This is an optimization exercise on Yosys and OpenROAD, whose aim is small area, not a production implementation.
In this exercise RTL edits were held to simulation tests only and were not proved equivalent to the original.
The series may have gaps, and a smaller design here may also do less where the tests do not look.

Run 1, drive-strength map:
The bar under the picture is 100 um long.
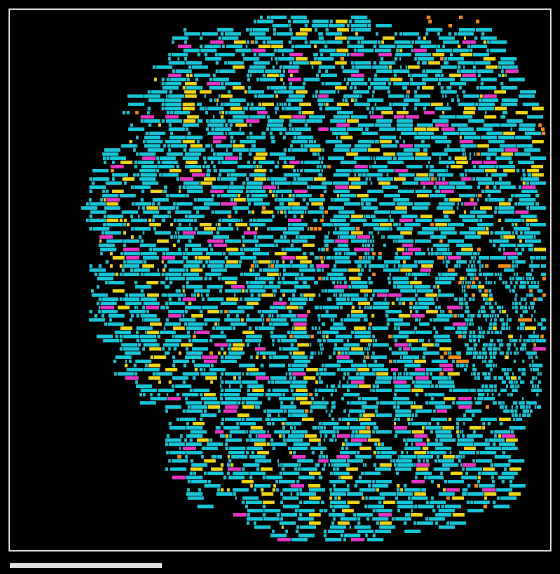
Run 1, placed cells, one color a class:
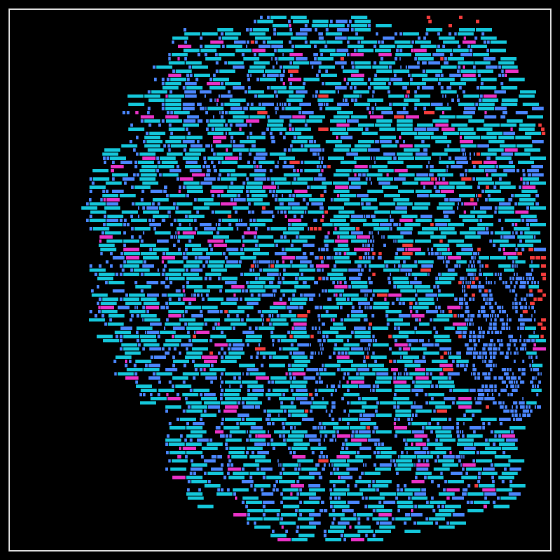
Run 1, where the registers sit:
Other sequential cells in the stronger gray, the rest of the logic in the fainter gray.
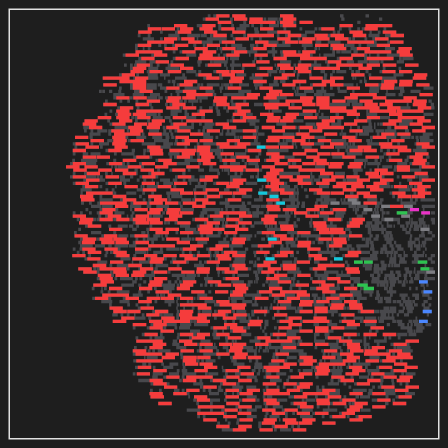
Run 1, routed clock nets over the placement:
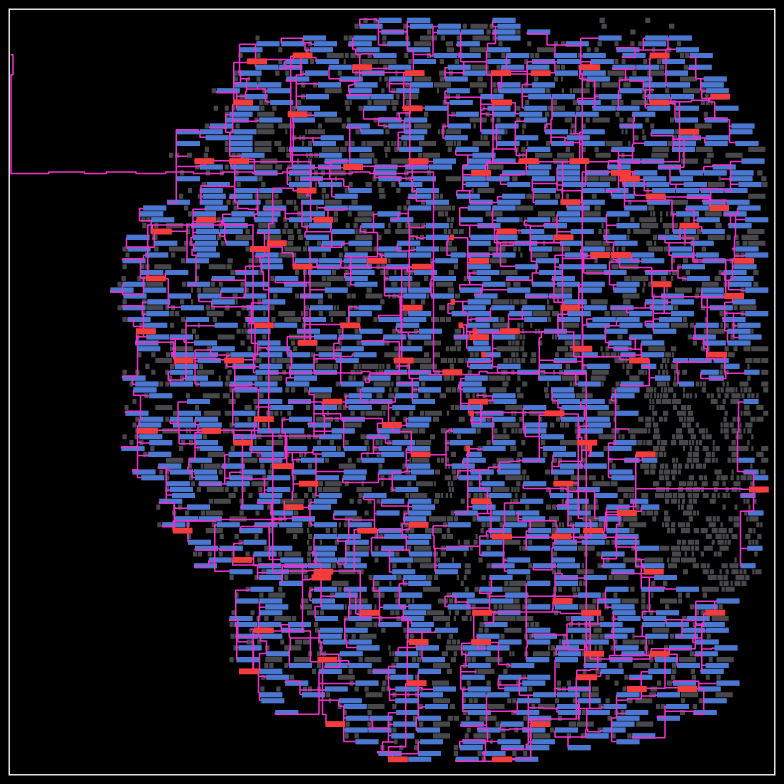
[design/flow/run.sh]
#!/bin/bash
# synth_recipe.tcl (not shown) runs the flow's synth.tcl, then flattens the netlist and writes it again
# the make line also repeats each setting of config.mk as NAME=value (left out here)
make -C /OpenROAD-flow-scripts/flow DESIGN_CONFIG=/design/flow/config.mk WORK_HOME=/design/flow/orfs CLKGATE_MAP_FILE= SYNTH_SCRIPT=/design/flow/synth_recipe.tcl finish
[design/flow/config.mk]
export PLATFORM = sky130hd
export DESIGN_NAME = lcd_ctrl
export DESIGN_NICKNAME = lcd_ctrl
export VERILOG_FILES = /design/flow/design.v
export SDC_FILE = /design/flow/constraint.sdc
export NUM_CORES = 4
export LEC_CHECK = 0
export CAP_MARGIN = 20
export CORE_MARGIN = 2
export CORE_UTILIZATION = 40
export SLEW_MARGIN = 20
[design/flow/constraint.sdc]
create_clock -name core_clock -period 8.0 [get_ports {clk}]
set_input_delay 1.6000 -clock core_clock [delete_from_list [all_inputs] [get_ports {clk}]]
set_output_delay 1.6000 -clock core_clock [all_outputs]
set_load 0.01 [all_outputs]
[design/flow/design.v]
module lcd_ctrl(clk, reset, datain, cmd, cmd_valid, dataout, output_valid, busy);
input           clk;
input           reset;
input   [7:0]   datain;
input   [2:0]   cmd;
input           cmd_valid;
output  reg     [7:0]dataout;
output  reg     output_valid;
output  reg     busy;
reg   [7:0]buffer[107:0]; 
reg   [6:0]count;
reg   [3:0]out_count;
reg   [6:0]origin;
reg   [1:0]state;
reg   valid, sign;
parameter load = 3'd0,
          in = 3'd1,
          fit = 3'd2,
          right = 3'd3,
          left = 3'd4,
          up = 3'd5,
          down = 3'd6;  
integer i;         
always@(posedge clk)
begin
  if(reset)
    begin
      output_valid <= 1'b0;
      busy <= 1'b0;
      count <= 7'd0;
      out_count <= 4'd0;
      origin <= 7'd0;
      state <= 2'd0;
      valid <= 1'b0;
      sign <= 1'b0;
      for(i = 0; i < 108; i = i + 1)
        buffer[i] <= 0;
    end
  else
    begin
      if(cmd_valid)
        begin
          if(!busy)
            begin
              busy <= 1'b1;
              case(state)
                2'd0:begin
                  if(cmd == load)
                    begin
                      state <= 2'd1;
                      origin <= 7'd13;
                      valid <= 1'b1;
                      output_valid <= 1'b0;
                      sign <= 1'b1;
                    end
                  else
                    begin
                      state <= 2'd0;
                      origin <= 7'd0;
                      valid <= 1'b0;
                      output_valid <= 1'b1;
                      sign <= 1'b0;
                    end
                end
                2'd1:begin
                  case(cmd)
                    load:begin
                      state <= 2'd1;
                      origin <= 7'd13;
                      valid <= 1'b1;
                      output_valid <= 1'b0;
                      sign <= 1'b1;
                    end
                    in:begin
                      state <= 2'd2;
                      origin <= 7'd40;
                      output_valid <= 1'b1;
                      sign <= 1'b0;
                    end
                    fit:begin
                      state <= 2'd1;
                      origin <= 7'd13;
                      output_valid <= 1'b1;
                      sign <= 1'b1;
                    end
                    right:begin
                      state <= 2'd1;
                      origin <= 7'd13;
                      output_valid <= 1'b1;
                      sign <= 1'b1;
                    end
                    left:begin
                      state <= 2'd1;
                      origin <= 7'd13;
                      output_valid <= 1'b1;
                      sign <= 1'b1;
                    end
                    up:begin
                      state <= 2'd1;
                      origin <= 7'd13;
                      output_valid <= 1'b1;
                      sign <= 1'b1;
                    end
                    down:begin
                      state <= 2'd1;
                      origin <= 7'd13;
                      output_valid <= 1'b1;
                      sign <= 1'b1;
                    end
                    default:begin
                      state <= 2'd0;
                      origin <= origin;
                      output_valid <= 1'b0;
                      sign <= 1'b0;
                    end
                  endcase
                end
                2'd2:begin
                  case(cmd)
                    load:begin
                      state <= 2'd1;
                      origin <= 7'd13;
                      valid <= 1'b1;
                      output_valid <= 1'b0;
                      sign <= 1'b1;
                    end
                    in:begin
                      state <= 2'd2;
                      origin <= origin;
                      output_valid <= 1'b1;
                      sign <= 1'b0;
                    end
                    fit:begin
                      state <= 2'd1;
                      origin <= 7'd13;
                      output_valid <= 1'b1;
                      sign <= 1'b1;
                    end
                    right:begin
                      state <= 2'd2;
                      output_valid <= 1'b1;
                      sign <= 1'b0;
                      if(origin == 7'd8 || origin == 7'd20 || origin == 7'd32 || origin == 7'd44 || origin == 7'd56 || origin == 7'd68)
                        origin <= origin;
                      else
                        origin <= origin + 1;
                    end
                    left:begin
                      state <= 2'd2;
                      output_valid <= 1'b1;
                      sign <= 1'b0;
                      if(origin == 7'd0 || origin == 7'd12 || origin == 7'd24 || origin == 7'd36 || origin == 7'd48 || origin == 7'd60)
                        origin <= origin;
                      else
                        origin <= origin - 1;
                    end
                    up:begin
                      state <= 2'd2;
                      output_valid <= 1'b1;
                      sign <= 1'b0;
                      if(origin == 0 || origin == 1 || origin == 2 || origin == 3 || origin == 4 || origin == 5 || origin == 6 || origin == 7 || origin == 8)
                        origin <= origin;
                      else
                        origin <= origin - 12;
                    end
                    down:begin
                      state <= 2'd2;
                      output_valid <= 1'b1;
                      sign <= 1'b0;
                      if(origin == 60 || origin == 61 || origin == 62 || origin == 63 || origin == 64 || origin == 65 || origin == 66 || origin == 67 || origin == 68)
                        origin <= origin;
                      else
                        origin <= origin + 12;
                    end
                    default:begin
                      state <= 2'd0;
                      sign <= 1'b0;
                      origin <= origin;
                      output_valid <= 1'b0;
                    end
                  endcase
                end
                default:begin
                  state <= 2'd0;
                  origin <= origin;
                  output_valid <= 1'b0;
                  sign <= 1'b0;
                end
              endcase
            end
          else
            begin
              origin <= origin;
              valid <= valid;
              output_valid <= output_valid;
              sign <= sign;
            end
        end
      else
        begin
          if(valid)
            begin
              if(count == 7'd108)
                begin
                  count <= 7'd0;
                  output_valid <= 1;
                  valid <= 0;
                end
              else
                begin
                  buffer[count] <= datain;
                  count <= count + 1;
                end
            end
          else
            begin
              if(output_valid)
                begin
                  if(out_count == 4'd15)
                    begin
                      out_count <= 4'd0;
                      output_valid <= 0;
                      busy <= 0;
                      if(sign)
                        origin <= origin - 81;
                      else
                        origin <= origin - 39;
                    end
                  else
                    begin
                      out_count <= out_count + 1;
                      if(sign)
                        begin
                          if(out_count == 4'd3 || out_count == 4'd7 || out_count == 4'd11)
                            begin
                              origin <= origin + 15;
                            end
                          else
                            begin
                              origin <= origin + 3;
                            end
                        end
                      else
                        begin
                          if(out_count == 4'd3 || out_count == 4'd7 || out_count == 4'd11)
                            begin
                              origin <= origin + 9;
                            end
                          else
                            begin
                              origin <= origin + 1;
                            end
                        end                     
                    end
                end
              else
                begin
                  origin <= origin;
                  valid <= valid;
                 	output_valid <= output_valid;
                end
            end
        end   
    end       
end        
always@(negedge clk)
begin
  if(reset)
      dataout <= 8'd0;     
  else
    begin
    if(valid)
        dataout <= 8'd0;
    else
        dataout <= buffer[origin];
  end 
end                                                             
endmodule
==> impl_metrics.py, run 1 <==
metrics = {
    "worst_setup_path": {
        "cp_max_fo": 1,
        "rrSetupSlack_ns": 0.71,
        "timing.rr.start": "origin[0]",
        "critPathTopFamily": "buffers and inverters",
        "crit_start": "dataout[6]",
        "crit_arrival_ns": 5.81,
        "required_ns": 6.40,
        "crit_slowest_cell": "clkdlybuf4s50_1",
        "crit_end": "dataout[6]",
        "worst_setup_path_end_kind": "primary output",
        "critical_path_cell_count": 1,
        "max_stage_delay_ns": 0.62,
        "reg2reg_depth": 6,
        "regToRegEndpoint": "dataout[4]",
        "cp_cell_sequence": "clkdlybuf4s50_1",
    },
    "synthesis": {
        "yosys.cell_types.count": 73,
        "synth_edf_count": 1024,
        "yosysTopAreaCell": "edfxtp_1",
        "synth_cells": 3299,
        "yosysTopAreaCellShare": 0.626,
        "syn_area_per_cell_sq_um": 14.9,
        "synth_area_leaders": "edfxtp_1 63%, mux4_2 12%, and2_1 11%",
        "synthTopCellsByCount": "1024 x edfxtp_1, 870 x and2_1, 256 x mux4_2, 175 x nor2_1, 161 x clkbuf_1",
        "yosysMostFrequentCell": "edfxtp_1",
        "yosysWarnings": 1,
        "async_flop_share": 0,
        "synth_nets": 3339,
    },
    "sta": {
        "max_slew_margin": 0.198,
        "hold_viol": 0,
        "setup_viol": 0,
        "worstMarginPinSlew_ns": 1.20,
        "drv_slew": 0,
        "finalSetupTns_ns": 0,
        "rsz0062_at_grt": "no",
    },
    "run": {
        "max_cap_violations": 0,
    },
    "floorplan": {
        "ios": 24,
        "initial_core_util": 0.403,
        "fp.dieH_um": 354,
        "die_x_um": 354,
        "rows": 128,
        "die_area_sq_um": 126000,
    },
    "clocking": {
        "cts_setup_buffers": 0,
        "ctsHoldBuffers": 0,
        "h-tree-depth": 3,
        "clockBufferDepth": 3,
        "cts_tree": "yes",
        "clk_pin_slew_ns": 0.06,
        "cts_resized": 0,
    },
    "layout": {
        "reg.largest.list": "buffer (1024), dataout (8)",
        "nNetsFinal": 3317,
        "drive_gt1_frac": 0.187,
        "final_cells": 4991,
        "regMostFlops": "buffer",
        "nFillCells": 10600,
        "antenna_cells": 0,
    },
    "global_route": {
        "grt_pass1_wl_um": 192000,
        "grt_pass1_vias": 28300,
        "grtUsageMet1": 0.292,
        "grt_max_degree": 90,
        "grt-ovfl-total": 0,
        "use_met3": 0.0313,
        "use_met2": 0.332,
        "antenna_found_initial": 3,
        "gr-usage-all-layers": 0.206,
        "busiest_layer": "met2",
    },
    "place": {
        "place_ws_ns": 0.677,
        "io_buffer_count": 23,
        "place_inst": 4784,
    },
    "detailed_routing": {
        "top_layer_used": "met4",
        "viasPerCell": 5.57,
        "drc_errors": 0,
        "routedWlPerCell_um": 25.8,
        "wl_met1_um": 55000,
        "drt-pass1-iter-count": 5,
        "met3WireLength_um": 9070,
        "drt_iter0_markers": 2795,
    },
    "min_path": {
        "hold_class": "reg -> reg",
    },
    "outcome": {
        "status": "timing/DRC/antenna clean",
    },
}
Back to the opening pictures, 'drive-strength map':
- yellow: drive 2 (cells 403; share 12%)
- orange: drive 3 to 4 (cells 86; share 2.6%)
- cyan: drive 1 or less (cells 2735; share 81%)
- magenta: drive 6 and up (cells 142; share 4.2%)
fin area: 54500 sq um
non-clock buffer count: 104
P&R area growth vs syn: 11.1%
Final WS setup: 0.591 ns

Back to the opening pictures, 'placed cells, one color a class':
- red: other buffers and delay cells (cells 104)
- cyan: flops (cells 1056)
- magenta: clock drivers and dummy loads (cells 208)
- blue: all other logic (cells 1998)
fin util: 0.448
area of the core: 122000 sq um

Back to the opening pictures, 'where the registers sit':
- red: buffer (sequential cells 1024)
- cyan: dataout (sequential cells 8; where center)
- green: origin (sequential cells 7; where middle right)
- magenta: state (sequential cells 2)
- blue: out_count (sequential cells 4)
- not colored: 11
Seq. cell area: 31400 sq um
sequential share of cell area: 0.576

Back to the opening pictures, 'routed clock nets over the placement':
- red: cells driving clock nets (count 117)
- magenta: clock wires (length 12900 um)
- blue: flip-flops (count 1056)
- routed clock nets: 118
worst clock skew: 0.0270 ns
Worst-Skew Late Latency: 0.70 ns

==> run 1: how the worst min path moves through the flow <==
stage | startpoint | end | slack (ns) | depth (start not counted)
5_1_grt | out_count[1] | out_count[1] | 0.51 | 2
3_5_place_dp | out_count[1] | out_count[1] | 0.49 | 2
6_report | out_count[1] | out_count[1] | 0.50 | 2
3_3_place_gp | out_count[1] | out_count[1] | 0.48 | 2
2_1_floorplan | out_count[1] | out_count[1] | 0.47 | 2
4_1_cts | out_count[1] | out_count[1] | 0.50 | 2
==> run 1: logic make-up (layout without fill, tap and decap cells) <==
| family | count (synthesis) | count (layout) | share of synthesized area |
|---|---|---|---|
| simple gates | 1357 | 1357 | 0.160 |
| xor+xnor | 17 | 17 | 0.00303 |
| flops | 1056 | 1056 | 0.639 |
| buf+inv | 262 | 329 | 0.0241 |
| fa+ha+maj | 27 | 27 | 0.00698 |
| compound gates | 272 | 272 | 0.0387 |
| mux | 308 | 308 | 0.128 |
==> run 1: cell usage in the layout, fill, tap and decap left out, drive strengths merged, types with 7 or more instances in the layout <==
master and n:
mux2i 50, and2 870, inv 29, a22oi 22
nand2 90, nor2b 15, nor4 13, clkdlybuf4s50 14
nand3 19, o221ai 9, clkinv 42, a22o 7
dfxtp 32, o2111ai 7, nor3 14, o22ai 16
a21oi 58, or3 8, o211ai 9, a31oi 8
buf 90, edfxtp 1024, or2 109, a221oi 42
xor2 10, nor2 182, o21ai 46, xnor2 7
and3 7, nand2b 9, mux4 256, clkbuf 144
ha 25
==> run 1: cell type report <==
| class | count | area [sq um] | share of cell area |
|---|---|---|---|
| multi-input combinational | 1981 | 16500 | 0.303 |
| sequential | 1056 | 31400 | 0.576 |
| clock buffer | 144 | 2940 | 0.0540 |
| inverter | 17 | 66.3 | 0.00122 |
| tap | 1625 | 2030 | 0.0373 |
| clock inverter | 64 | 507 | 0.00929 |
| timing repair buffer | 104 | 1040 | 0.0191 |
==> run 1 -> run 2 <==
==> design/flow/design.v (replaced) <==
module lcd_ctrl(clk, reset, datain, cmd, cmd_valid, dataout, output_valid, busy);
input           clk;
input           reset;
input   [7:0]   datain;
input   [2:0]   cmd;
input           cmd_valid;
output  [7:0]   dataout;
output  reg     output_valid;
output  reg     busy;
reg   [7:0] ring [0:107];
reg         loading;       
reg         img;           
reg         zoom;          
reg   [3:0] fr, fc;        
reg   [3:0] pr, pc;        
reg   [3:0] out_count;
wire accept = cmd_valid & ~busy;
wire [1:0] j = out_count[1:0];
integer i;
always @(posedge clk) begin
  ring[0] <= loading ? datain : ring[107];
  for (i = 1; i < 108; i = i + 1)
    ring[i] <= ring[i-1];
end
always @(posedge clk) begin
  if (accept && cmd == 3'd0) begin
    fr <= 4'd0;
    fc <= 4'd0;
  end else if (fc == 4'd11) begin
    fc <= 4'd0;
    fr <= (fr == 4'd8) ? 4'd0 : fr + 4'd1;
  end else
    fc <= fc + 4'd1;
end
always @(posedge clk) begin
  if (reset) begin
    busy <= 1'b0;
    output_valid <= 1'b0;
    loading <= 1'b0;
    img <= 1'b0;
  end else if (accept) begin
    busy <= 1'b1;
    out_count <= 4'd0;
    if (cmd == 3'd0) begin
      loading <= 1'b1;
      img <= 1'b1;
      zoom <= 1'b0;
      pr <= 4'd1;
      pc <= 4'd1;
    end else begin
      output_valid <= 1'b1;
      if (img) begin
        case (cmd)
          3'd1: if (!zoom) begin
                  zoom <= 1'b1;
                  pr <= 4'd3;
                  pc <= 4'd4;
                end
          3'd2: begin
                  zoom <= 1'b0;
                  pr <= 4'd1;
                  pc <= 4'd1;
                end
          3'd3: if (zoom && pc != 4'd8) pc <= pc + 4'd1;
          3'd4: if (zoom && pc != 4'd0) pc <= pc - 4'd1;
          3'd5: if (zoom && pr != 4'd0) pr <= pr - 4'd1;
          3'd6: if (zoom && pr != 4'd5) pr <= pr + 4'd1;
          default: ;
        endcase
      end
    end
  end else if (loading) begin
    if (fr == 4'd8 && fc == 4'd11)
      loading <= 1'b0;
  end else if (output_valid) begin
    out_count <= out_count + 4'd1;
    if (out_count == 4'd15) begin
      output_valid <= 1'b0;
      busy <= 1'b0;
    end
    if (j != 2'd3)
      pc <= pc + (zoom ? 4'd1 : 4'd3);
    else begin
      pc <= pc - (zoom ? 4'd3 : 4'd9);
      if (out_count[3:2] == 2'd3)
        pr <= pr - (zoom ? 4'd3 : 4'd6);
      else
        pr <= pr + (zoom ? 4'd1 : 4'd2);
    end
  end else if (busy)
    output_valid <= 1'b1;
end
wire [4:0] dc = {1'b0, pc} - {1'b0, fc};
wire       bw = dc[4];
wire [3:0] mc = bw ? dc[3:0] + 4'd12 : dc[3:0];
wire [4:0] dr = {1'b0, pr} - {1'b0, fr} - {4'd0, bw};
wire [3:0] mr = dr[4] ? dr[3:0] + 4'd9 : dr[3:0];
reg [7:0] rowval [0:8];
reg [7:0] dout;
integer r, c;
always @(*) begin
  for (r = 0; r < 9; r = r + 1) begin
    rowval[r] = 8'd0;
    for (c = 0; c < 12; c = c + 1)
      rowval[r] = rowval[r] | ({8{mc == c}} & ring[107 - (12*r + c)]);
  end
  dout = 8'd0;
  for (r = 0; r < 9; r = r + 1)
    dout = dout | ({8{img && mr == r}} & rowval[r]);
end
assign dataout = dout;
endmodule
--- a/design/flow/config.mk
+++ b/design/flow/config.mk
@@ -7,2 +7,3 @@
 export LEC_CHECK = 0
+export ABC_AREA = 1
 export CAP_MARGIN = 20
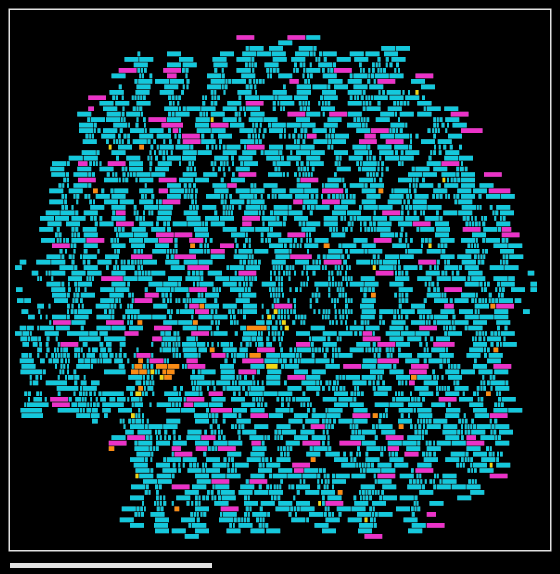
Run 2: drive-strength map
The bar under the picture is 100 um long.
- yellow: drive 2 (cells 19; share 0.62%)
- orange: drive 3 to 4 (cells 32; share 1.0%)
- magenta: drive 6 and up (cells 147; share 4.8%)
- cyan: drive 1 or less (cells 2884; share 94%)

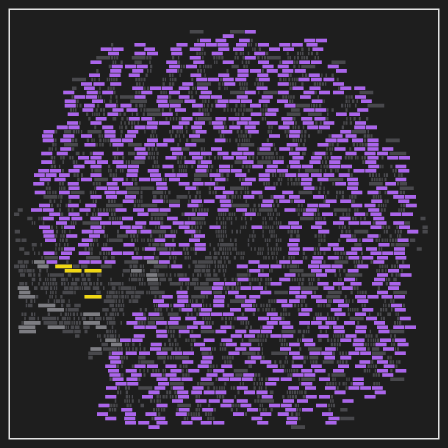
Run 2: where the registers sit
Other sequential cells in the stronger gray, the rest of the logic in the fainter gray.
- purple: ring (sequential cells 864; where spread over the die)
- yellow: pr (sequential cells 4; where middle left)
- not colored: 21
sequential share of cell area: 0.557
Seq. cell area: 17900 sq um

==> impl_metrics.py, run 2 <==
metrics = {
    "place": {
        "place_inst": 3849,
        "io_buffer_count": 23,
    },
    "layout": {
        "regMostFlops": "ring",
        "final_common_cell": "dfxtp_1",
        "drive_gt1_frac": 0.0642,
        "area_growth_pct": 15.4,
        "final_cells": 4013,
        "nFillCells": 6282,
        "design_area_sq_um": 32200,
        "antenna_cells": 0,
    },
    "sta": {
        "finalSetupTns_ns": 0,
        "max_slew_margin": 0.254,
        "rsz0062_at_grt": "no",
    },
    "floorplan": {
        "core_region_area_sq_um": 68800,
        "rows": 96,
        "ios": 24,
        "fp.dieH_um": 268,
    },
    "global_route": {
        "gr-usage-all-layers": 0.186,
        "grt_max_degree": 163,
        "grt_pass1_wl_um": 107000,
        "busiest_layer": "met2",
        "antenna_found_initial": 0,
        "grt_pass1_vias": 20200,
    },
    "synthesis": {
        "synth_top_family_by_area": "simple AND/OR/NAND/NOR gates",
        "synth_area_leaders": "dfxtp_1 63%, nand3_1 15%, nand2_1 9.1%",
        "synth.area.mux_share": 0,
        "synth_edf_count": 13,
        "synth_cells": 3044,
        "async_flop_share": 0,
        "yosysTopAreaCellShare": 0.629,
        "yosysWarnings": 3,
        "syn_area_per_cell_sq_um": 9.16,
        "yosysTopAreaCell": "dfxtp_1",
        "synth_nets": 3088,
        "synthAdderAreaFrac": 0.0151,
    },
    "clocking": {
        "clk_pin_slew_ns": 0.06,
        "h-tree-depth": 3,
        "clockBufferDepth": 3,
        "cts_tree": "yes",
    },
    "worst_setup_path": {
        "worst_setup_path_end_kind": "primary output",
        "crit_arrival_ns": 5.96,
        "reg2reg_depth": 5,
        "required_ns": 6.40,
        "cp_max_fo": 8,
    },
    "detailed_routing": {
        "viasPerCell": 5.08,
        "drc_errors": 0,
    },
    "min_path": {
        "hold_path_depth": 0,
    },
    "outcome": {
        "status": "timing/DRC/antenna clean",
    },
}
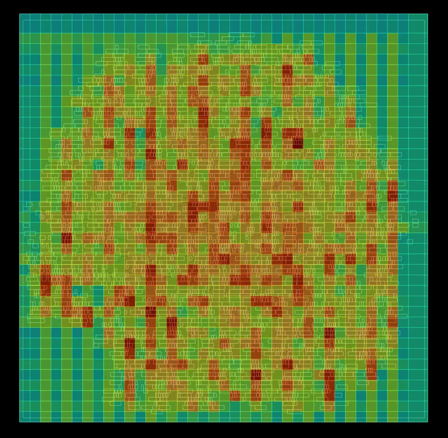
Run 2: routing congestion
grt met3 use: 0.0289
grt met2 use: 0.303
grt met1 use: 0.254

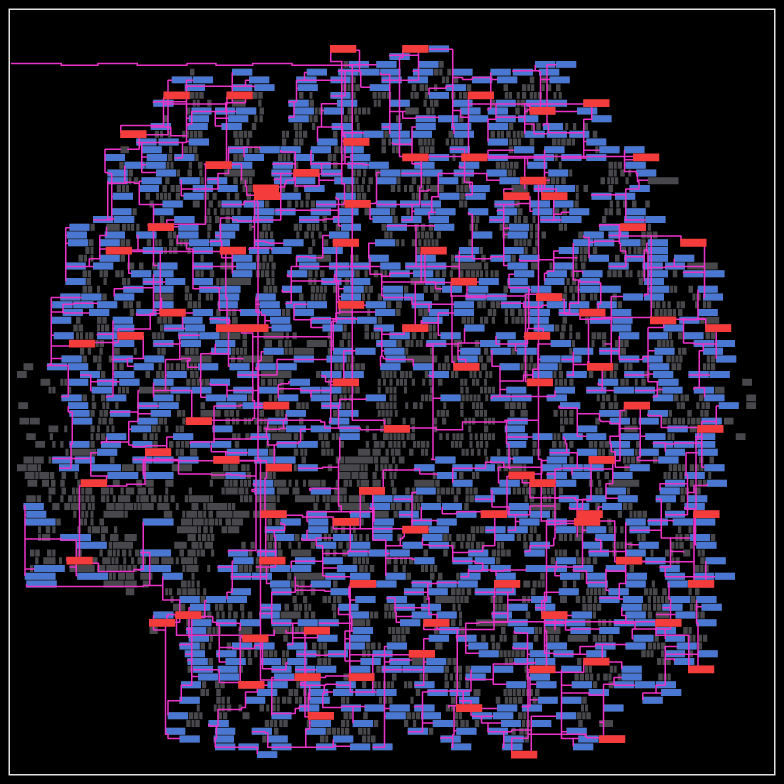
Run 2: routed clock nets over the placement
Worst-Skew Late Latency: 0.63 ns
worst clock skew: 0.0166 ns

[run 2: cells by family after synthesis]
family	count (synthesis)
buffers and inverters	231
AOI/OAI and AO/OA	53
adders and majority gates	30
and+or+nand+nor	1816
xor gates and xnor gates	25
DFF	889
[run 2: through the flow]
step | utilization | worst slack [ns] | hold slack (ns)
global route | 0.467 | 0.0544 | 0.343
floorplan | - | 2.46 | 0.331
global placement | 0.420 | 1.34 | 0.332
CTS | 0.467 | 0.412 | 0.335
finish | 0.467 | 0.444 | 0.337
detailed placement | 0.420 | 1.14 | 0.336
[run 2: timing repair]
item | CTS | global route
endpoints found under the setup margin | 0 | 5
hold buffers | 0 | 0
gates resized for setup | 0 | 2
[run 2: cell type report]
class	count	area share
clock buffer	127	0.0812
clock inverter	37	0.0190
inverter	52	0.00615
multi-input combinational	1924	0.280
sequential	889	0.557
tap	931	0.0362
timing repair buffer	53	0.0196
[run 2: path summary, 6_finish.rpt]
check / from / to / slack [ns]
setup / recovery: pc[0] / dataout[7] / 0.44
hold / removal: ring[17][0] / ring[18][0] / 0.34
setup reg to reg: loading / pc[3] / 5.19
hold reg to reg: ring[17][0] / ring[18][0] / 0.34
[run 2: worst max-delay path, stage by stage (launching register included)]
cell	delay [ns]
edfxtp_1	0.43
inv_1	0.21
ha_1	0.18
inv_1	0.06
fa_1	0.45
inv_1	0.09
nor2_1	0.06
nor2_2	0.16
fa_1	0.49
inv_1	0.08
ha_1	0.15
nor2_1	0.06
fa_1	0.43
nand2_1	0.13
a21oi_4	0.08
xor2_4	0.18
o21ai_0	0.32
nand3_1	0.18
nor2_1	0.54
nand2_1	0.12
nand2_1	0.09
nor2_1	0.05
nand2_1	0.20
clkdlybuf4s50_1	0.59
[run 2: per-layer routing]
| layer | share of wire | wire length, um | vias to the layer above |
|---|---|---|---|
| li1 | - | - | 9994 |
| met1 | 0.48 | 31800 | 9828 |
| met5 | 0 | 0 | - |
| met2 | 0.45 | 30300 | 459 |
| met3 | 0.048 | 3170 | 107 |
| met4 | 0.021 | 1430 | 0 |
==> run 2 -> run 3 <==
==> design/flow/flow/run.sh (new file) <==
#!/bin/bash
# Standard layout (standard.sh), with synthesis mapped by flow/synth_abc.tcl.
set -euo pipefail
work=$(pwd)
export FLOW_ABC_SCRIPT=$work/flow/area.abc
bash standard.sh SYNTH_SCRIPT=$work/flow/synth_abc.tcl finish > $work/flow_make.log 2>&1
==> design/flow/flow/area.abc (new file) <==
strash
&get -n
&st
&dch -f
&nf -R 1000
&st
&syn2
&dch -f
&nf -R 1000
&put
==> design/flow/flow/synth_abc.tcl (new file) <==
# synth_recipe.tcl (the standard synthesis), except that the final mapping to
# library cells runs flow/area.abc, an area-recovering &nf script, instead of
# ORFS's abc_area.script. Registers are mapped before ABC runs, so they are
# the standard synthesis's registers with the same names and cells.
proc synth {args} { yosys synth -nofsm -noshare {*}$args }
proc abc {args} {
  set keep {}
  set skip 0
  foreach a $args {
    if {$skip} { set skip 0; continue }
    if {$a in {-script -D}} { set skip 1; continue }
    lappend keep $a
  }
  yosys abc -script $::env(FLOW_ABC_SCRIPT) {*}$keep
}
source $::env(SCRIPTS_DIR)/synth.tcl
# left out here: clear keep_hierarchy, flatten, clean up, hide names made inside functions, write 1_2_yosys.v
==> design/flow/standard.sh (new file) <==
#!/bin/bash
# synth_recipe.tcl (not shown) runs the flow's synth.tcl, then flattens the netlist and writes it again
# the make line also repeats each setting of config.mk as NAME=value (left out here)
make -C /OpenROAD-flow-scripts/flow DESIGN_CONFIG=/design/flow/config.mk WORK_HOME=/design/flow/orfs CLKGATE_MAP_FILE= SYNTH_SCRIPT=/design/flow/synth_recipe.tcl "${@:-finish}"
--- a/design/flow/config.mk
+++ b/design/flow/config.mk
@@ -10,3 +10,4 @@
 export CORE_MARGIN = 2
-export CORE_UTILIZATION = 40
+export CORE_UTILIZATION = 65
+export CTS_BUF_LIST = sky130_fd_sc_hd__clkbuf_4
 export SLEW_MARGIN = 20
removed: design/flow/run.sh
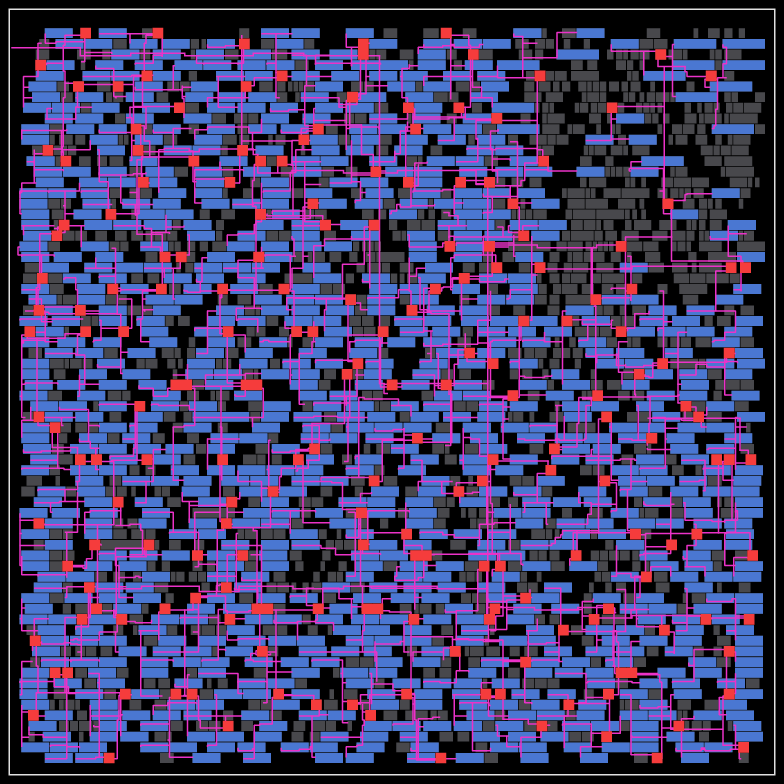
Run 3: routed clock nets over the placement
Worst-Skew Late Latency: 0.91 ns
worst clock skew: 0.0600 ns

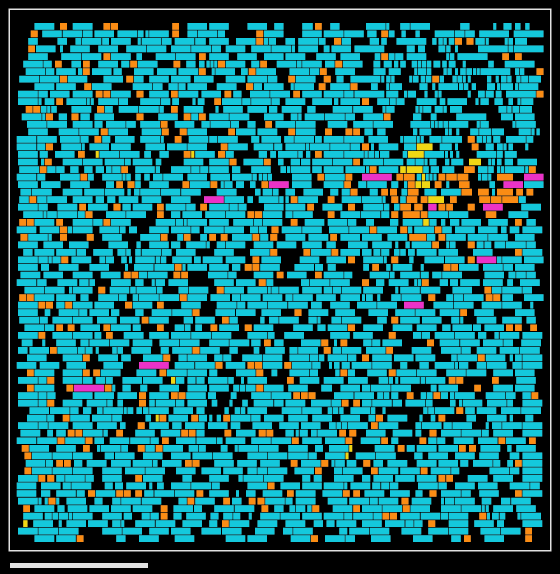
Run 3: drive-strength map
The bar under the picture is 50 um long.
- magenta: drive 6 and up (cells 11; share 0.53%)
- orange: drive 3 to 4 (cells 363; share 17%)
- cyan: drive 1 or less (cells 1700; share 81%)
- yellow: drive 2 (cells 17; share 0.81%)
fin area: 27700 sq um
Final WS setup: 0.330 ns
P&R area growth vs syn: 16.8%
non-clock buffer count: 64

==> impl_metrics.py, run 3 <==
metrics = {
    "outcome": {
        "status": "timing/DRC/antenna clean",
    },
    "layout": {
        "nNetsFinal": 1984,
        "mostFrequentLayoutCells": "876 x dfxtp_1, 307 x clkbuf_4, 116 x a222oi_1",
        "drive_gt1_frac": 0.187,
        "regMostFlops": "ring",
        "nFillCells": 2334,
    },
    "detailed_routing": {
        "wl_met1_um": 25100,
        "viasPerCell": 6.12,
        "drt-pass1-iter-count": 6,
        "drt_iter0_markers": 1599,
        "routedWlPerCell_um": 22.2,
        "met2_length_um": 26400,
        "met3WireLength_um": 4010,
    },
    "synthesis": {
        "synth_top_family_by_area": "compound AO/OA/AOI/OAI gates",
        "synthAdderAreaFrac": 0.0177,
        "synth_edf_count": 13,
        "syn_area_per_cell_sq_um": 14.2,
        "synth_compound_area_frac": 0.167,
        "synthTopCellsByCount": "876 x dfxtp_1, 116 x a222oi_1, 93 x a221oi_1, 83 x a22o_1, 72 x nand2_1",
        "synth_cells": 1675,
        "yosys.cell_types.count": 37,
        "synth_area_leaders": "dfxtp_1 74%, a222oi_1 4.9%, a221oi_1 3.4%",
        "yosysWarnings": 3,
        "yosysTopAreaCell": "dfxtp_1",
        "synthSimpleGateAreaFrac": 0.0407,
        "yosysMostFrequentCell": "dfxtp_1",
        "yosysTopAreaCellShare": 0.740,
        "synth_nets": 1719,
        "synth.area.mux_share": 0.00422,
    },
    "clocking": {
        "ctsHoldBuffers": 0,
        "cts_tree": "yes",
        "cts_root_buffer": "clkbuf_4",
        "clockBufferDepth": 3,
    },
    "sta": {
        "finalSetupTns_ns": 0,
        "worstMarginPinSlew_ns": 1.06,
        "hold_viol": 0,
        "max_slew_margin": 0.294,
        "whs_ns": 0.304,
        "period_minus_slack_ns": 7.67,
        "drv_slew": 0,
    },
    "global_route": {
        "grt_pass1_wl_um": 88300,
        "antenna_found_initial": 3,
        "grt-ovfl-total": 0,
        "grt_max_degree": 73,
    },
    "floorplan": {
        "initial_core_util": 0.663,
        "die_x_um": 195,
        "fp.dieH_um": 195,
        "die_area_sq_um": 38000,
        "ios": 24,
        "rows": 69,
    },
    "worst_setup_path": {
        "max_stage_delay_ns": 0.52,
        "crit_slowest_cell": "clkdlybuf4s50_1",
        "cp_max_fo": 5,
        "reg2reg_depth": 4,
        "cp_cell_sequence": "clkinv_1 -> ha_1 -> clkinv_1 -> fa_1 -> a31oi_2 -> fa_1 -> clkinv_1 -> ha_1 -> nor2_1 -> fa_1 -> nand2_1 -> a21oi_1 -> xnor2_2 -> nor2b_1 -> xnor2_2 -> nand2b_1 -> or2_4 -> buf_4 -> a31oi_1 -> nor4_1 -> nand3_1 -> clkdlybuf4s50_1",
        "required_ns": 6.40,
    },
    "place": {
        "place.gp.congestion": 0.834,
        "io_buffer_count": 23,
    },
    "run": {
        "max_cap_violations": 0,
    },
    "min_path": {
        "hold_class": "reg -> reg",
        "hold_path_depth": 0,
    },
}
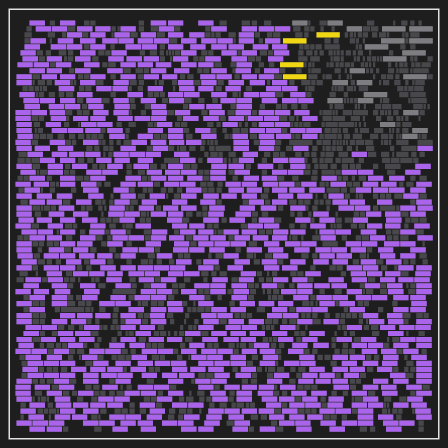
Run 3: where the registers sit
Other sequential cells in the stronger gray, the rest of the logic in the fainter gray.
- yellow: pr (sequential cells 4)
- purple: ring (sequential cells 864; where spread over the die)

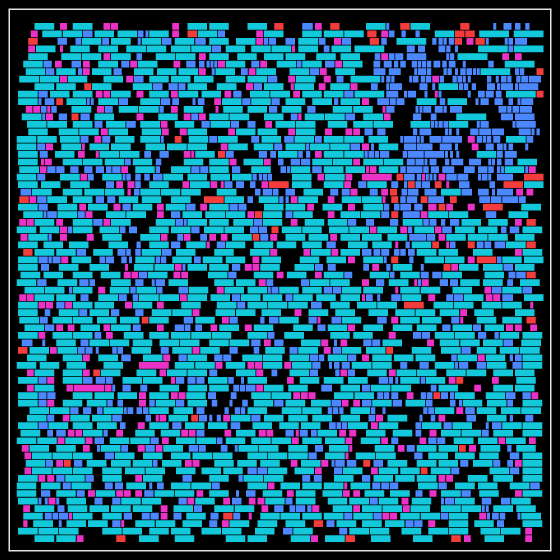
Run 3: placed cells, one color a class
- red: other buffers and delay cells (cells 64)
- magenta: clock drivers and dummy loads (cells 352)
- cyan: flops (cells 889)
- blue: all other logic (cells 786)
area of the core: 35700 sq um
fin util: 0.775

run 3: routing by layer:
metal | global-route usage | vias up
met5 | 0 | -
met1 | 0.405 | 7741
li1 | - | 7209
met2 | 0.469 | 591
met4 | 0.116 | 0
met3 | 0.0755 | 92
run 3: cell families after synthesis:
| family | count (synthesis) |
|---|---|
| flops | 889 |
| xor+xnor | 27 |
| mux | 9 |
| compound gates | 488 |
| fa+ha+maj | 30 |
| buf+inv | 24 |
| simple gates | 208 |
run 3: what timing repair did:
item / in CTS / in global routing
setup endpoints to repair: 8 / 8
setup buffers: 3 / 2
gates resized for setup: 14 / 10
pin swaps: 1 / 1
run 3: path summary, 6_finish.rpt:
| path | start | end | slack (ns) |
|---|---|---|---|
| max reg2reg | busy | pr[1] | 5.63 |
| max | pc[0] | dataout[3] | 0.33 |
| min | ring[86][7] | ring[87][7] | 0.30 |
| min reg2reg | ring[86][7] | ring[87][7] | 0.30 |
run 3: area by class of cell:
| class | instances | area [sq um] | share of cell area |
|---|---|---|---|
| Clock buffer | 307 | 2300 | 0.0833 |
| Timing Repair Buffer | 64 | 626 | 0.0226 |
| Inverter | 24 | 90.1 | 0.00325 |
| Tap cell | 461 | 577 | 0.0208 |
| Clock inverter | 45 | 267 | 0.00963 |
| Multi-Input combinational cell | 762 | 5890 | 0.213 |
| Sequential cell | 889 | 17900 | 0.648 |
| Antenna cell | 3 | 7.51 | 0.000271 |
run 3: worst max-delay path: cells and delay by family (launching register included):
kind	cells	cell delay, ns
AO/OA/AOI/OAI	3	0.39
XOR/XNOR	2	0.55
adder cells (fa/ha/maj)	5	1.61
buffers and inverters	5	0.95
flip-flops	1	0.42
AND/OR/NAND/NOR	7	1.27
run 3: through the flow:
stage,instances
after CTS,2550
after detailed placement,2195
final,2555
after floorplan,1675
after global routing,2555
after global placement,2195
==> run 3 -> run 4 <==
--- a/design/flow/config.mk
+++ b/design/flow/config.mk
@@ -10,4 +10,3 @@
 export CORE_MARGIN = 2
-export CORE_UTILIZATION = 65
-export CTS_BUF_LIST = sky130_fd_sc_hd__clkbuf_4
+export CORE_UTILIZATION = 40
 export SLEW_MARGIN = 20
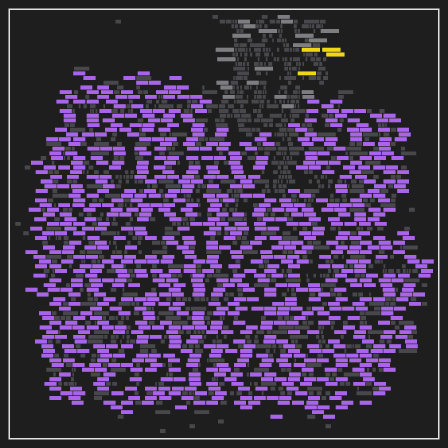
Run 4: where the registers sit
Other sequential cells in the stronger gray, the rest of the logic in the fainter gray.
- yellow: pr (sequential cells 4; where upper right)
- purple: ring (sequential cells 864)
- not colored: 21

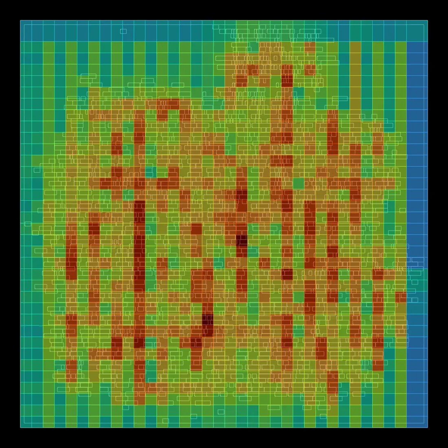
Run 4: routing congestion
GR Util All Layers: 0.191
drt wl/cell: 22.2 um
Most Crowded Layer GR: met2
grt met2 use: 0.303

==> impl_metrics.py, run 4 <==
metrics = {
    "sta": {
        "drv_slew": 0,
        "fin_ws_ns": 0.362,
        "period_minus_slack_ns": 7.64,
        "max_slew_margin": 0.270,
        "worstMarginPinSlew_ns": 1.09,
        "whs_ns": 0.338,
        "finalSetupTns_ns": 0,
        "rsz0062_at_grt": "no",
        "hold_viol": 0,
    },
    "layout": {
        "final_common_cell": "dfxtp_1",
        "nFillCells": 5148,
        "fin_util": 0.479,
        "final_cells": 2655,
        "antenna_cells": 0,
        "mostFrequentLayoutCells": "876 x dfxtp_1, 116 x a222oi_1, 93 x a221oi_1",
        "area_growth_pct": 18.9,
        "largest_reg_flops": 864,
        "nNetsFinal": 1860,
        "regMostFlops": "ring",
    },
    "synthesis": {
        "synthTopCellsByCount": "876 x dfxtp_1, 116 x a222oi_1, 93 x a221oi_1, 83 x a22o_1, 72 x nand2_1",
        "synth_cells": 1675,
        "yosysTopAreaCellShare": 0.740,
        "async_flop_share": 0,
        "synth_edf_count": 13,
        "syn_area_per_cell_sq_um": 14.2,
        "synth_area_leaders": "dfxtp_1 74%, a222oi_1 4.9%, a221oi_1 3.4%",
        "yosys.cell_types.count": 37,
        "yosysTopAreaCell": "dfxtp_1",
        "synth_nets": 1719,
        "yosysMostFrequentCell": "dfxtp_1",
    },
    "floorplan": {
        "initial_core_util": 0.403,
        "die_area_sq_um": 61200,
        "die_x_um": 247,
        "fp.dieH_um": 247,
        "ios": 24,
        "core_region_area_sq_um": 58800,
        "rows": 89,
    },
    "clocking": {
        "cts_root_buffer": "clkbuf_16",
        "ctsHoldBuffers": 0,
        "cts_tree": "yes",
        "h-tree-depth": 3,
        "clk_pin_slew_ns": 0.06,
    },
    "worst_setup_path": {
        "required_ns": 6.40,
        "cp_max_fo": 6,
        "crit_arrival_ns": 6.04,
        "worst_setup_path_end_kind": "primary output",
    },
    "place": {
        "place_inst": 2503,
        "io_buffer_count": 23,
        "place.gp.congestion": 0.790,
    },
    "global_route": {
        "antenna_found_initial": 1,
        "grt-ovfl-total": 0,
        "grt_pass1_wl_um": 90200,
        "grt_max_degree": 68,
        "use_met3": 0.0358,
    },
    "outcome": {
        "status": "timing/DRC/antenna clean",
    },
    "detailed_routing": {
        "drt_iter0_markers": 1536,
        "drt-pass1-iter-count": 6,
        "drc_errors": 0,
        "viasPerCell": 5.61,
    },
    "run": {
        "max_cap_violations": 0,
    },
    "min_path": {
        "hold_class": "reg -> reg",
    },
}
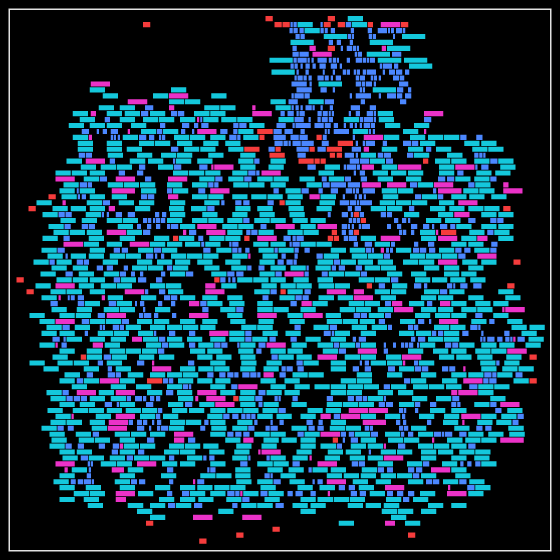
Run 4: placed cells, one color a class
- red: other buffers and delay cells (cells 56)
- blue: all other logic (cells 786)
- cyan: flops (cells 889)
- magenta: clock drivers and dummy loads (cells 151)

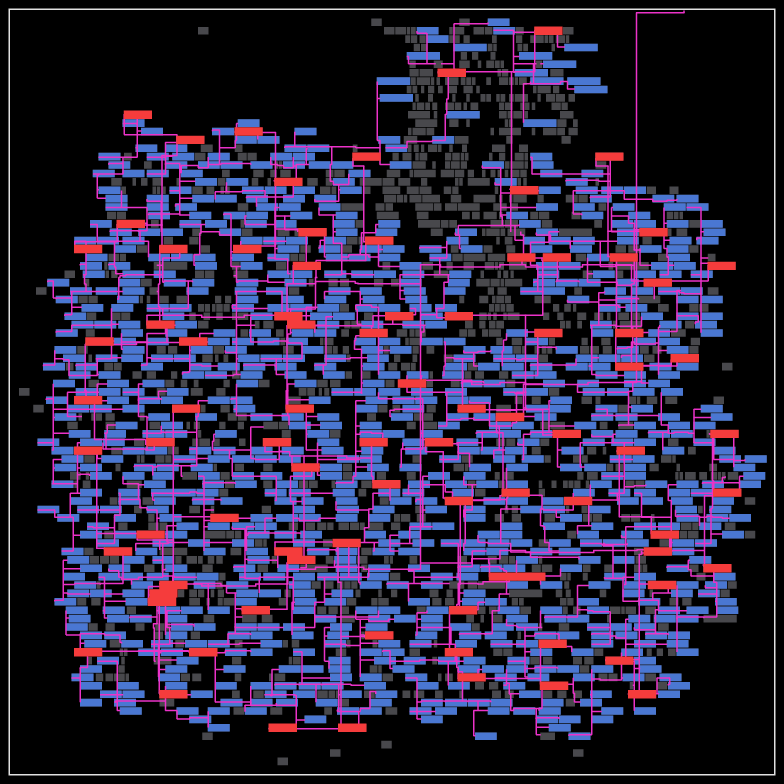
Run 4: routed clock nets over the placement
Worst-Skew Late Latency: 0.62 ns
worst clock skew: 0.0136 ns

run 4: final timing paths:
check,slack (ns),start,cells after the start,to
setup reg to reg,5.68,busy,4,pr[3]
setup / recovery,0.36,pc[0],22,dataout[3]
hold / removal,0.34,ring[101][0],0,ring[102][0]
hold reg to reg,0.34,ring[101][0],0,ring[102][0]
run 4: area by class of cell:
cell class,count,area [sq um],share of cell area
repair buffers,56,578,0.0205
clock buffers,126,2470,0.0877
clock inverters,25,310,0.0110
multi-input cells,762,5830,0.207
well taps,773,967,0.0343
inverters,24,90.1,0.00320
flip-flops and latches,889,17900,0.636
run 4: worst max-delay path, cell delays in order (launching register included):
cell and delay (ns):
edfxtp_1 0.48, clkinv_1 0.13, ha_1 0.15, clkinv_1 0.09, fa_1 0.42, a31oi_1 0.26, fa_1 0.49, clkinv_1 0.06
ha_1 0.14, nor2_1 0.06, fa_1 0.43, nand2_1 0.09, a21oi_1 0.09, xnor2_2 0.27, nor2b_1 0.13, xnor2_2 0.18
nand2_1 0.10, or2_0 0.40, buf_4 0.32, a31oi_1 0.07, nor4_1 0.32, nand3_1 0.20, clkdlybuf4s50_1 0.53
run 4: kinds of logic (layout without fill, tap and decap cells):
logic type,count (synthesis),after routing,synth area share
flip-flops,889,889,0.756
multiplexers,9,9,0.00422
XOR/XNOR,27,27,0.00998
buffers and inverters,24,231,0.00380
adder cells (fa/ha/maj),30,30,0.0177
AND/OR/NAND/NOR,208,208,0.0407
AO/OA/AOI/OAI,488,488,0.167
run 4: repair_timing:
item,4_1_cts,5_1_grt
setup buffers,0,1
endpoints found under the setup margin,1,8
gates resized for setup,1,11
run 4: per-layer routing:
| layer | vias up | routed length [um] |
|---|---|---|
| li1 | 6812 | - |
| met1 | 7533 | 27000 |
| met2 | 441 | 26700 |
| met3 | 110 | 3520 |
| met4 | 0 | 1570 |
| met5 | - | 0 |
## Run 5: files that changed since run 4, shown whole
==> design/flow/design.v <==
module lcd_ctrl(clk, reset, datain, cmd, cmd_valid, dataout, output_valid, busy);
input           clk;
input           reset;
input   [7:0]   datain;
input   [2:0]   cmd;
input           cmd_valid;
output  [7:0]   dataout;
output  reg     output_valid;
output  reg     busy;
reg   [7:0] ring [0:107];
reg         loading;       
reg         img;           
reg         zoom;          
reg   [3:0] fr, fc;        
reg   [2:0] orow;          
reg   [3:0] ocol;          
reg   [3:0] out_count;
wire accept = cmd_valid & ~busy;
integer i;
always @(posedge clk) begin
  ring[0] <= loading ? datain : ring[107];
  for (i = 1; i < 108; i = i + 1)
    ring[i] <= ring[i-1];
end
always @(posedge clk) begin
  if (accept && cmd == 3'd0) begin
    fr <= 4'd0;
    fc <= 4'd0;
  end else if (fc == 4'd11) begin
    fc <= 4'd0;
    fr <= (fr == 4'd8) ? 4'd0 : fr + 4'd1;
  end else
    fc <= fc + 4'd1;
end
always @(posedge clk) begin
  if (reset) begin
    busy <= 1'b0;
    output_valid <= 1'b0;
    loading <= 1'b0;
    img <= 1'b0;
  end else if (accept) begin
    busy <= 1'b1;
    out_count <= 4'd0;
    if (cmd == 3'd0) begin
      loading <= 1'b1;
      img <= 1'b1;
      zoom <= 1'b0;
    end else begin
      output_valid <= 1'b1;
      if (img) begin
        case (cmd)
          3'd1: if (!zoom) begin
                  zoom <= 1'b1;
                  orow <= 3'd3;
                  ocol <= 4'd4;
                end
          3'd2: zoom <= 1'b0;
          3'd3: if (zoom && ocol != 4'd8) ocol <= ocol + 4'd1;
          3'd4: if (zoom && ocol != 4'd0) ocol <= ocol - 4'd1;
          3'd5: if (zoom && orow != 3'd0) orow <= orow - 3'd1;
          3'd6: if (zoom && orow != 3'd5) orow <= orow + 3'd1;
          default: ;
        endcase
      end
    end
  end else if (loading) begin
    if (fr == 4'd8 && fc == 4'd11)
      loading <= 1'b0;
  end else if (output_valid) begin
    out_count <= out_count + 4'd1;
    if (out_count == 4'd15) begin
      output_valid <= 1'b0;
      busy <= 1'b0;
    end
  end else if (busy)
    output_valid <= 1'b1;
end
wire [1:0] vi = out_count[3:2];
wire [1:0] vj = out_count[1:0];
wire [3:0] pr = zoom ? {1'b0, orow} + {2'b0, vi} : {1'b0, vi, 1'b1};
wire [3:0] pc = zoom ? ocol + {2'b0, vj} : {vj, 2'b01} - {2'b0, vj};
wire [4:0] dc = {1'b0, pc} - {1'b0, fc};
wire       bw = dc[4];
wire [4:0] dr = {1'b0, pr} - {1'b0, fr} - {4'd0, bw};
wire [11:0] colsel;
wire [8:0]  rowsel;
genvar gr, gc, gb;
generate
  for (gc = 0; gc < 12; gc = gc + 1) begin : CS
    assign colsel[gc] = (dc == gc) | (dc == gc + 20);
  end
  for (gr = 0; gr < 9; gr = gr + 1) begin : RS
    assign rowsel[gr] = img & ((dr == gr) | (dr == gr + 23));
  end
endgenerate
wire [7:0] rowval [0:8];
generate
  for (gr = 0; gr < 9; gr = gr + 1) begin : RV
    for (gb = 0; gb < 8; gb = gb + 1) begin : B
      wire [3:0] part_n;
      for (gc = 0; gc < 4; gc = gc + 1) begin : P
        lcd_ctrl_sel3 u (
          .d0(ring[107 - (12*gr + 3*gc)][gb]),     .s0(colsel[3*gc]),
          .d1(ring[107 - (12*gr + 3*gc + 1)][gb]), .s1(colsel[3*gc + 1]),
          .d2(ring[107 - (12*gr + 3*gc + 2)][gb]), .s2(colsel[3*gc + 2]),
          .y_n(part_n[gc]));
      end
      assign rowval[gr][gb] = ~&part_n;
    end
  end
  for (gb = 0; gb < 8; gb = gb + 1) begin : O
    wire [2:0] part_n;
    for (gr = 0; gr < 3; gr = gr + 1) begin : P
      lcd_ctrl_sel3 u (
        .d0(rowval[3*gr][gb]),     .s0(rowsel[3*gr]),
        .d1(rowval[3*gr + 1][gb]), .s1(rowsel[3*gr + 1]),
        .d2(rowval[3*gr + 2][gb]), .s2(rowsel[3*gr + 2]),
        .y_n(part_n[gr]));
    end
    assign dataout[gb] = ~&part_n;
  end
endgenerate
endmodule
module lcd_ctrl_sel3(d0, d1, d2, s0, s1, s2, y_n);
input  d0, d1, d2, s0, s1, s2;
output y_n;
assign y_n = ~((d0 & s0) | (d1 & s1) | (d2 & s2));
endmodule
==> design/flow/flow/run.sh <==
#!/bin/bash
# Standard layout (standard.sh), with synthesis mapped by flow/synth_abc.tcl and
# the small select module lcd_ctrl_sel3 kept as its own module during synthesis
# (the netlist is flattened before layout, as in the standard synthesis).
set -euo pipefail
work=$(pwd)
export FLOW_ABC_SCRIPT=$work/flow/area.abc
bash standard.sh SYNTH_SCRIPT=$work/flow/synth_abc.tcl SYNTH_KEEP_MODULES=lcd_ctrl_sel3 finish > $work/flow_make.log 2>&1
==> design/flow/config.mk <==
export PLATFORM = sky130hd
export DESIGN_NAME = lcd_ctrl
export DESIGN_NICKNAME = lcd_ctrl
export VERILOG_FILES = /design/flow/design.v
export SDC_FILE = /design/flow/constraint.sdc
export NUM_CORES = 4
export LEC_CHECK = 0
export ABC_AREA = 1
export CAP_MARGIN = 20
export CORE_MARGIN = 2
export CORE_UTILIZATION = 65
export CTS_BUF_LIST = sky130_fd_sc_hd__clkbuf_16
export CTS_CLUSTER_DIAMETER = 100
export CTS_CLUSTER_SIZE = 30
export SLEW_MARGIN = 20
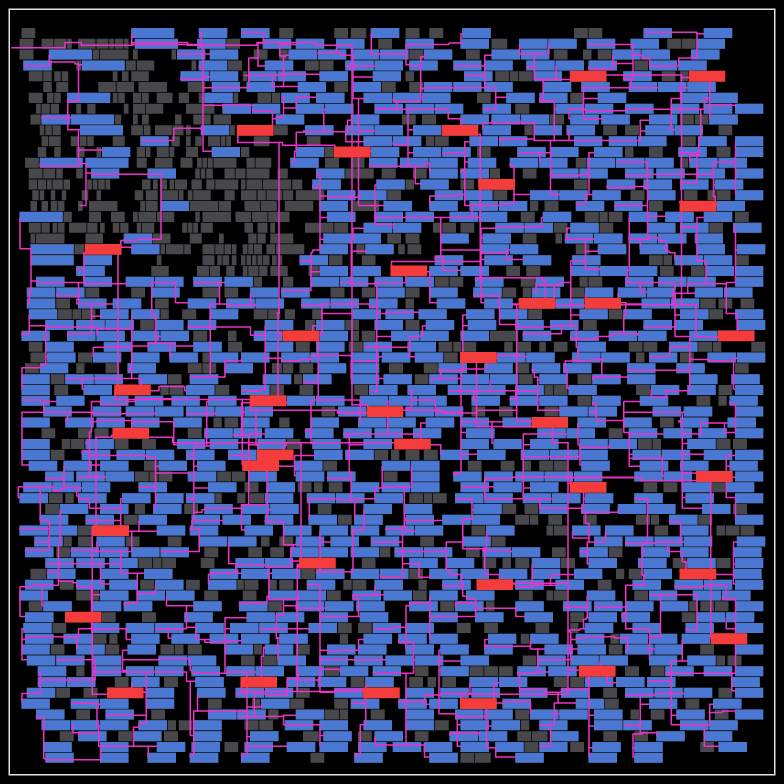
Run 5: routed clock nets over the placement
- blue: flip-flops (count 888)
- red: cells driving clock nets (count 35)
- magenta: clock wires (length 6900 um)
- routed clock nets: 36
- flops lie: spread over the die
Worst-Skew Late Latency: 0.54 ns
worst clock skew: 0.0219 ns

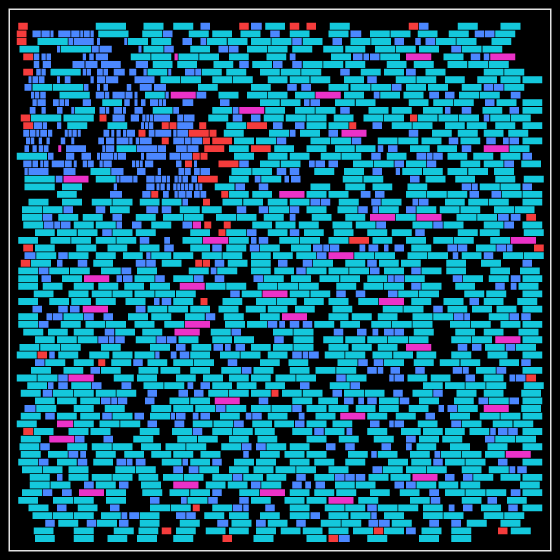
Run 5: placed cells, one color a class
- blue: all other logic (cells 616)
- cyan: flops (cells 888)
- magenta: clock drivers and dummy loads (cells 39)
- red: other buffers and delay cells (cells 56)
row count: 68
sequential share of cell area: 0.711
fin area: 25200 sq um

==> impl_metrics.py, run 5 <==
metrics = {
    "synthesis": {
        "yosysWarnings": 3,
        "synth_area_leaders": "dfxtp_1 76%, a222oi_1 14%, nand4_1 2.0%",
        "yosysTopAreaCellShare": 0.763,
        "yosys.cell_types.count": 35,
        "synth_cells": 1504,
    },
    "sta": {
        "worstMarginPinSlew_ns": 1.07,
        "max_slew_margin": 0.287,
        "setup_viol": 0,
    },
    "worst_setup_path": {
        "worst_setup_path_end_kind": "primary output",
        "critPathTopFamily": "adder cells",
        "crit_top_cell": "fa_1",
        "crit_arrival_ns": 6.12,
        "required_ns": 6.40,
        "cp_cell_sequence": "ha_1 -> fa_1 -> mux2_1 -> clkinv_1 -> fa_1 -> clkinv_1 -> a21o_1 -> a21oi_2 -> fa_1 -> fa_1 -> nand2_1 -> a21oi_1 -> xor2_1 -> nor2_1 -> nand2_1 -> nor2_1 -> a31oi_1 -> nor2_1 -> buf_4 -> a222oi_1 -> nand3_1 -> clkdlybuf4s50_1",
        "cp_max_fo": 6,
        "max_stage_delay_ns": 0.58,
    },
    "detailed_routing": {
        "viasPerCell": 6.65,
        "drt_iter0_markers": 2208,
        "routedWlPerCell_um": 24.6,
        "drt-pass1-iter-count": 13,
    },
    "floorplan": {
        "core_region_area_sq_um": 34700,
        "initial_core_util": 0.662,
        "die_x_um": 192,
    },
    "layout": {
        "drive_gt1_frac": 0.0544,
        "regMostFlops": "ring",
        "nNetsFinal": 1637,
        "largest_reg_flops": 864,
        "mostFrequentLayoutCells": "876 x dfxtp_1, 312 x a222oi_1, 74 x nand4_1",
        "nFillCells": 2339,
    },
    "global_route": {
        "grt_max_degree": 64,
        "grt_pass1_wl_um": 78700,
    },
    "place": {
        "io_buffer_count": 23,
        "place.gp.congestion": 0.804,
        "place_ws_ns": 0.553,
        "place_inst": 2015,
    },
    "clocking": {
        "cts_tree": "yes",
        "clk_pin_slew_ns": 0.11,
        "h-tree-depth": 2,
        "cts_setup_buffers": 0,
    },
    "outcome": {
        "status": "timing/DRC/antenna clean",
    },
}
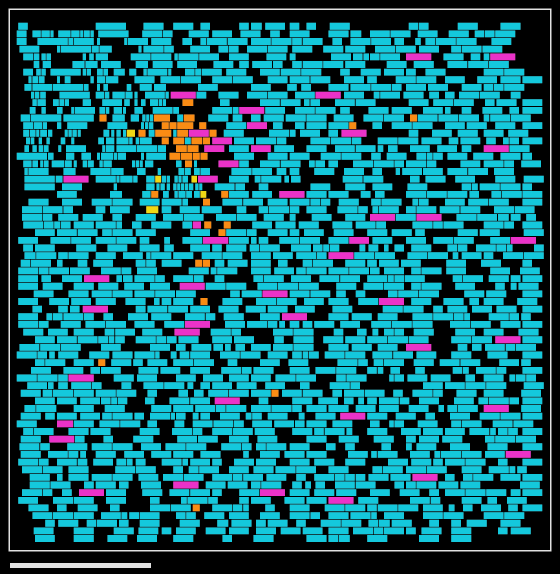
Run 5: drive-strength map
The bar under the picture is 50 um long.
Final WS setup: 0.276 ns
P&R area growth vs syn: 9.45%
non-clock buffer count: 56

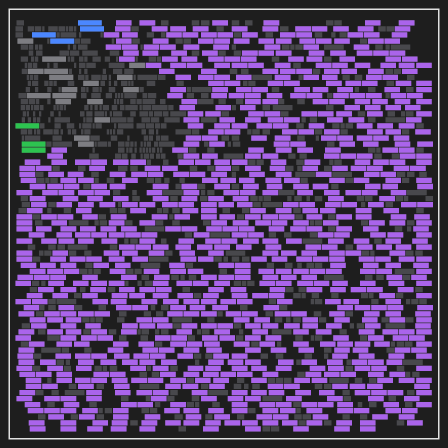
Run 5: where the registers sit
Other sequential cells in the stronger gray, the rest of the logic in the fainter gray.
- blue: ocol (sequential cells 4; where upper left)
- purple: ring (sequential cells 864; where spread over the die)
- green: orow (sequential cells 3)
Seq. cell area: 17900 sq um
fin util: 0.725

==> run 5: cell count changes in the layout (fill, tap and decap cells not counted), sizes merged, moves of 18 or more <==
cell    delta
a21oi     -29
a221oi    -93
a222oi   +196
a22o      -83
a22oi     -55
a31oi     -54
clkbuf    -91
clkinv    -18
nand2     -55
nand4     +62
==> run 5: cell families after synthesis <==
group	after synthesis	share of synthesized area
buffers and inverters	17	0.00277
DFF	888	0.778
xor gates and xnor gates	21	0.00800
and+or+nand+nor	190	0.0439
muxes	10	0.00484
adders and majority gates	26	0.0164
AOI/OAI and AO/OA	352	0.146
==> run 5: cell type report <==
type	count	area, sq um	share of cell area
clock buffers	35	876	0.0348
multi-input cells	599	5150	0.205
clock inverters	4	32.5	0.00129
flip-flops and latches	888	17900	0.711
well taps	455	569	0.0226
inverters	17	63.8	0.00254
repair buffers	56	578	0.0230
==> run 5: Yosys stat by module, one instance, submodules excluded <==
module / flops+latches / times used / cells inside
lcd_ctrl: 888 / 1 / 1192
lcd_ctrl_sel3: 0 / 312 / 1
==> run 5: worst reg2reg max path, stage by stage (launching register included) <==
cell,delay (ns)
dfxtp_1,0.37
nor2b_1,0.37
nand2_1,0.10
nor3_1,0.32
o221ai_1,0.18
a21oi_1,0.38
==> run 5: worst paths after layout <==
kind / startpoint / endpoint / slack, ns / cells past startpoint
min: ring[98][4] / ring[99][4] / 0.34 / 0
max reg2reg: busy / ocol[1] / 5.95 / 5
min reg2reg: ring[98][4] / ring[99][4] / 0.34 / 0
max: out_count[0] / dataout[3] / 0.28 / 22
==> run 5: stage by stage <==
stage	hold slack (ns)	setup TNS (ns)	utilization	area (sq um)
floorplan	0.330	0	-	23000
global placement	0.332	0	0.698	24200
detailed placement	0.336	0	0.698	24200
CTS	0.344	0	0.725	25200
global route	0.337	-0.00177	0.725	25200
finish	0.340	0	0.725	25200
==> run 5: layer usage <==
metal  routed length [um]  vias to the layer above  part of all wire  GRT usage
li1                     -                     6267                 -          -
met1                22200                     6811              0.44      0.392
met2                23400                      500              0.46      0.445
met3                 3880                       74             0.077     0.0378
met4                 1110                        0             0.022     0.0807
met5                    0                        -                 0          0
==> run 5: what timing repair did <==
item | 4_1_cts | 5_1_grt
resized for setup | 3 | 3
gates cloned | 0 | 0
endpoints found under the setup margin | 4 | 8
==> run 5 -> run 6 <==
--- a/design/flow/config.mk
+++ b/design/flow/config.mk
@@ -11,5 +11,5 @@
 export CORE_UTILIZATION = 65
-export CTS_BUF_LIST = sky130_fd_sc_hd__clkbuf_16
-export CTS_CLUSTER_DIAMETER = 100
-export CTS_CLUSTER_SIZE = 30
+export CTS_BUF_LIST = sky130_fd_sc_hd__clkbuf_8
+export CTS_CLUSTER_DIAMETER = 60
+export CTS_CLUSTER_SIZE = 18
 export SLEW_MARGIN = 20
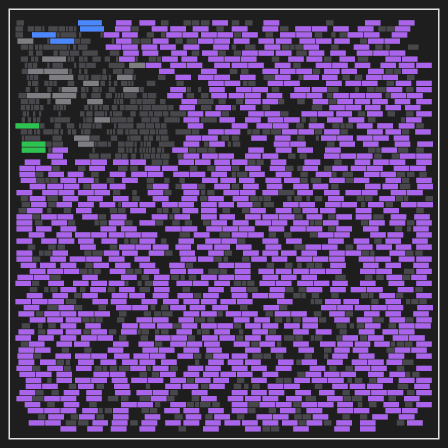
Run 6: where the registers sit
Other sequential cells in the stronger gray, the rest of the logic in the fainter gray.
fin util: 0.724
sequential share of cell area: 0.713

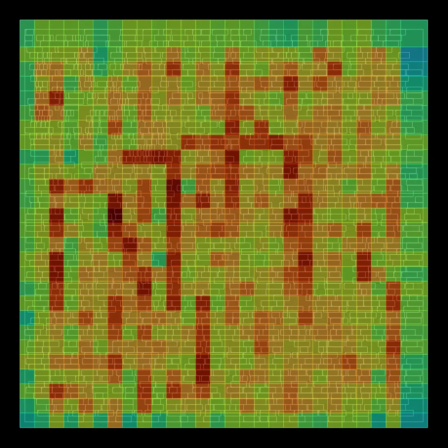
Run 6: routing congestion
grt met2 use: 0.443
drt wl/cell: 24.5 um
grt met3 use: 0.0420

==> impl_metrics.py, run 6 <==
metrics = {
    "clocking": {
        "h-tree-depth": 2,
        "cts_sinks": 888,
        "cts_made_buffers": 55,
        "cts_tree": "yes",
        "clk_pin_slew_ns": 0.10,
        "clockBufferDepth": 3,
        "clock_latency_ns": 0.68,
        "ctsHoldBuffers": 0,
        "cts_root_buffer": "clkbuf_8",
    },
    "run": {
        "max_cap_violations": 0,
    },
    "detailed_routing": {
        "drt-pass1-iter-count": 8,
        "drc_errors": 0,
        "antenna_left": 0,
        "drt_iter0_markers": 1922,
        "viasPerCell": 6.61,
        "vias": 13700,
        "wl_um": 50900,
    },
    "synthesis": {
        "synth_flop_cell": "dfxtp_1",
        "synth_cells": 1504,
        "synth_edf_count": 12,
        "synth_seq_cells": 888,
        "synth.cell_area_sq_um": 23000,
        "yosysWarnings": 3,
        "synth_nets": 1544,
        "yosysMostFrequentCell": "dfxtp_1",
        "yosysTopAreaCell": "dfxtp_1",
        "async_flop_share": 0,
        "yosysTopAreaCellShare": 0.763,
        "yosysSeqAreaShare": 0.778,
        "syn_area_per_cell_sq_um": 15.3,
        "yosys.cell_types.count": 35,
        "synthTopCellsByCount": "876 x dfxtp_1, 312 x a222oi_1, 74 x nand4_1, 47 x nor2_1, 19 x ha_1",
        "synth_area_leaders": "dfxtp_1 76%, a222oi_1 14%, nand4_1 2.0%",
    },
    "sta": {
        "worstMarginPinSlew_ns": 1.03,
        "period_minus_slack_ns": 7.72,
        "drv_slew": 0,
        "period_share": 0.965,
        "setup_viol": 0,
        "max_slew_margin": 0.312,
        "fmax_mhz": 129,
        "hold_viol": 0,
        "rsz0062_at_grt": "yes",
    },
    "min_path": {
        "hold_class": "reg -> reg",
    },
    "outcome": {
        "status": "timing/DRC/antenna clean",
    },
    "global_route": {
        "grt_pass1_wl_um": 79100,
        "antenna_found_initial": 0,
        "grt_pass1_vias": 14000,
        "gr-usage-all-layers": 0.280,
        "grt_max_degree": 64,
        "grt-ovfl-total": 0,
    },
    "worst_setup_path": {
        "cp_cell_sequence": "ha_1 -> fa_1 -> mux2_1 -> clkinv_1 -> fa_1 -> clkinv_1 -> a21o_1 -> a21oi_2 -> fa_1 -> fa_1 -> nand2_1 -> a21oi_1 -> xnor2_1 -> nor4_1 -> o21ai_0 -> nor2_1 -> buf_4 -> a222oi_1 -> nand3_1 -> clkdlybuf4s50_1",
        "crit_type": "reg -> out",
        "crit_arrival_ns": 6.12,
        "max_stage_delay_ns": 0.53,
        "crit_slowest_cell": "clkdlybuf4s50_1",
        "crit_top_cell": "fa_1",
        "cp_max_fo": 8,
        "startpoint_type": "flip-flop",
        "worst_setup_path_end_kind": "primary output",
        "required_ns": 6.40,
    },
    "layout": {
        "nNetsFinal": 1657,
        "nFillCells": 2369,
        "final_cells": 2076,
        "drive_gt1_frac": 0.0709,
        "regMostFlops": "ring",
        "final_common_cell": "dfxtp_1",
        "antenna_cells": 0,
        "mostFrequentLayoutCells": "876 x dfxtp_1, 312 x a222oi_1, 74 x nand4_1",
        "largest_reg_flops": 864,
    },
    "floorplan": {
        "ios": 24,
        "core_region_area_sq_um": 34700,
        "rows": 68,
        "die_area_sq_um": 36900,
        "die_x_um": 192,
        "fp.dieH_um": 192,
        "initial_core_util": 0.662,
    },
    "place": {
        "io_buffer_count": 23,
        "place_inst": 2015,
        "dp_hpwl_um": 28400,
        "place.gp.congestion": 0.804,
        "place_ws_ns": 0.553,
    },
}
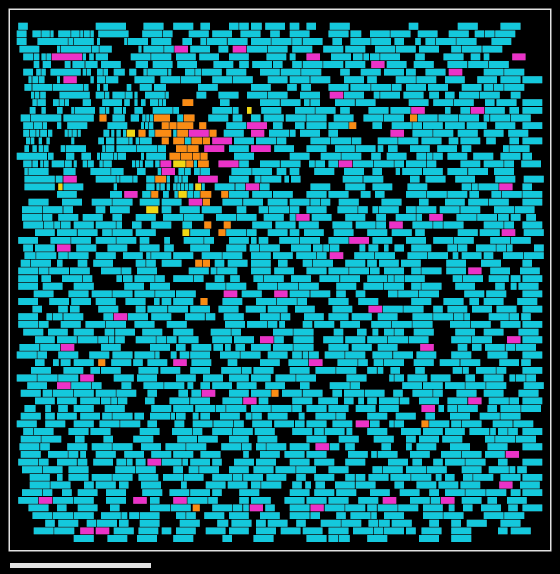
Run 6: drive-strength map
The bar under the picture is 50 um long.
- yellow: drive 2 (cells 8; share 0.49%)
- orange: drive 3 to 4 (cells 41; share 2.5%)
- magenta: drive 6 and up (cells 66; share 4.1%)
- cyan: drive 1 or less (cells 1506; share 93%)
Final WS setup: 0.276 ns
P&R area growth vs syn: 9.22%
fin area: 25100 sq um

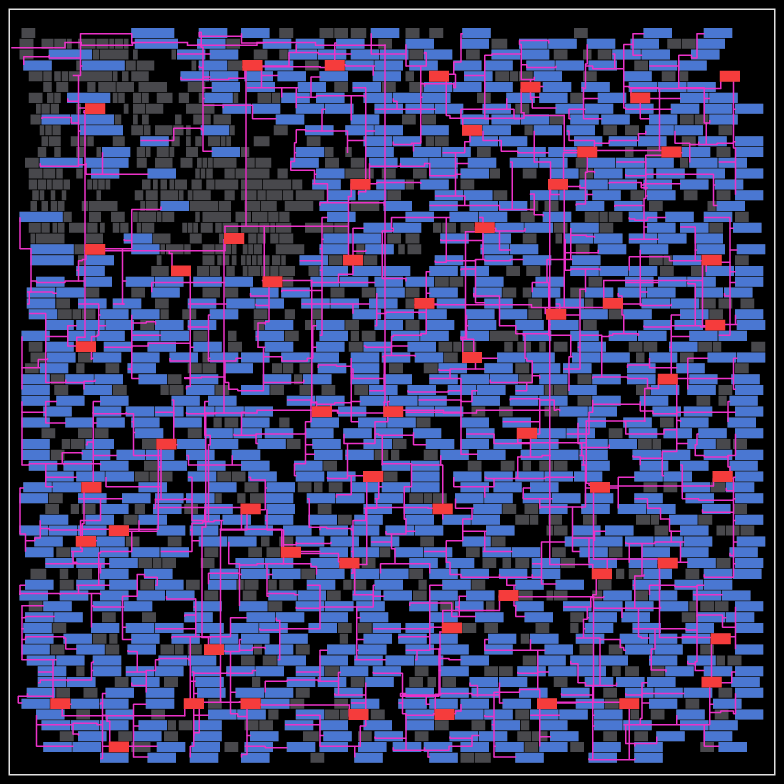
Run 6: routed clock nets over the placement
- magenta: clock wires (length 7450 um)
- red: cells driving clock nets (count 55)
- blue: flip-flops (count 888)
- flops lie: spread over the die
worst clock skew: 0.0104 ns

-- run 6: cell counts after synthesis --
No cell type changed its count.
-- run 6: worst paths after layout --
| check | start | to | slack, ns | cells after the start |
|---|---|---|---|---|
| worst max-delay path | out_count[0] | dataout[4] | 0.28 | 20 |
| worst min-delay path | ring[15][2] | ring[16][2] | 0.35 | 0 |
| worst max register to register | busy | ocol[0] | 5.96 | 5 |
| worst min register to register | ring[15][2] | ring[16][2] | 0.35 | 0 |
-- run 6: cells by family (layout without fill, tap and decap cells) --
logic type,count (synthesis),after routing,share of synthesized area
mux,10,10,0.00484
xor+xnor,21,21,0.00800
buf+inv,17,134,0.00277
simple gates,190,190,0.0439
fa+ha+maj,26,26,0.0164
flops,888,888,0.778
compound gates,352,352,0.146
-- run 6: modules after synthesis, one instance, submodules excluded --
module,flip-flops and latches,copies in the design
lcd_ctrl_sel3,0,312
lcd_ctrl,888,1
-- run 6: per-layer routing --
layer / up-vias / GRT usage / wire length (um)
met4: 0 / 0.0984 / 1290
met1: 6799 / 0.395 / 22300
met5: - / 0 / 0
met3: 93 / 0.0420 / 3750
li1: 6306 / - / -
met2: 534 / 0.443 / 23600
-- run 6: final cells by class --
type                    count  area [sq um]  share of cell area
clock inverters             5          58.8             0.00234
multi-input cells         599          5180               0.206
repair buffers             56           578              0.0230
well taps                 455           569              0.0227
flip-flops and latches    888         17900               0.713
inverters                  17          63.8             0.00254
clock buffers              56           771              0.0307
-- run 6: critical path, delay by kind of cell (launching register included) --
kind,cells,cell delay [ns]
buf+inv,4,0.91
fa+ha+maj,5,2.05
xor+xnor,1,0.23
simple gates,4,0.51
compound gates,5,1.12
mux,1,0.16
flops,1,0.49
-- run 6: repair_timing --
action                     CTS  global route
setup buffers                0             0
gates resized for setup      4            10
setup endpoints to repair    8             8
-- run 6: through the flow --
step | TNS, ns | hold slack [ns] | utilization | instance area (sq um)
after floorplan | 0 | 0.330 | - | 23000
after global placement | 0 | 0.332 | 0.698 | 24200
after detailed placement | 0 | 0.336 | 0.698 | 24200
after CTS | 0 | 0.341 | 0.723 | 25100
after global routing | -0.0930 | 0.353 | 0.724 | 25100
final | 0 | 0.349 | 0.724 | 25100
==> run 6 -> run 7 <==
--- a/design/flow/config.mk
+++ b/design/flow/config.mk
@@ -8,5 +8,5 @@
 export ABC_AREA = 1
-export CAP_MARGIN = 20
+export CAP_MARGIN = 0
 export CORE_MARGIN = 2
-export CORE_UTILIZATION = 65
+export CORE_UTILIZATION = 75
 export CTS_BUF_LIST = sky130_fd_sc_hd__clkbuf_8
@@ -14,2 +14,2 @@
 export CTS_CLUSTER_SIZE = 18
-export SLEW_MARGIN = 20
+export SLEW_MARGIN = 0
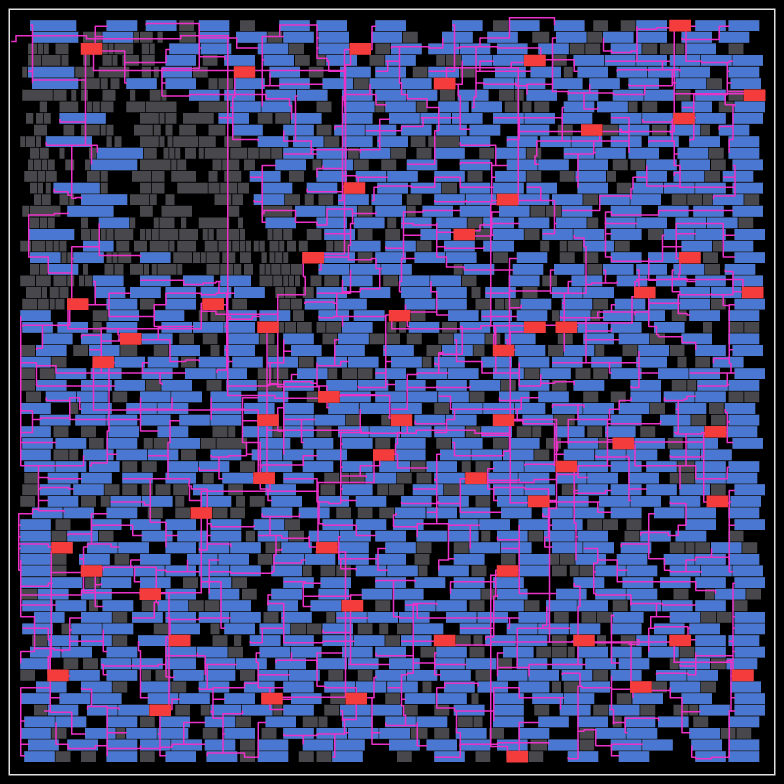
Run 7: routed clock nets over the placement
- blue: flip-flops (count 888)
- magenta: clock wires (length 7130 um)
- red: cells driving clock nets (count 55)
- flops lie: spread over the die
worst clock skew: 0.0304 ns
Worst-Skew Late Latency: 0.64 ns

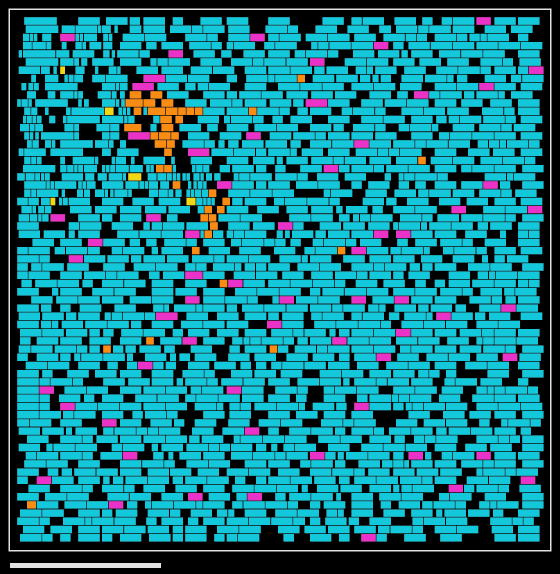
Run 7: drive-strength map
The bar under the picture is 50 um long.
- magenta: drive 6 and up (cells 63; share 3.9%)
- orange: drive 3 to 4 (cells 42; share 2.6%)
- yellow: drive 2 (cells 5; share 0.31%)
- cyan: drive 1 or less (cells 1512; share 93%)

==> impl_metrics.py, run 7 <==
metrics = {
    "layout": {
        "largest_reg_flops": 864,
        "antenna_cells": 0,
        "top_area_cell_class": "flip-flops and latches",
        "nFillCells": 1713,
        "nClkBuffers": 56,
        "sequential_cell_total": 888,
        "regMostFlops": "ring",
        "clkCellAreaFrac": 0.0323,
        "buf_share": 0.0227,
        "regArea_sq_um": 17900,
        "multi_input_area_sq_um": 5150,
        "signal_buffers": 58,
        "area_growth_pct": 8.61,
        "multi_input_cells": 599,
        "nNetsFinal": 1659,
        "final_common_cell": "dfxtp_1",
        "mostFrequentLayoutCells": "876 x dfxtp_1, 312 x a222oi_1, 74 x nand4_1",
        "drive_gt1_frac": 0.0678,
    },
    "floorplan": {
        "die_area_sq_um": 32100,
        "taps": 396,
        "die_x_um": 179,
        "rows": 64,
    },
    "global_route": {
        "busiest_layer": "met2",
        "use_met3": 0.0551,
        "antenna_found_initial": 0,
        "grt_max_degree": 73,
        "grt_pass1_wl_um": 78700,
        "grt_pass1_vias": 14300,
        "grtUsageMet1": 0.441,
    },
    "worst_setup_path": {
        "worst_setup_path_end_kind": "primary output",
        "startpoint_type": "flip-flop",
        "crit_type": "reg -> out",
        "crit_arrival_ns": 6.01,
        "required_ns": 6.40,
        "reg2reg_depth": 4,
    },
    "clocking": {
        "clockBufferDepth": 3,
        "cts_root_buffer": "clkbuf_8",
        "cts_setup_buffers": 0,
        "ctsHoldBuffers": 0,
        "clk_pin_slew_ns": 0.11,
        "cts_sinks": 888,
        "cts_made_buffers": 55,
        "h-tree-depth": 2,
    },
    "sta": {
        "max_slew_margin": 0.378,
        "period_share": 0.952,
        "finalSetupTns_ns": 0,
        "rsz0062_at_grt": "no",
        "drv_slew": 0,
        "hold_viol": 0,
    },
    "detailed_routing": {
        "wl_met1_um": 21400,
        "viasPerCell": 6.94,
        "vias": 14000,
        "drc_errors": 0,
        "met2_length_um": 24200,
        "wl_um": 51400,
        "routedWlPerCell_um": 25.5,
        "drt-pass1-iter-count": 15,
        "top_layer_used": "met4",
        "antenna_left": 0,
    },
    "synthesis": {
        "yosys.cell_types.count": 35,
        "synth_area_leaders": "dfxtp_1 76%, a222oi_1 14%, nand4_1 2.0%",
        "yosysSeqAreaShare": 0.778,
        "async_flop_share": 0,
        "synth.cell_area_sq_um": 23000,
        "synth_cells": 1504,
        "yosysTopAreaCellShare": 0.763,
        "synthTopCellsByCount": "876 x dfxtp_1, 312 x a222oi_1, 74 x nand4_1, 47 x nor2_1, 19 x ha_1",
        "yosysWarnings": 3,
        "yosysTopAreaCell": "dfxtp_1",
        "synth_edf_count": 12,
        "syn_area_per_cell_sq_um": 15.3,
    },
    "min_path": {
        "hold_class": "reg -> reg",
        "hold_path_depth": 0,
    },
    "outcome": {
        "status": "timing/DRC/antenna clean",
    },
    "place": {
        "dp_hpwl_um": 29200,
        "io_buffer_count": 23,
    },
}
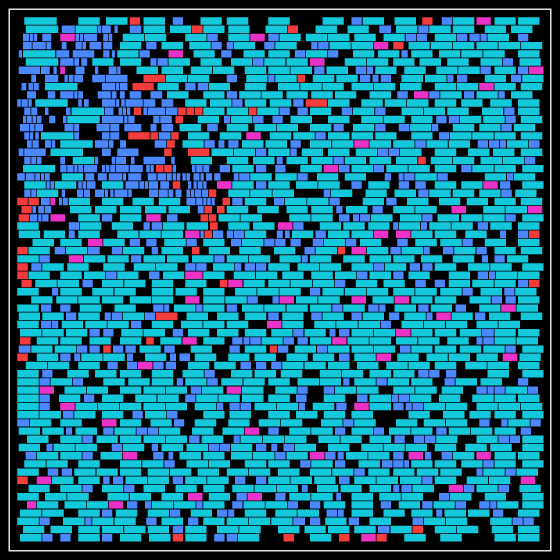
Run 7: placed cells, one color a class
- blue: all other logic (cells 616)
- magenta: clock drivers and dummy loads (cells 60)
- red: other buffers and delay cells (cells 58)
- cyan: flops (cells 888)
fin util: 0.821
sequential share of cell area: 0.717
fin area: 25000 sq um
area of the core: 30400 sq um

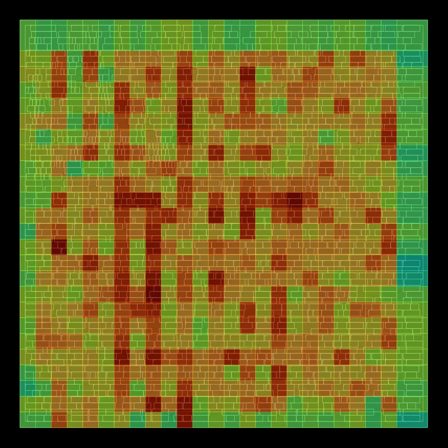
Run 7: routing congestion
GR Util All Layers: 0.320
grt met2 use: 0.518

==> run 7: Yosys stat by module, one instance, submodules excluded <==
module / times used / cell area (sq um) / cells
lcd_ctrl_sel3: 312 / 10.0 / 1
lcd_ctrl: 1 / 19900 / 1192
==> run 7: path summary, 6_finish.rpt <==
| path | start | end | slack, ns |
|---|---|---|---|
| max reg2reg | busy | zoom | 5.96 |
| min | ring[29][4] | ring[30][4] | 0.34 |
| max | out_count[0] | dataout[2] | 0.39 |
| min reg2reg | ring[29][4] | ring[30][4] | 0.34 |
==> run 7: logic make-up after synthesis <==
kind of cell               Yosys count  share of synthesized area
xor gates and xnor gates            21                    0.00800
buffers and inverters               17                    0.00277
AOI/OAI and AO/OA                  352                      0.146
adders and majority gates           26                     0.0164
muxes                               10                    0.00484
DFF                                888                      0.778
and+or+nand+nor                    190                     0.0439
==> run 7: critical path, stage by stage (launching register included) <==
cell and delay, ns:
edfxtp_1 0.51, ha_1 0.26, fa_1 0.48, mux2_1 0.16
clkinv_1 0.09, fa_1 0.44, clkinv_1 0.07, a21o_1 0.13
a21oi_2 0.08, fa_1 0.44, fa_1 0.45, nand2_1 0.09
a21oi_1 0.10, xor2_1 0.19, nor2_1 0.09, nand2_1 0.11
nor2_1 0.05, a31oi_1 0.22, nor2_1 0.07, buf_4 0.21
a222oi_1 0.39, nand3_1 0.22, clkdlybuf4s50_1 0.53
==> run 7: stage by stage <==
stage / std cells / worst slack [ns] / cell area, sq um / hold slack [ns]
final: 2018 / 0.386 / 25000 / 0.338
after global routing: 2018 / 0.0377 / 25000 / 0.344
after CTS: 2018 / 0.187 / 25000 / 0.333
after detailed placement: 1958 / 0.901 / 24200 / 0.335
after global placement: 1958 / 0.985 / 24200 / 0.333
after floorplan: 1504 / 0.963 / 23000 / 0.330
==> run 7: repair_timing <==
action                                  4_1_cts  5_1_grt
endpoints found under the hold margin         0        0
gates resized for setup                       0        4
endpoints found under the setup margin        0        8
==> run 7 -> run 8 <==
==> design/flow/flow/run.sh (replaced) <==
#!/bin/bash
# Standard layout (standard.sh), with synthesis mapped by flow/synth_abc.tcl and
# the small select module lcd_ctrl_sel3 kept as its own module during synthesis
# (the netlist is flattened before layout, as in the standard synthesis).
# Every port still gets a buffer; it is a buf_1.
set -euo pipefail
work=$(pwd)
export FLOW_ABC_SCRIPT=$work/flow/area.abc
bash standard.sh SYNTH_SCRIPT=$work/flow/synth_abc.tcl SYNTH_KEEP_MODULES=lcd_ctrl_sel3 \
  "BUFFER_PORTS_ARGS=-buffer_cell sky130_fd_sc_hd__buf_1" finish > $work/flow_make.log 2>&1
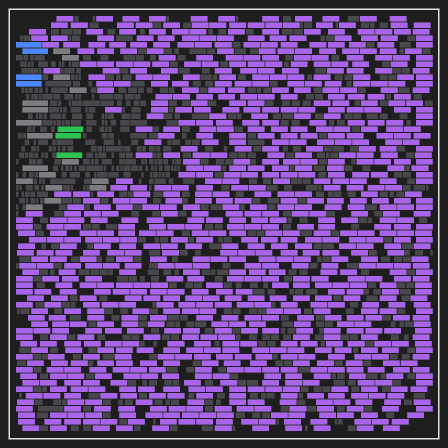
Run 8: where the registers sit
Other sequential cells in the stronger gray, the rest of the logic in the fainter gray.
- green: orow (sequential cells 3)
- purple: ring (sequential cells 864; where spread over the die)
- blue: ocol (sequential cells 4; where upper left)
- not colored: 17

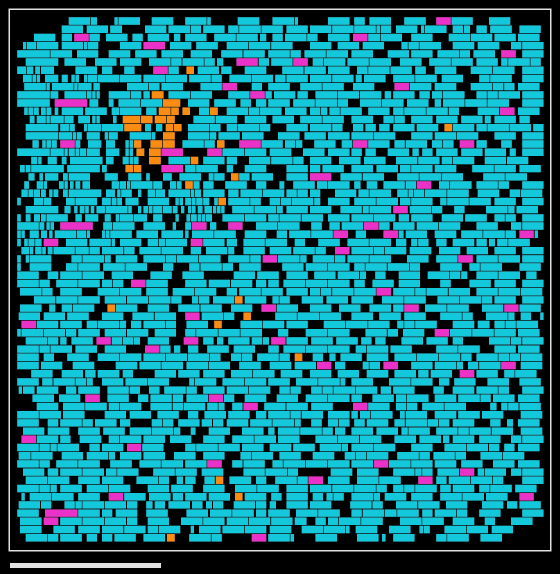
Run 8: drive-strength map
The bar under the picture is 50 um long.
- magenta: drive 6 and up (cells 67; share 4.1%)
- cyan: drive 1 or less (cells 1516; share 94%)
- orange: drive 3 to 4 (cells 37; share 2.3%)

==> impl_metrics.py, run 8 <==
metrics = {
    "floorplan": {
        "die_area_sq_um": 32100,
        "initial_core_util": 0.756,
        "die_x_um": 179,
    },
    "worst_setup_path": {
        "cp_cell_sequence": "ha_1 -> fa_1 -> mux2_1 -> clkinv_1 -> fa_1 -> clkinv_1 -> a21o_1 -> a21oi_1 -> fa_1 -> fa_1 -> nand2_1 -> a21oi_1 -> xnor2_1 -> nor4_1 -> o21ai_0 -> nor2_1 -> a222oi_1 -> nand3_1 -> buf_1",
        "critPathTopFamily": "adder cells",
        "crit_slowest_cell": "nor2_1",
        "startpoint_type": "flip-flop",
        "cp_max_fo": 8,
        "crit_type": "reg -> out",
        "worst_setup_path_end_kind": "primary output",
    },
    "detailed_routing": {
        "vias": 14000,
        "wl_um": 51600,
        "drc_errors": 0,
        "viasPerCell": 6.95,
    },
    "clocking": {
        "clk_pin_slew_ns": 0.10,
        "cts_root_buffer": "clkbuf_8",
        "clockBufferDepth": 3,
    },
    "layout": {
        "regMostFlops": "ring",
        "nNetsFinal": 1655,
    },
    "synthesis": {
        "yosysWarnings": 3,
        "syn_area_per_cell_sq_um": 15.3,
        "async_flop_share": 0,
        "yosysTopAreaCell": "dfxtp_1",
        "synth.cell_area_sq_um": 23000,
        "yosysSeqAreaShare": 0.778,
    },
    "run": {
        "max_cap_violations": 0,
    },
    "sta": {
        "worstMarginPinSlew_ns": 1.16,
        "setup_viol": 0,
        "period_share": 0.960,
        "fin_ws_ns": 0.319,
        "rsz0062_at_grt": "no",
    },
    "global_route": {
        "grt-ovfl-total": 0,
        "grt_max_degree": 73,
        "grt_pass1_vias": 14300,
    },
    "place": {
        "place.gp.congestion": 0.820,
        "placed_cell_area_sq_um": 24000,
    },
    "outcome": {
        "status": "timing/DRC/antenna clean",
    },
}
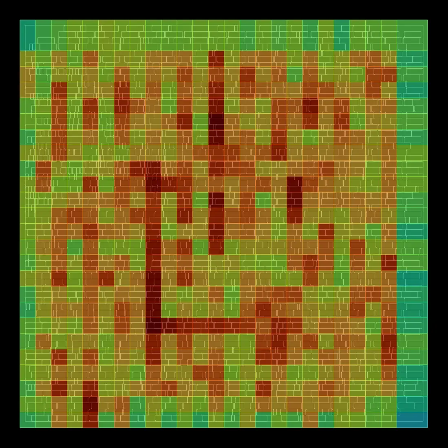
Run 8: routing congestion
grt met1 use: 0.441
grt met3 use: 0.0628
fin util: 0.818
drt wl/cell: 25.6 um
grt met2 use: 0.530

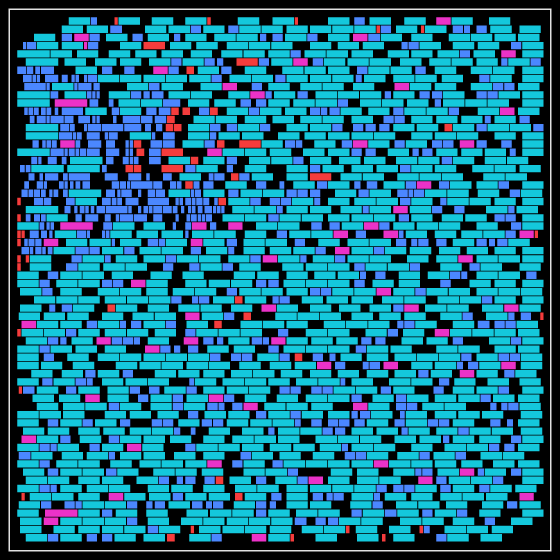
Run 8: placed cells, one color a class
sequential share of cell area: 0.719
row count: 64
fin area: 24900 sq um

## run 8: cell counts after synthesis
No cell type changed its count.
## run 8: what timing repair did
item                                    CTS  global route
hold buffers                              0             0
buffers inserted                          0             0
gates resized for setup                   0             2
endpoints found under the setup margin    0             7
## run 8: kinds of logic after synthesis
family                     Yosys count  share of synthesized area
adders and majority gates           26                     0.0164
buffers and inverters               17                    0.00277
xor gates and xnor gates            21                    0.00800
AOI/OAI and AO/OA                  352                      0.146
and+or+nand+nor                    190                     0.0439
muxes                               10                    0.00484
DFF                                888                      0.778
## run 8: per-layer routing
| layer | track usage | vias to the layer above | share of wire |
|---|---|---|---|
| met4 | 0.0964 | 0 | 0.020 |
| met2 | 0.530 | 650 | 0.48 |
| li1 | - | 6308 | - |
| met3 | 0.0628 | 85 | 0.089 |
| met1 | 0.441 | 6975 | 0.41 |
| met5 | 0 | - | 0 |
## run 8: final timing paths
path,from,endpoint,depth (start not counted)
max,out_count[0],dataout[2],19
min,ring[85][4],ring[86][4],0
max reg2reg,zoom,ocol[1],4
min reg2reg,ring[85][4],ring[86][4],0
## run 8: final cells by class
type	instances	area [sq um]
clock buffers	57	785
flip-flops and latches	888	17900
inverters	17	63.8
well taps	396	495
multi-input cells	599	5140
repair buffers	54	394
clock inverters	5	105
fillers	1713	5550
## run 8: per-stage QoR
| step | utilization | std cells | hold slack (ns) |
|---|---|---|---|
| 2_1_floorplan | - | 1504 | 0.330 |
| 3_3_place_gp | 0.788 | 1954 | 0.332 |
| 3_5_place_dp | 0.788 | 1954 | 0.336 |
| 4_1_cts | 0.818 | 2016 | 0.333 |
| 5_1_grt | 0.818 | 2016 | 0.352 |
| 6_report | 0.818 | 2016 | 0.334 |
## run 8: per-module statistics from Yosys, one instance, submodules excluded
module,cell area (sq um),flops+latches
lcd_ctrl,19900,888
lcd_ctrl_sel3,10.0,0
==> run 8 -> run 9 <==
--- a/design/flow/config.mk
+++ b/design/flow/config.mk
@@ -8,5 +8,5 @@
 export ABC_AREA = 1
-export CAP_MARGIN = 0
+export CAP_MARGIN = 20
 export CORE_MARGIN = 2
-export CORE_UTILIZATION = 75
+export CORE_UTILIZATION = 65
 export CTS_BUF_LIST = sky130_fd_sc_hd__clkbuf_8
@@ -14,2 +14,2 @@
 export CTS_CLUSTER_SIZE = 18
-export SLEW_MARGIN = 0
+export SLEW_MARGIN = 20
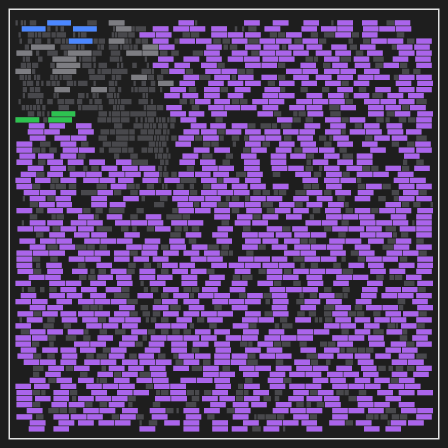
Run 9: where the registers sit
Other sequential cells in the stronger gray, the rest of the logic in the fainter gray.
fin util: 0.717
sequential share of cell area: 0.719

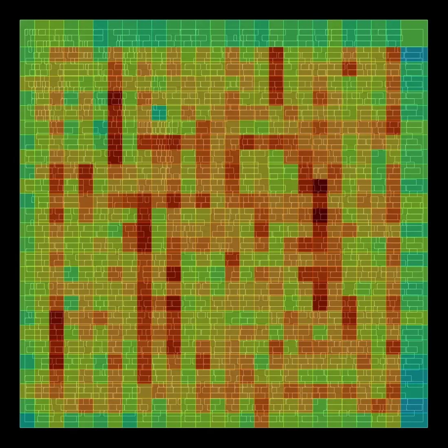
Run 9: routing congestion
grt met1 use: 0.395
GR Util All Layers: 0.280
grt met3 use: 0.0365

==> impl_metrics.py, run 9 <==
metrics = {
    "outcome": {
        "status": "timing/DRC/antenna clean",
    },
    "clocking": {
        "cts_sinks": 888,
        "h-tree-depth": 2,
        "cts_setup_buffers": 0,
        "ctsHoldBuffers": 0,
        "cts_root_buffer": "clkbuf_8",
        "cts_resized": 0,
        "cts_tree": "yes",
        "cts_made_buffers": 56,
    },
    "floorplan": {
        "initial_core_util": 0.662,
        "die_x_um": 192,
        "ios": 24,
        "die_area_sq_um": 36900,
        "fp.dieH_um": 192,
    },
    "worst_setup_path": {
        "timing.rr.start": "busy",
        "worst_setup_path_end_kind": "primary output",
        "cp_cell_sequence": "ha_1 -> fa_1 -> mux2_1 -> clkinv_1 -> fa_1 -> clkinv_1 -> a21o_1 -> a21oi_1 -> fa_1 -> fa_1 -> nand2_1 -> a21oi_1 -> xnor2_1 -> nor4_1 -> o21ai_0 -> nor2_1 -> a222oi_1 -> nand3_1 -> buf_1",
        "reg2reg_depth": 4,
        "crit_type": "reg -> out",
        "cp_max_fo": 8,
        "max_stage_delay_ns": 0.92,
        "crit_arrival_ns": 6.14,
        "crit_top_cell": "fa_1",
        "crit_slowest_cell": "nor2_1",
        "startpoint_type": "flip-flop",
        "crit_start": "out_count[0]",
    },
    "synthesis": {
        "synth_seq_cells": 888,
        "synth_cells": 1504,
        "yosysTopAreaCellShare": 0.763,
        "synth_xor_area_frac": 0.00800,
        "synth_nets": 1544,
        "synthAdderAreaFrac": 0.0164,
        "yosys.cell_types.count": 35,
        "synthSimpleGateAreaFrac": 0.0439,
        "synth_flop_cell": "dfxtp_1",
        "yosysTopAreaCell": "dfxtp_1",
        "synth_compound_area_frac": 0.146,
        "synth.area.mux_share": 0.00484,
        "synth.cell_area_sq_um": 23000,
        "syn_area_per_cell_sq_um": 15.3,
        "synthTopCellsByCount": "876 x dfxtp_1, 312 x a222oi_1, 74 x nand4_1, 47 x nor2_1, 19 x ha_1",
        "synth_edf_count": 12,
        "yosysWarnings": 3,
    },
    "global_route": {
        "antenna_found_initial": 0,
        "grt_pass1_wl_um": 79600,
        "grt-ovfl-total": 0,
        "grt_pass1_vias": 14100,
        "grt_max_degree": 65,
    },
    "min_path": {
        "hold_start": "ring[56][1]",
        "hold_path_depth": 0,
        "hold_class": "reg -> reg",
    },
    "detailed_routing": {
        "drt-pass1-iter-count": 8,
        "wl_um": 51100,
        "viasPerCell": 6.67,
        "drt_iter0_markers": 1831,
        "vias": 13800,
        "antenna_left": 0,
        "drc_errors": 0,
    },
    "place": {
        "place_inst": 2009,
        "place.gp.congestion": 0.776,
        "placed_cell_area_sq_um": 24100,
        "io_buffer_count": 23,
        "place_ws_ns": 0.974,
        "dp_hpwl_um": 28400,
    },
    "sta": {
        "hold_viol": 0,
        "period_minus_slack_ns": 7.74,
        "worstMarginPinSlew_ns": 1.16,
        "period_share": 0.967,
        "finalSetupTns_ns": 0,
        "rsz0062_at_grt": "no",
        "max_slew_margin": 0.222,
        "fin_ws_ns": 0.263,
        "setup_viol": 0,
        "fmax_mhz": 129,
        "drv_slew": 0,
    },
    "run": {
        "max_cap_violations": 0,
    },
    "layout": {
        "regMostFlops": "ring",
        "largest_reg_flops": 864,
        "drive_gt1_frac": 0.0625,
        "nNetsFinal": 1652,
        "mostFrequentLayoutCells": "876 x dfxtp_1, 312 x a222oi_1, 74 x nand4_1",
        "nFillCells": 2376,
        "area_growth_pct": 8.24,
        "final_common_cell": "dfxtp_1",
        "antenna_cells": 0,
    },
}
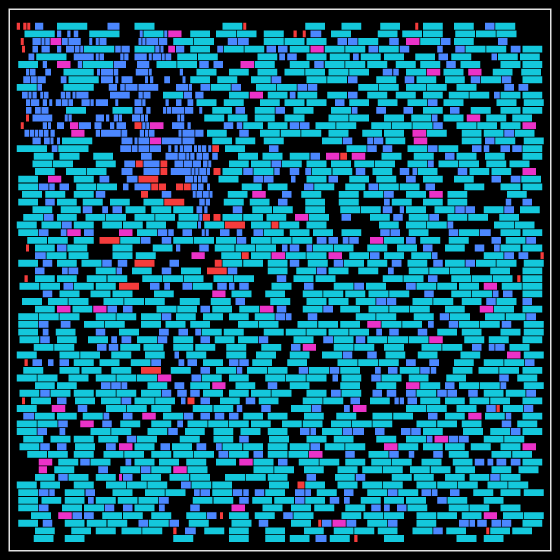
Run 9: placed cells, one color a class
fin area: 24900 sq um
row count: 68
area of the core: 34700 sq um

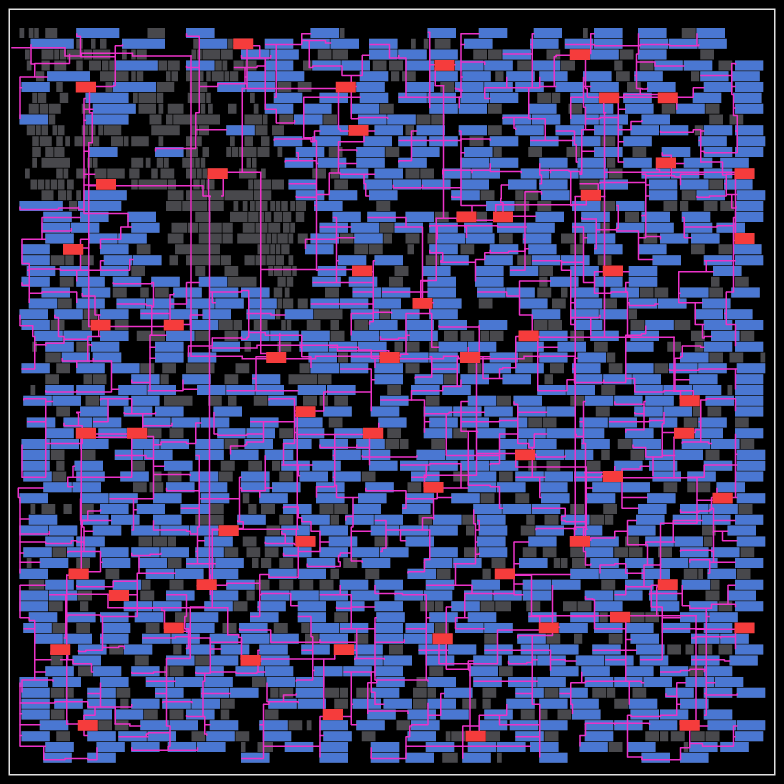
Run 9: routed clock nets over the placement
worst clock skew: 0.0254 ns

run 9: final cells by class:
class	count	area [sq um]	area share
multi-input combinational	599	5140	0.206
tap	455	569	0.0229
clock buffer	57	785	0.0315
inverter	17	63.8	0.00256
clock inverter	6	51.3	0.00206
timing repair buffer	50	389	0.0156
sequential	888	17900	0.719
run 9: worst paths after layout:
path	endpoint	slack, ns
setup / recovery	dataout[3]	0.26
hold / removal	ring[57][1]	0.34
setup reg to reg	zoom	5.92
hold reg to reg	ring[57][1]	0.34
run 9: routing by layer:
metal | track usage | wire length [um]
met2 | 0.456 | 23800
met5 | 0 | 0
met3 | 0.0365 | 3600
met4 | 0.0828 | 1100
met1 | 0.395 | 22600
run 9: logic make-up after synthesis:
| kind of cell | count (synthesis) |
|---|---|
| adders and majority gates | 26 |
| DFF | 888 |
| muxes | 10 |
| xor gates and xnor gates | 21 |
| buffers and inverters | 17 |
| AOI/OAI and AO/OA | 352 |
| and+or+nand+nor | 190 |
run 9: modules after synthesis, one instance, submodules excluded:
module / copies in the design / cell area (sq um)
lcd_ctrl_sel3: 312 / 10.0
lcd_ctrl: 1 / 19900
run 9: critical path, delay by kind of cell (launching register included):
| family | cells | cell delay (ns) |
|---|---|---|
| xor+xnor | 1 | 0.17 |
| buf+inv | 3 | 0.34 |
| fa+ha+maj | 5 | 2.07 |
| compound gates | 5 | 0.74 |
| mux | 1 | 0.16 |
| simple gates | 4 | 1.50 |
| flops | 1 | 0.49 |
==> run 9 -> run 10 <==
--- a/design/flow/design.v
+++ b/design/flow/design.v
@@ -28,7 +28,7 @@
     fc <= 4'd0;
-  end else if (fc == 4'd11) begin
-    fc <= 4'd0;
-    fr <= (fr == 4'd8) ? 4'd0 : fr + 4'd1;
+  end else if (fc == 4'd0) begin
+    fc <= 4'd11;
+    fr <= (fr == 4'd0) ? 4'd8 : fr - 4'd1;
   end else
-    fc <= fc + 4'd1;
+    fc <= fc - 4'd1;
 end
@@ -42,3 +42,2 @@
     busy <= 1'b1;
-    out_count <= 4'd0;
     if (cmd == 3'd0) begin
@@ -66,6 +65,5 @@
   end else if (loading) begin
-    if (fr == 4'd8 && fc == 4'd11)
+    if (fr == 4'd0 && fc == 4'd1)
       loading <= 1'b0;
   end else if (output_valid) begin
-    out_count <= out_count + 4'd1;
     if (out_count == 4'd15) begin
@@ -77,2 +75,4 @@
 end
+always @(posedge clk)
+  out_count <= output_valid ? out_count + 4'd1 : 4'd0;
 wire [1:0] vi = out_count[3:2];
@@ -81,5 +81,5 @@
 wire [3:0] pc = zoom ? ocol + {2'b0, vj} : {vj, 2'b01} - {2'b0, vj};
-wire [4:0] dc = {1'b0, pc} - {1'b0, fc};
-wire       bw = dc[4];
-wire [4:0] dr = {1'b0, pr} - {1'b0, fr} - {4'd0, bw};
+wire [4:0] dc = {1'b0, pc} + {1'b0, fc};
+wire       cy = dc > 5'd11;
+wire [4:0] dr = {1'b0, pr} + {1'b0, fr} + {4'd0, cy};
 wire [11:0] colsel;
@@ -89,6 +89,6 @@
   for (gc = 0; gc < 12; gc = gc + 1) begin : CS
-    assign colsel[gc] = (dc == gc) | (dc == gc + 20);
+    assign colsel[gc] = (dc == gc) | (dc == gc + 12);
   end
   for (gr = 0; gr < 9; gr = gr + 1) begin : RS
-    assign rowsel[gr] = img & ((dr == gr) | (dr == gr + 23));
+    assign rowsel[gr] = img & ((dr == gr) | (dr == gr + 9));
   end
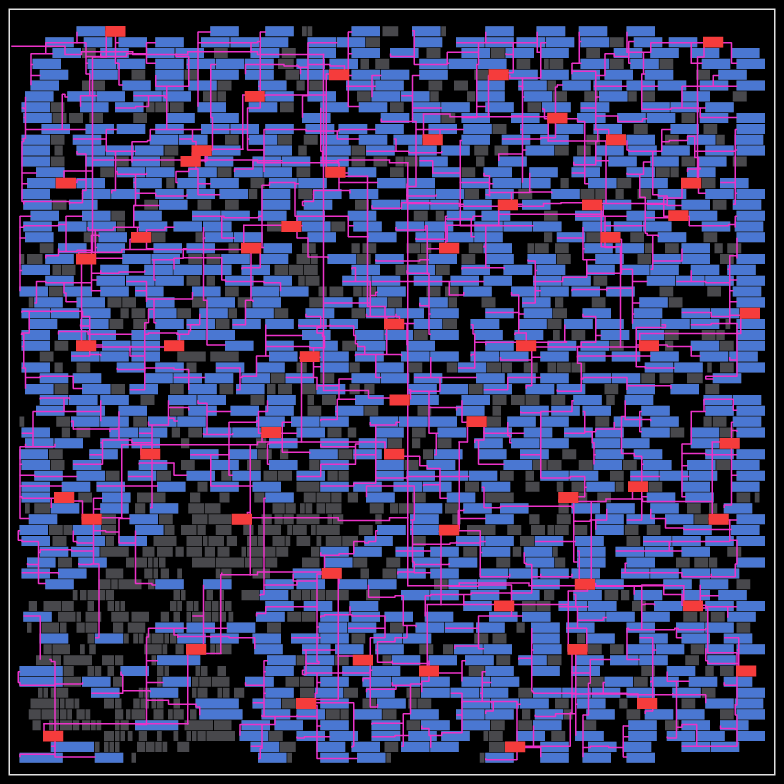
Run 10: routed clock nets over the placement
- magenta: clock wires (length 7570 um)
- red: cells driving clock nets (count 55)
- blue: flip-flops (count 888)
- flops lie: spread over the die

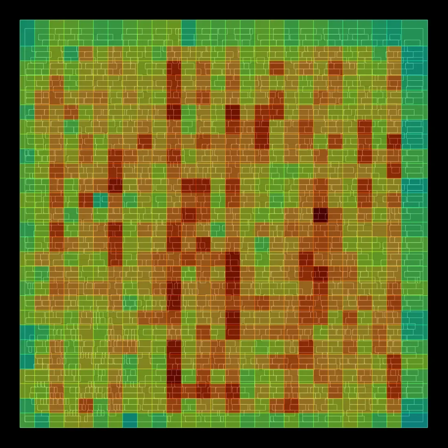
Run 10: routing congestion
grt met2 use: 0.452
fin util: 0.720
drt wl/cell: 25.2 um
GR Util All Layers: 0.287
grt met3 use: 0.0484

==> impl_metrics.py, run 10 <==
metrics = {
    "layout": {
        "nFillCells": 2394,
        "mostFrequentLayoutCells": "880 x dfxtp_1, 312 x a222oi_1, 73 x nand4_1",
        "antenna_cells": 0,
        "regMostFlops": "ring",
        "nNetsFinal": 1657,
        "drive_gt1_frac": 0.0790,
        "regArea_sq_um": 17900,
        "multi_input_area_sq_um": 5200,
        "largest_reg_flops": 864,
    },
    "synthesis": {
        "yosys.cell_types.count": 33,
        "yosysTopAreaCell": "dfxtp_1",
        "syn_area_per_cell_sq_um": 15.3,
        "synth_cells": 1496,
        "synthTopCellsByCount": "880 x dfxtp_1, 312 x a222oi_1, 73 x nand4_1, 44 x nor2_1, 21 x a21oi_1",
        "synth_area_leaders": "dfxtp_1 77%, a222oi_1 14%, nand4_1 2.0%",
        "synth_nets": 1534,
        "async_flop_share": 0,
        "yosysTopAreaCellShare": 0.769,
        "synth_flop_cell": "dfxtp_1",
        "synth.cell_area_sq_um": 22900,
        "yosysSeqAreaShare": 0.780,
        "yosysMostFrequentCell": "dfxtp_1",
        "yosysWarnings": 3,
        "synth_seq_cells": 888,
    },
    "worst_setup_path": {
        "regToRegEndpoint": "ocol[2]",
        "worst_setup_path_end_kind": "primary output",
        "rrSetupSlack_ns": 5.95,
        "startpoint_type": "flip-flop",
        "crit_arrival_ns": 5.96,
        "required_ns": 6.40,
        "cp_max_fo": 8,
        "crit_type": "reg -> out",
    },
    "sta": {
        "drv_slew": 0,
        "period_minus_slack_ns": 7.56,
        "finalSetupTns_ns": 0,
        "fmax_mhz": 132,
        "hold_viol": 0,
        "max_slew_margin": 0.318,
    },
    "clocking": {
        "cts_resized": 5,
        "clockBufferDepth": 3,
        "cts_root_buffer": "clkbuf_8",
        "ctsHoldBuffers": 0,
        "clock_latency_ns": 0.69,
        "cts_sinks": 888,
        "h-tree-depth": 2,
        "cts_setup_buffers": 0,
    },
    "detailed_routing": {
        "vias": 13900,
        "antenna_left": 0,
        "wl_um": 52300,
        "drc_errors": 0,
        "drt_iter0_markers": 2031,
        "drt-pass1-iter-count": 11,
    },
    "floorplan": {
        "ios": 24,
        "fp.dieH_um": 192,
        "core_region_area_sq_um": 34600,
        "die_area_sq_um": 36700,
        "die_x_um": 192,
        "rows": 68,
    },
    "place": {
        "placed_cell_area_sq_um": 24000,
        "place.gp.congestion": 0.787,
        "place_ws_ns": 0.642,
        "place_inst": 2014,
    },
    "min_path": {
        "min_to": "ring[60][5]",
        "hold_path_depth": 0,
        "hold_start": "ring[59][5]",
        "hold_class": "reg -> reg",
    },
    "global_route": {
        "grt_pass1_vias": 13900,
        "grt_pass1_wl_um": 80500,
        "grt_max_degree": 64,
        "grt-ovfl-total": 0,
    },
    "outcome": {
        "status": "timing/DRC/antenna clean",
    },
}
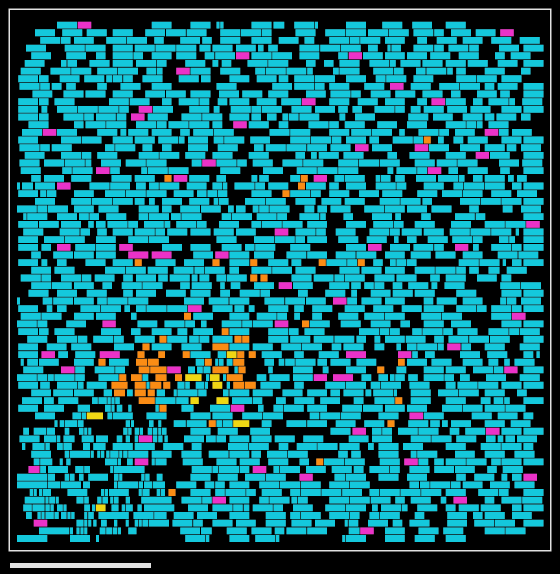
Run 10: drive-strength map
The bar under the picture is 50 um long.
- cyan: drive 1 or less (cells 1492; share 92%)
- magenta: drive 6 and up (cells 62; share 3.8%)
- yellow: drive 2 (cells 9; share 0.56%)
- orange: drive 3 to 4 (cells 57; share 3.5%)
fin area: 24900 sq um
Final WS setup: 0.439 ns

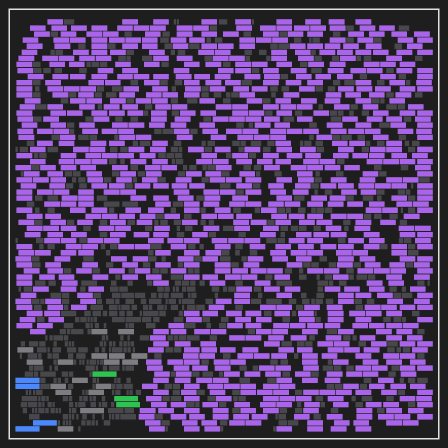
Run 10: where the registers sit
Other sequential cells in the stronger gray, the rest of the logic in the fainter gray.
- blue: ocol (sequential cells 4; where lower left)
- purple: ring (sequential cells 864; where spread over the die)
- green: orow (sequential cells 3)

## run 10: changes by cell type in the layout (fill, tap and decap cells not counted), moves of 3 or more
cell	change
buf_4	+19
nor2_1	-6
clkinv_1	-5
dfxtp_1	+4
edfxtp_1	-4
nor2b_1	+4
xor2_1	-4
buf_12	-3
nand2b_1	-3
nor2_4	+3
xnor2_1	-3
xor2_2	+3
## run 10: how the worst max path moves through the flow
stage	slack (ns)	end	cells past startpoint	startpoint
final	0.44	dataout[7]	20	ocol[0]
after global routing	0.08	dataout[7]	20	ocol[0]
after CTS	0.04	dataout[7]	20	ocol[0]
after detailed placement	0.64	dataout[7]	19	ocol[0]
after global placement	0.76	dataout[7]	19	ocol[0]
after floorplan	0.91	dataout[0]	14	ocol[0]
## run 10: area by class of cell
| class | count | area share |
|---|---|---|
| sequential | 888 | 0.716 |
| inverter | 12 | 0.00181 |
| timing repair buffer | 66 | 0.0189 |
| clock inverter | 2 | 0.000753 |
| multi-input combinational | 596 | 0.209 |
| tap | 455 | 0.0228 |
| clock buffer | 56 | 0.0309 |
## run 10: per-layer routing
metal  vias to the layer above  global-route usage  routed length (um)
li1                       6292                   -                   -
met1                      6950               0.408               23500
met2                       539               0.452               23600
met3                        89              0.0484                4030
met4                         0              0.0867                1160
met5                         -                   0                   0
## run 10: worst max-delay path: stages (launching register included)
cell	delay, ns
edfxtp_1	0.46
ha_1	0.26
fa_1	0.44
mux2_1	0.33
ha_1	0.28
a21o_1	0.18
a21oi_1	0.22
xor2_2	0.25
clkinv_1	0.10
a21oi_1	0.21
fa_1	0.21
clkinv_1	0.09
a21o_1	0.16
a21oi_1	0.23
xor2_2	0.31
xor2_2	0.30
nand2b_1	0.28
nor2_4	0.13
a222oi_1	0.44
nand3_1	0.19
buf_1	0.18
## run 10: cells by family after synthesis
| group | after synthesis | share of synthesized area |
|---|---|---|
| AO/OA/AOI/OAI | 355 | 0.147 |
| XOR/XNOR | 17 | 0.00650 |
| adder cells (fa/ha/maj) | 24 | 0.0154 |
| buffers and inverters | 12 | 0.00197 |
| flip-flops | 888 | 0.780 |
| multiplexers | 10 | 0.00492 |
| AND/OR/NAND/NOR | 190 | 0.0440 |
## run 10: per-module statistics from Yosys (local to each module, per instance)
module | cell area [sq um] | copies in the design
lcd_ctrl | 19800 | 1
lcd_ctrl_sel3 | 10.0 | 312

==> gallery <==
Placed cells, one color a class.
Plate I
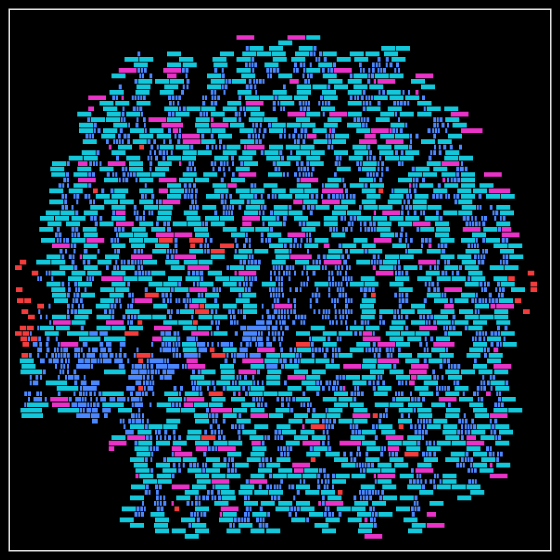
Plate II
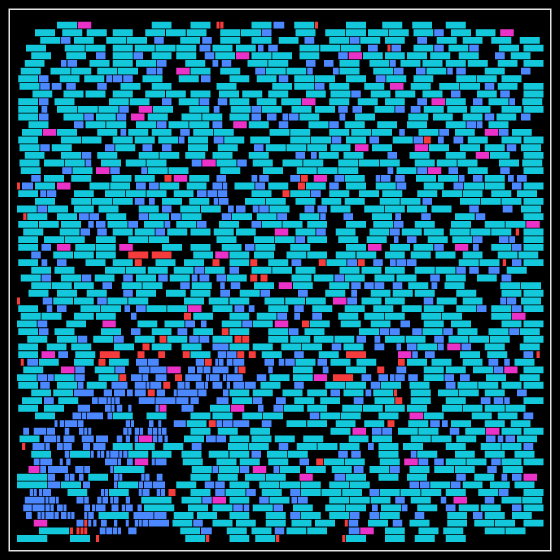
Plate III
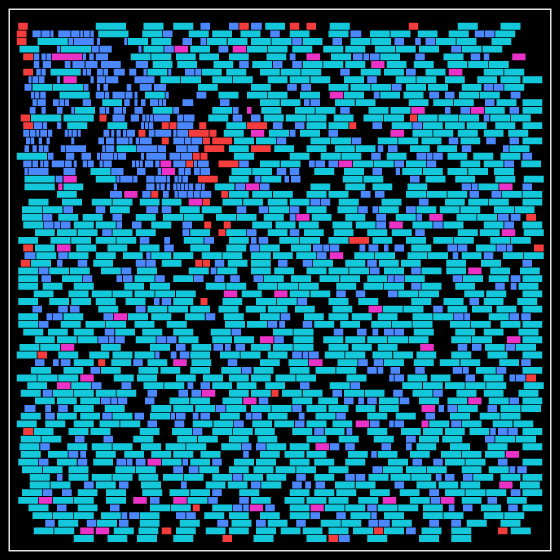
The one with the most cells is Plate I.
The one with the lowest utilization is Plate I.
| from | picture |
|---|---|
| run 2 | Plate I |
| run 6 | Plate III |
| run 10 | Plate II |

Key to Plate II:
- cyan: flops (cells 888)
- blue: all other logic (cells 608)
- red: other buffers and delay cells (cells 66)
- magenta: clock drivers and dummy loads (cells 58)


==> layout pictures side by side <==
Routing congestion.
shot_01.png
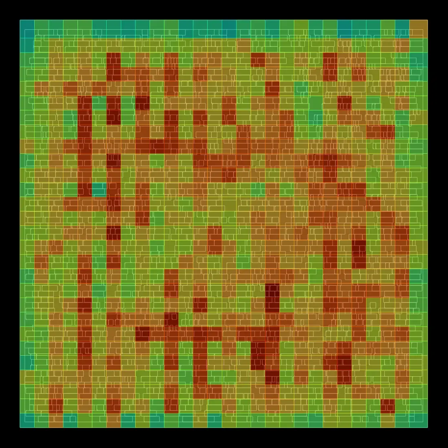
shot_02.png
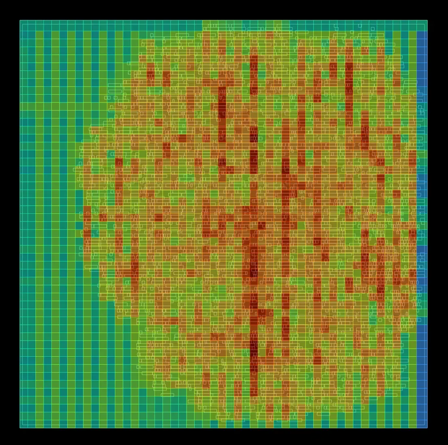
shot_03.png
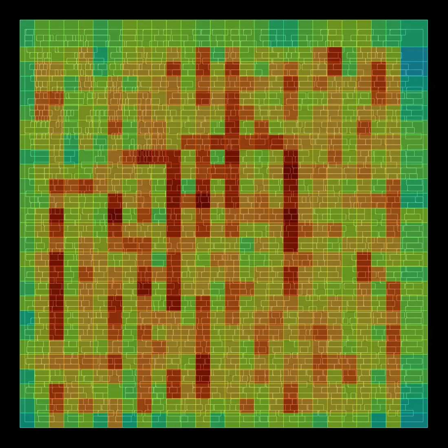
Of these, lowest utilization: shot_02.png
Of these, lowest track usage: shot_02.png
shot_01.png is run 3.
shot_03.png is run 5.
shot_02.png is run 1.

-- separate check: timing with driven ports --
Ports are ideal in the flow. The routed layouts listed here were re-timed in OpenROAD. Step 1 (the two cells are an assumption about what drives the block):
set clk [get_ports {clk}]
set_driving_cell -lib_cell sky130_fd_sc_hd__clkbuf_16 $clk
set_driving_cell -lib_cell sky130_fd_sc_hd__buf_2 [delete_from_list [all_inputs] $clk]
Step 2 adds t to the input delays and takes it off the output delays; t is the mean of the earliest and latest rising clock arrival at the registers after step 1. Input paths then give back, and output paths get back, about the clock's delay inside the block. Slacks: ideal / step 1 / step 2; pairs: ideal / step 1.
run | t, ns | slack for setup (ns) | worst data-port slew with drivers (ns) | pins driven straight from the clock port
run 2 | 0.686 | 0.444 / 0.381 / 1.067 | 0.03 | 1
run 3 | 0.933 | 0.330 / 0.275 / 1.208 | 0.03 | 1
run 4 | 0.671 | 0.362 / 0.305 / 0.976 | 0.04 | 1
run 5 | 0.592 | 0.276 / 0.220 / 0.812 | 0.04 | 1
run 6 | 0.722 | 0.276 / 0.224 / 0.947 | 0.04 | 1
run 7 | 0.672 | 0.386 / 0.336 / 1.008 | 0.03 | 1
run 8 | 0.691 | 0.319 / 0.266 / 0.957 | 0.03 | 1
run 9 | 0.719 | 0.263 / 0.212 / 0.931 | 0.04 | 1
run 10 | 0.727 | 0.439 / 0.387 / 1.114 | 0.03 | 1
After both steps every run listed still meets setup and hold.
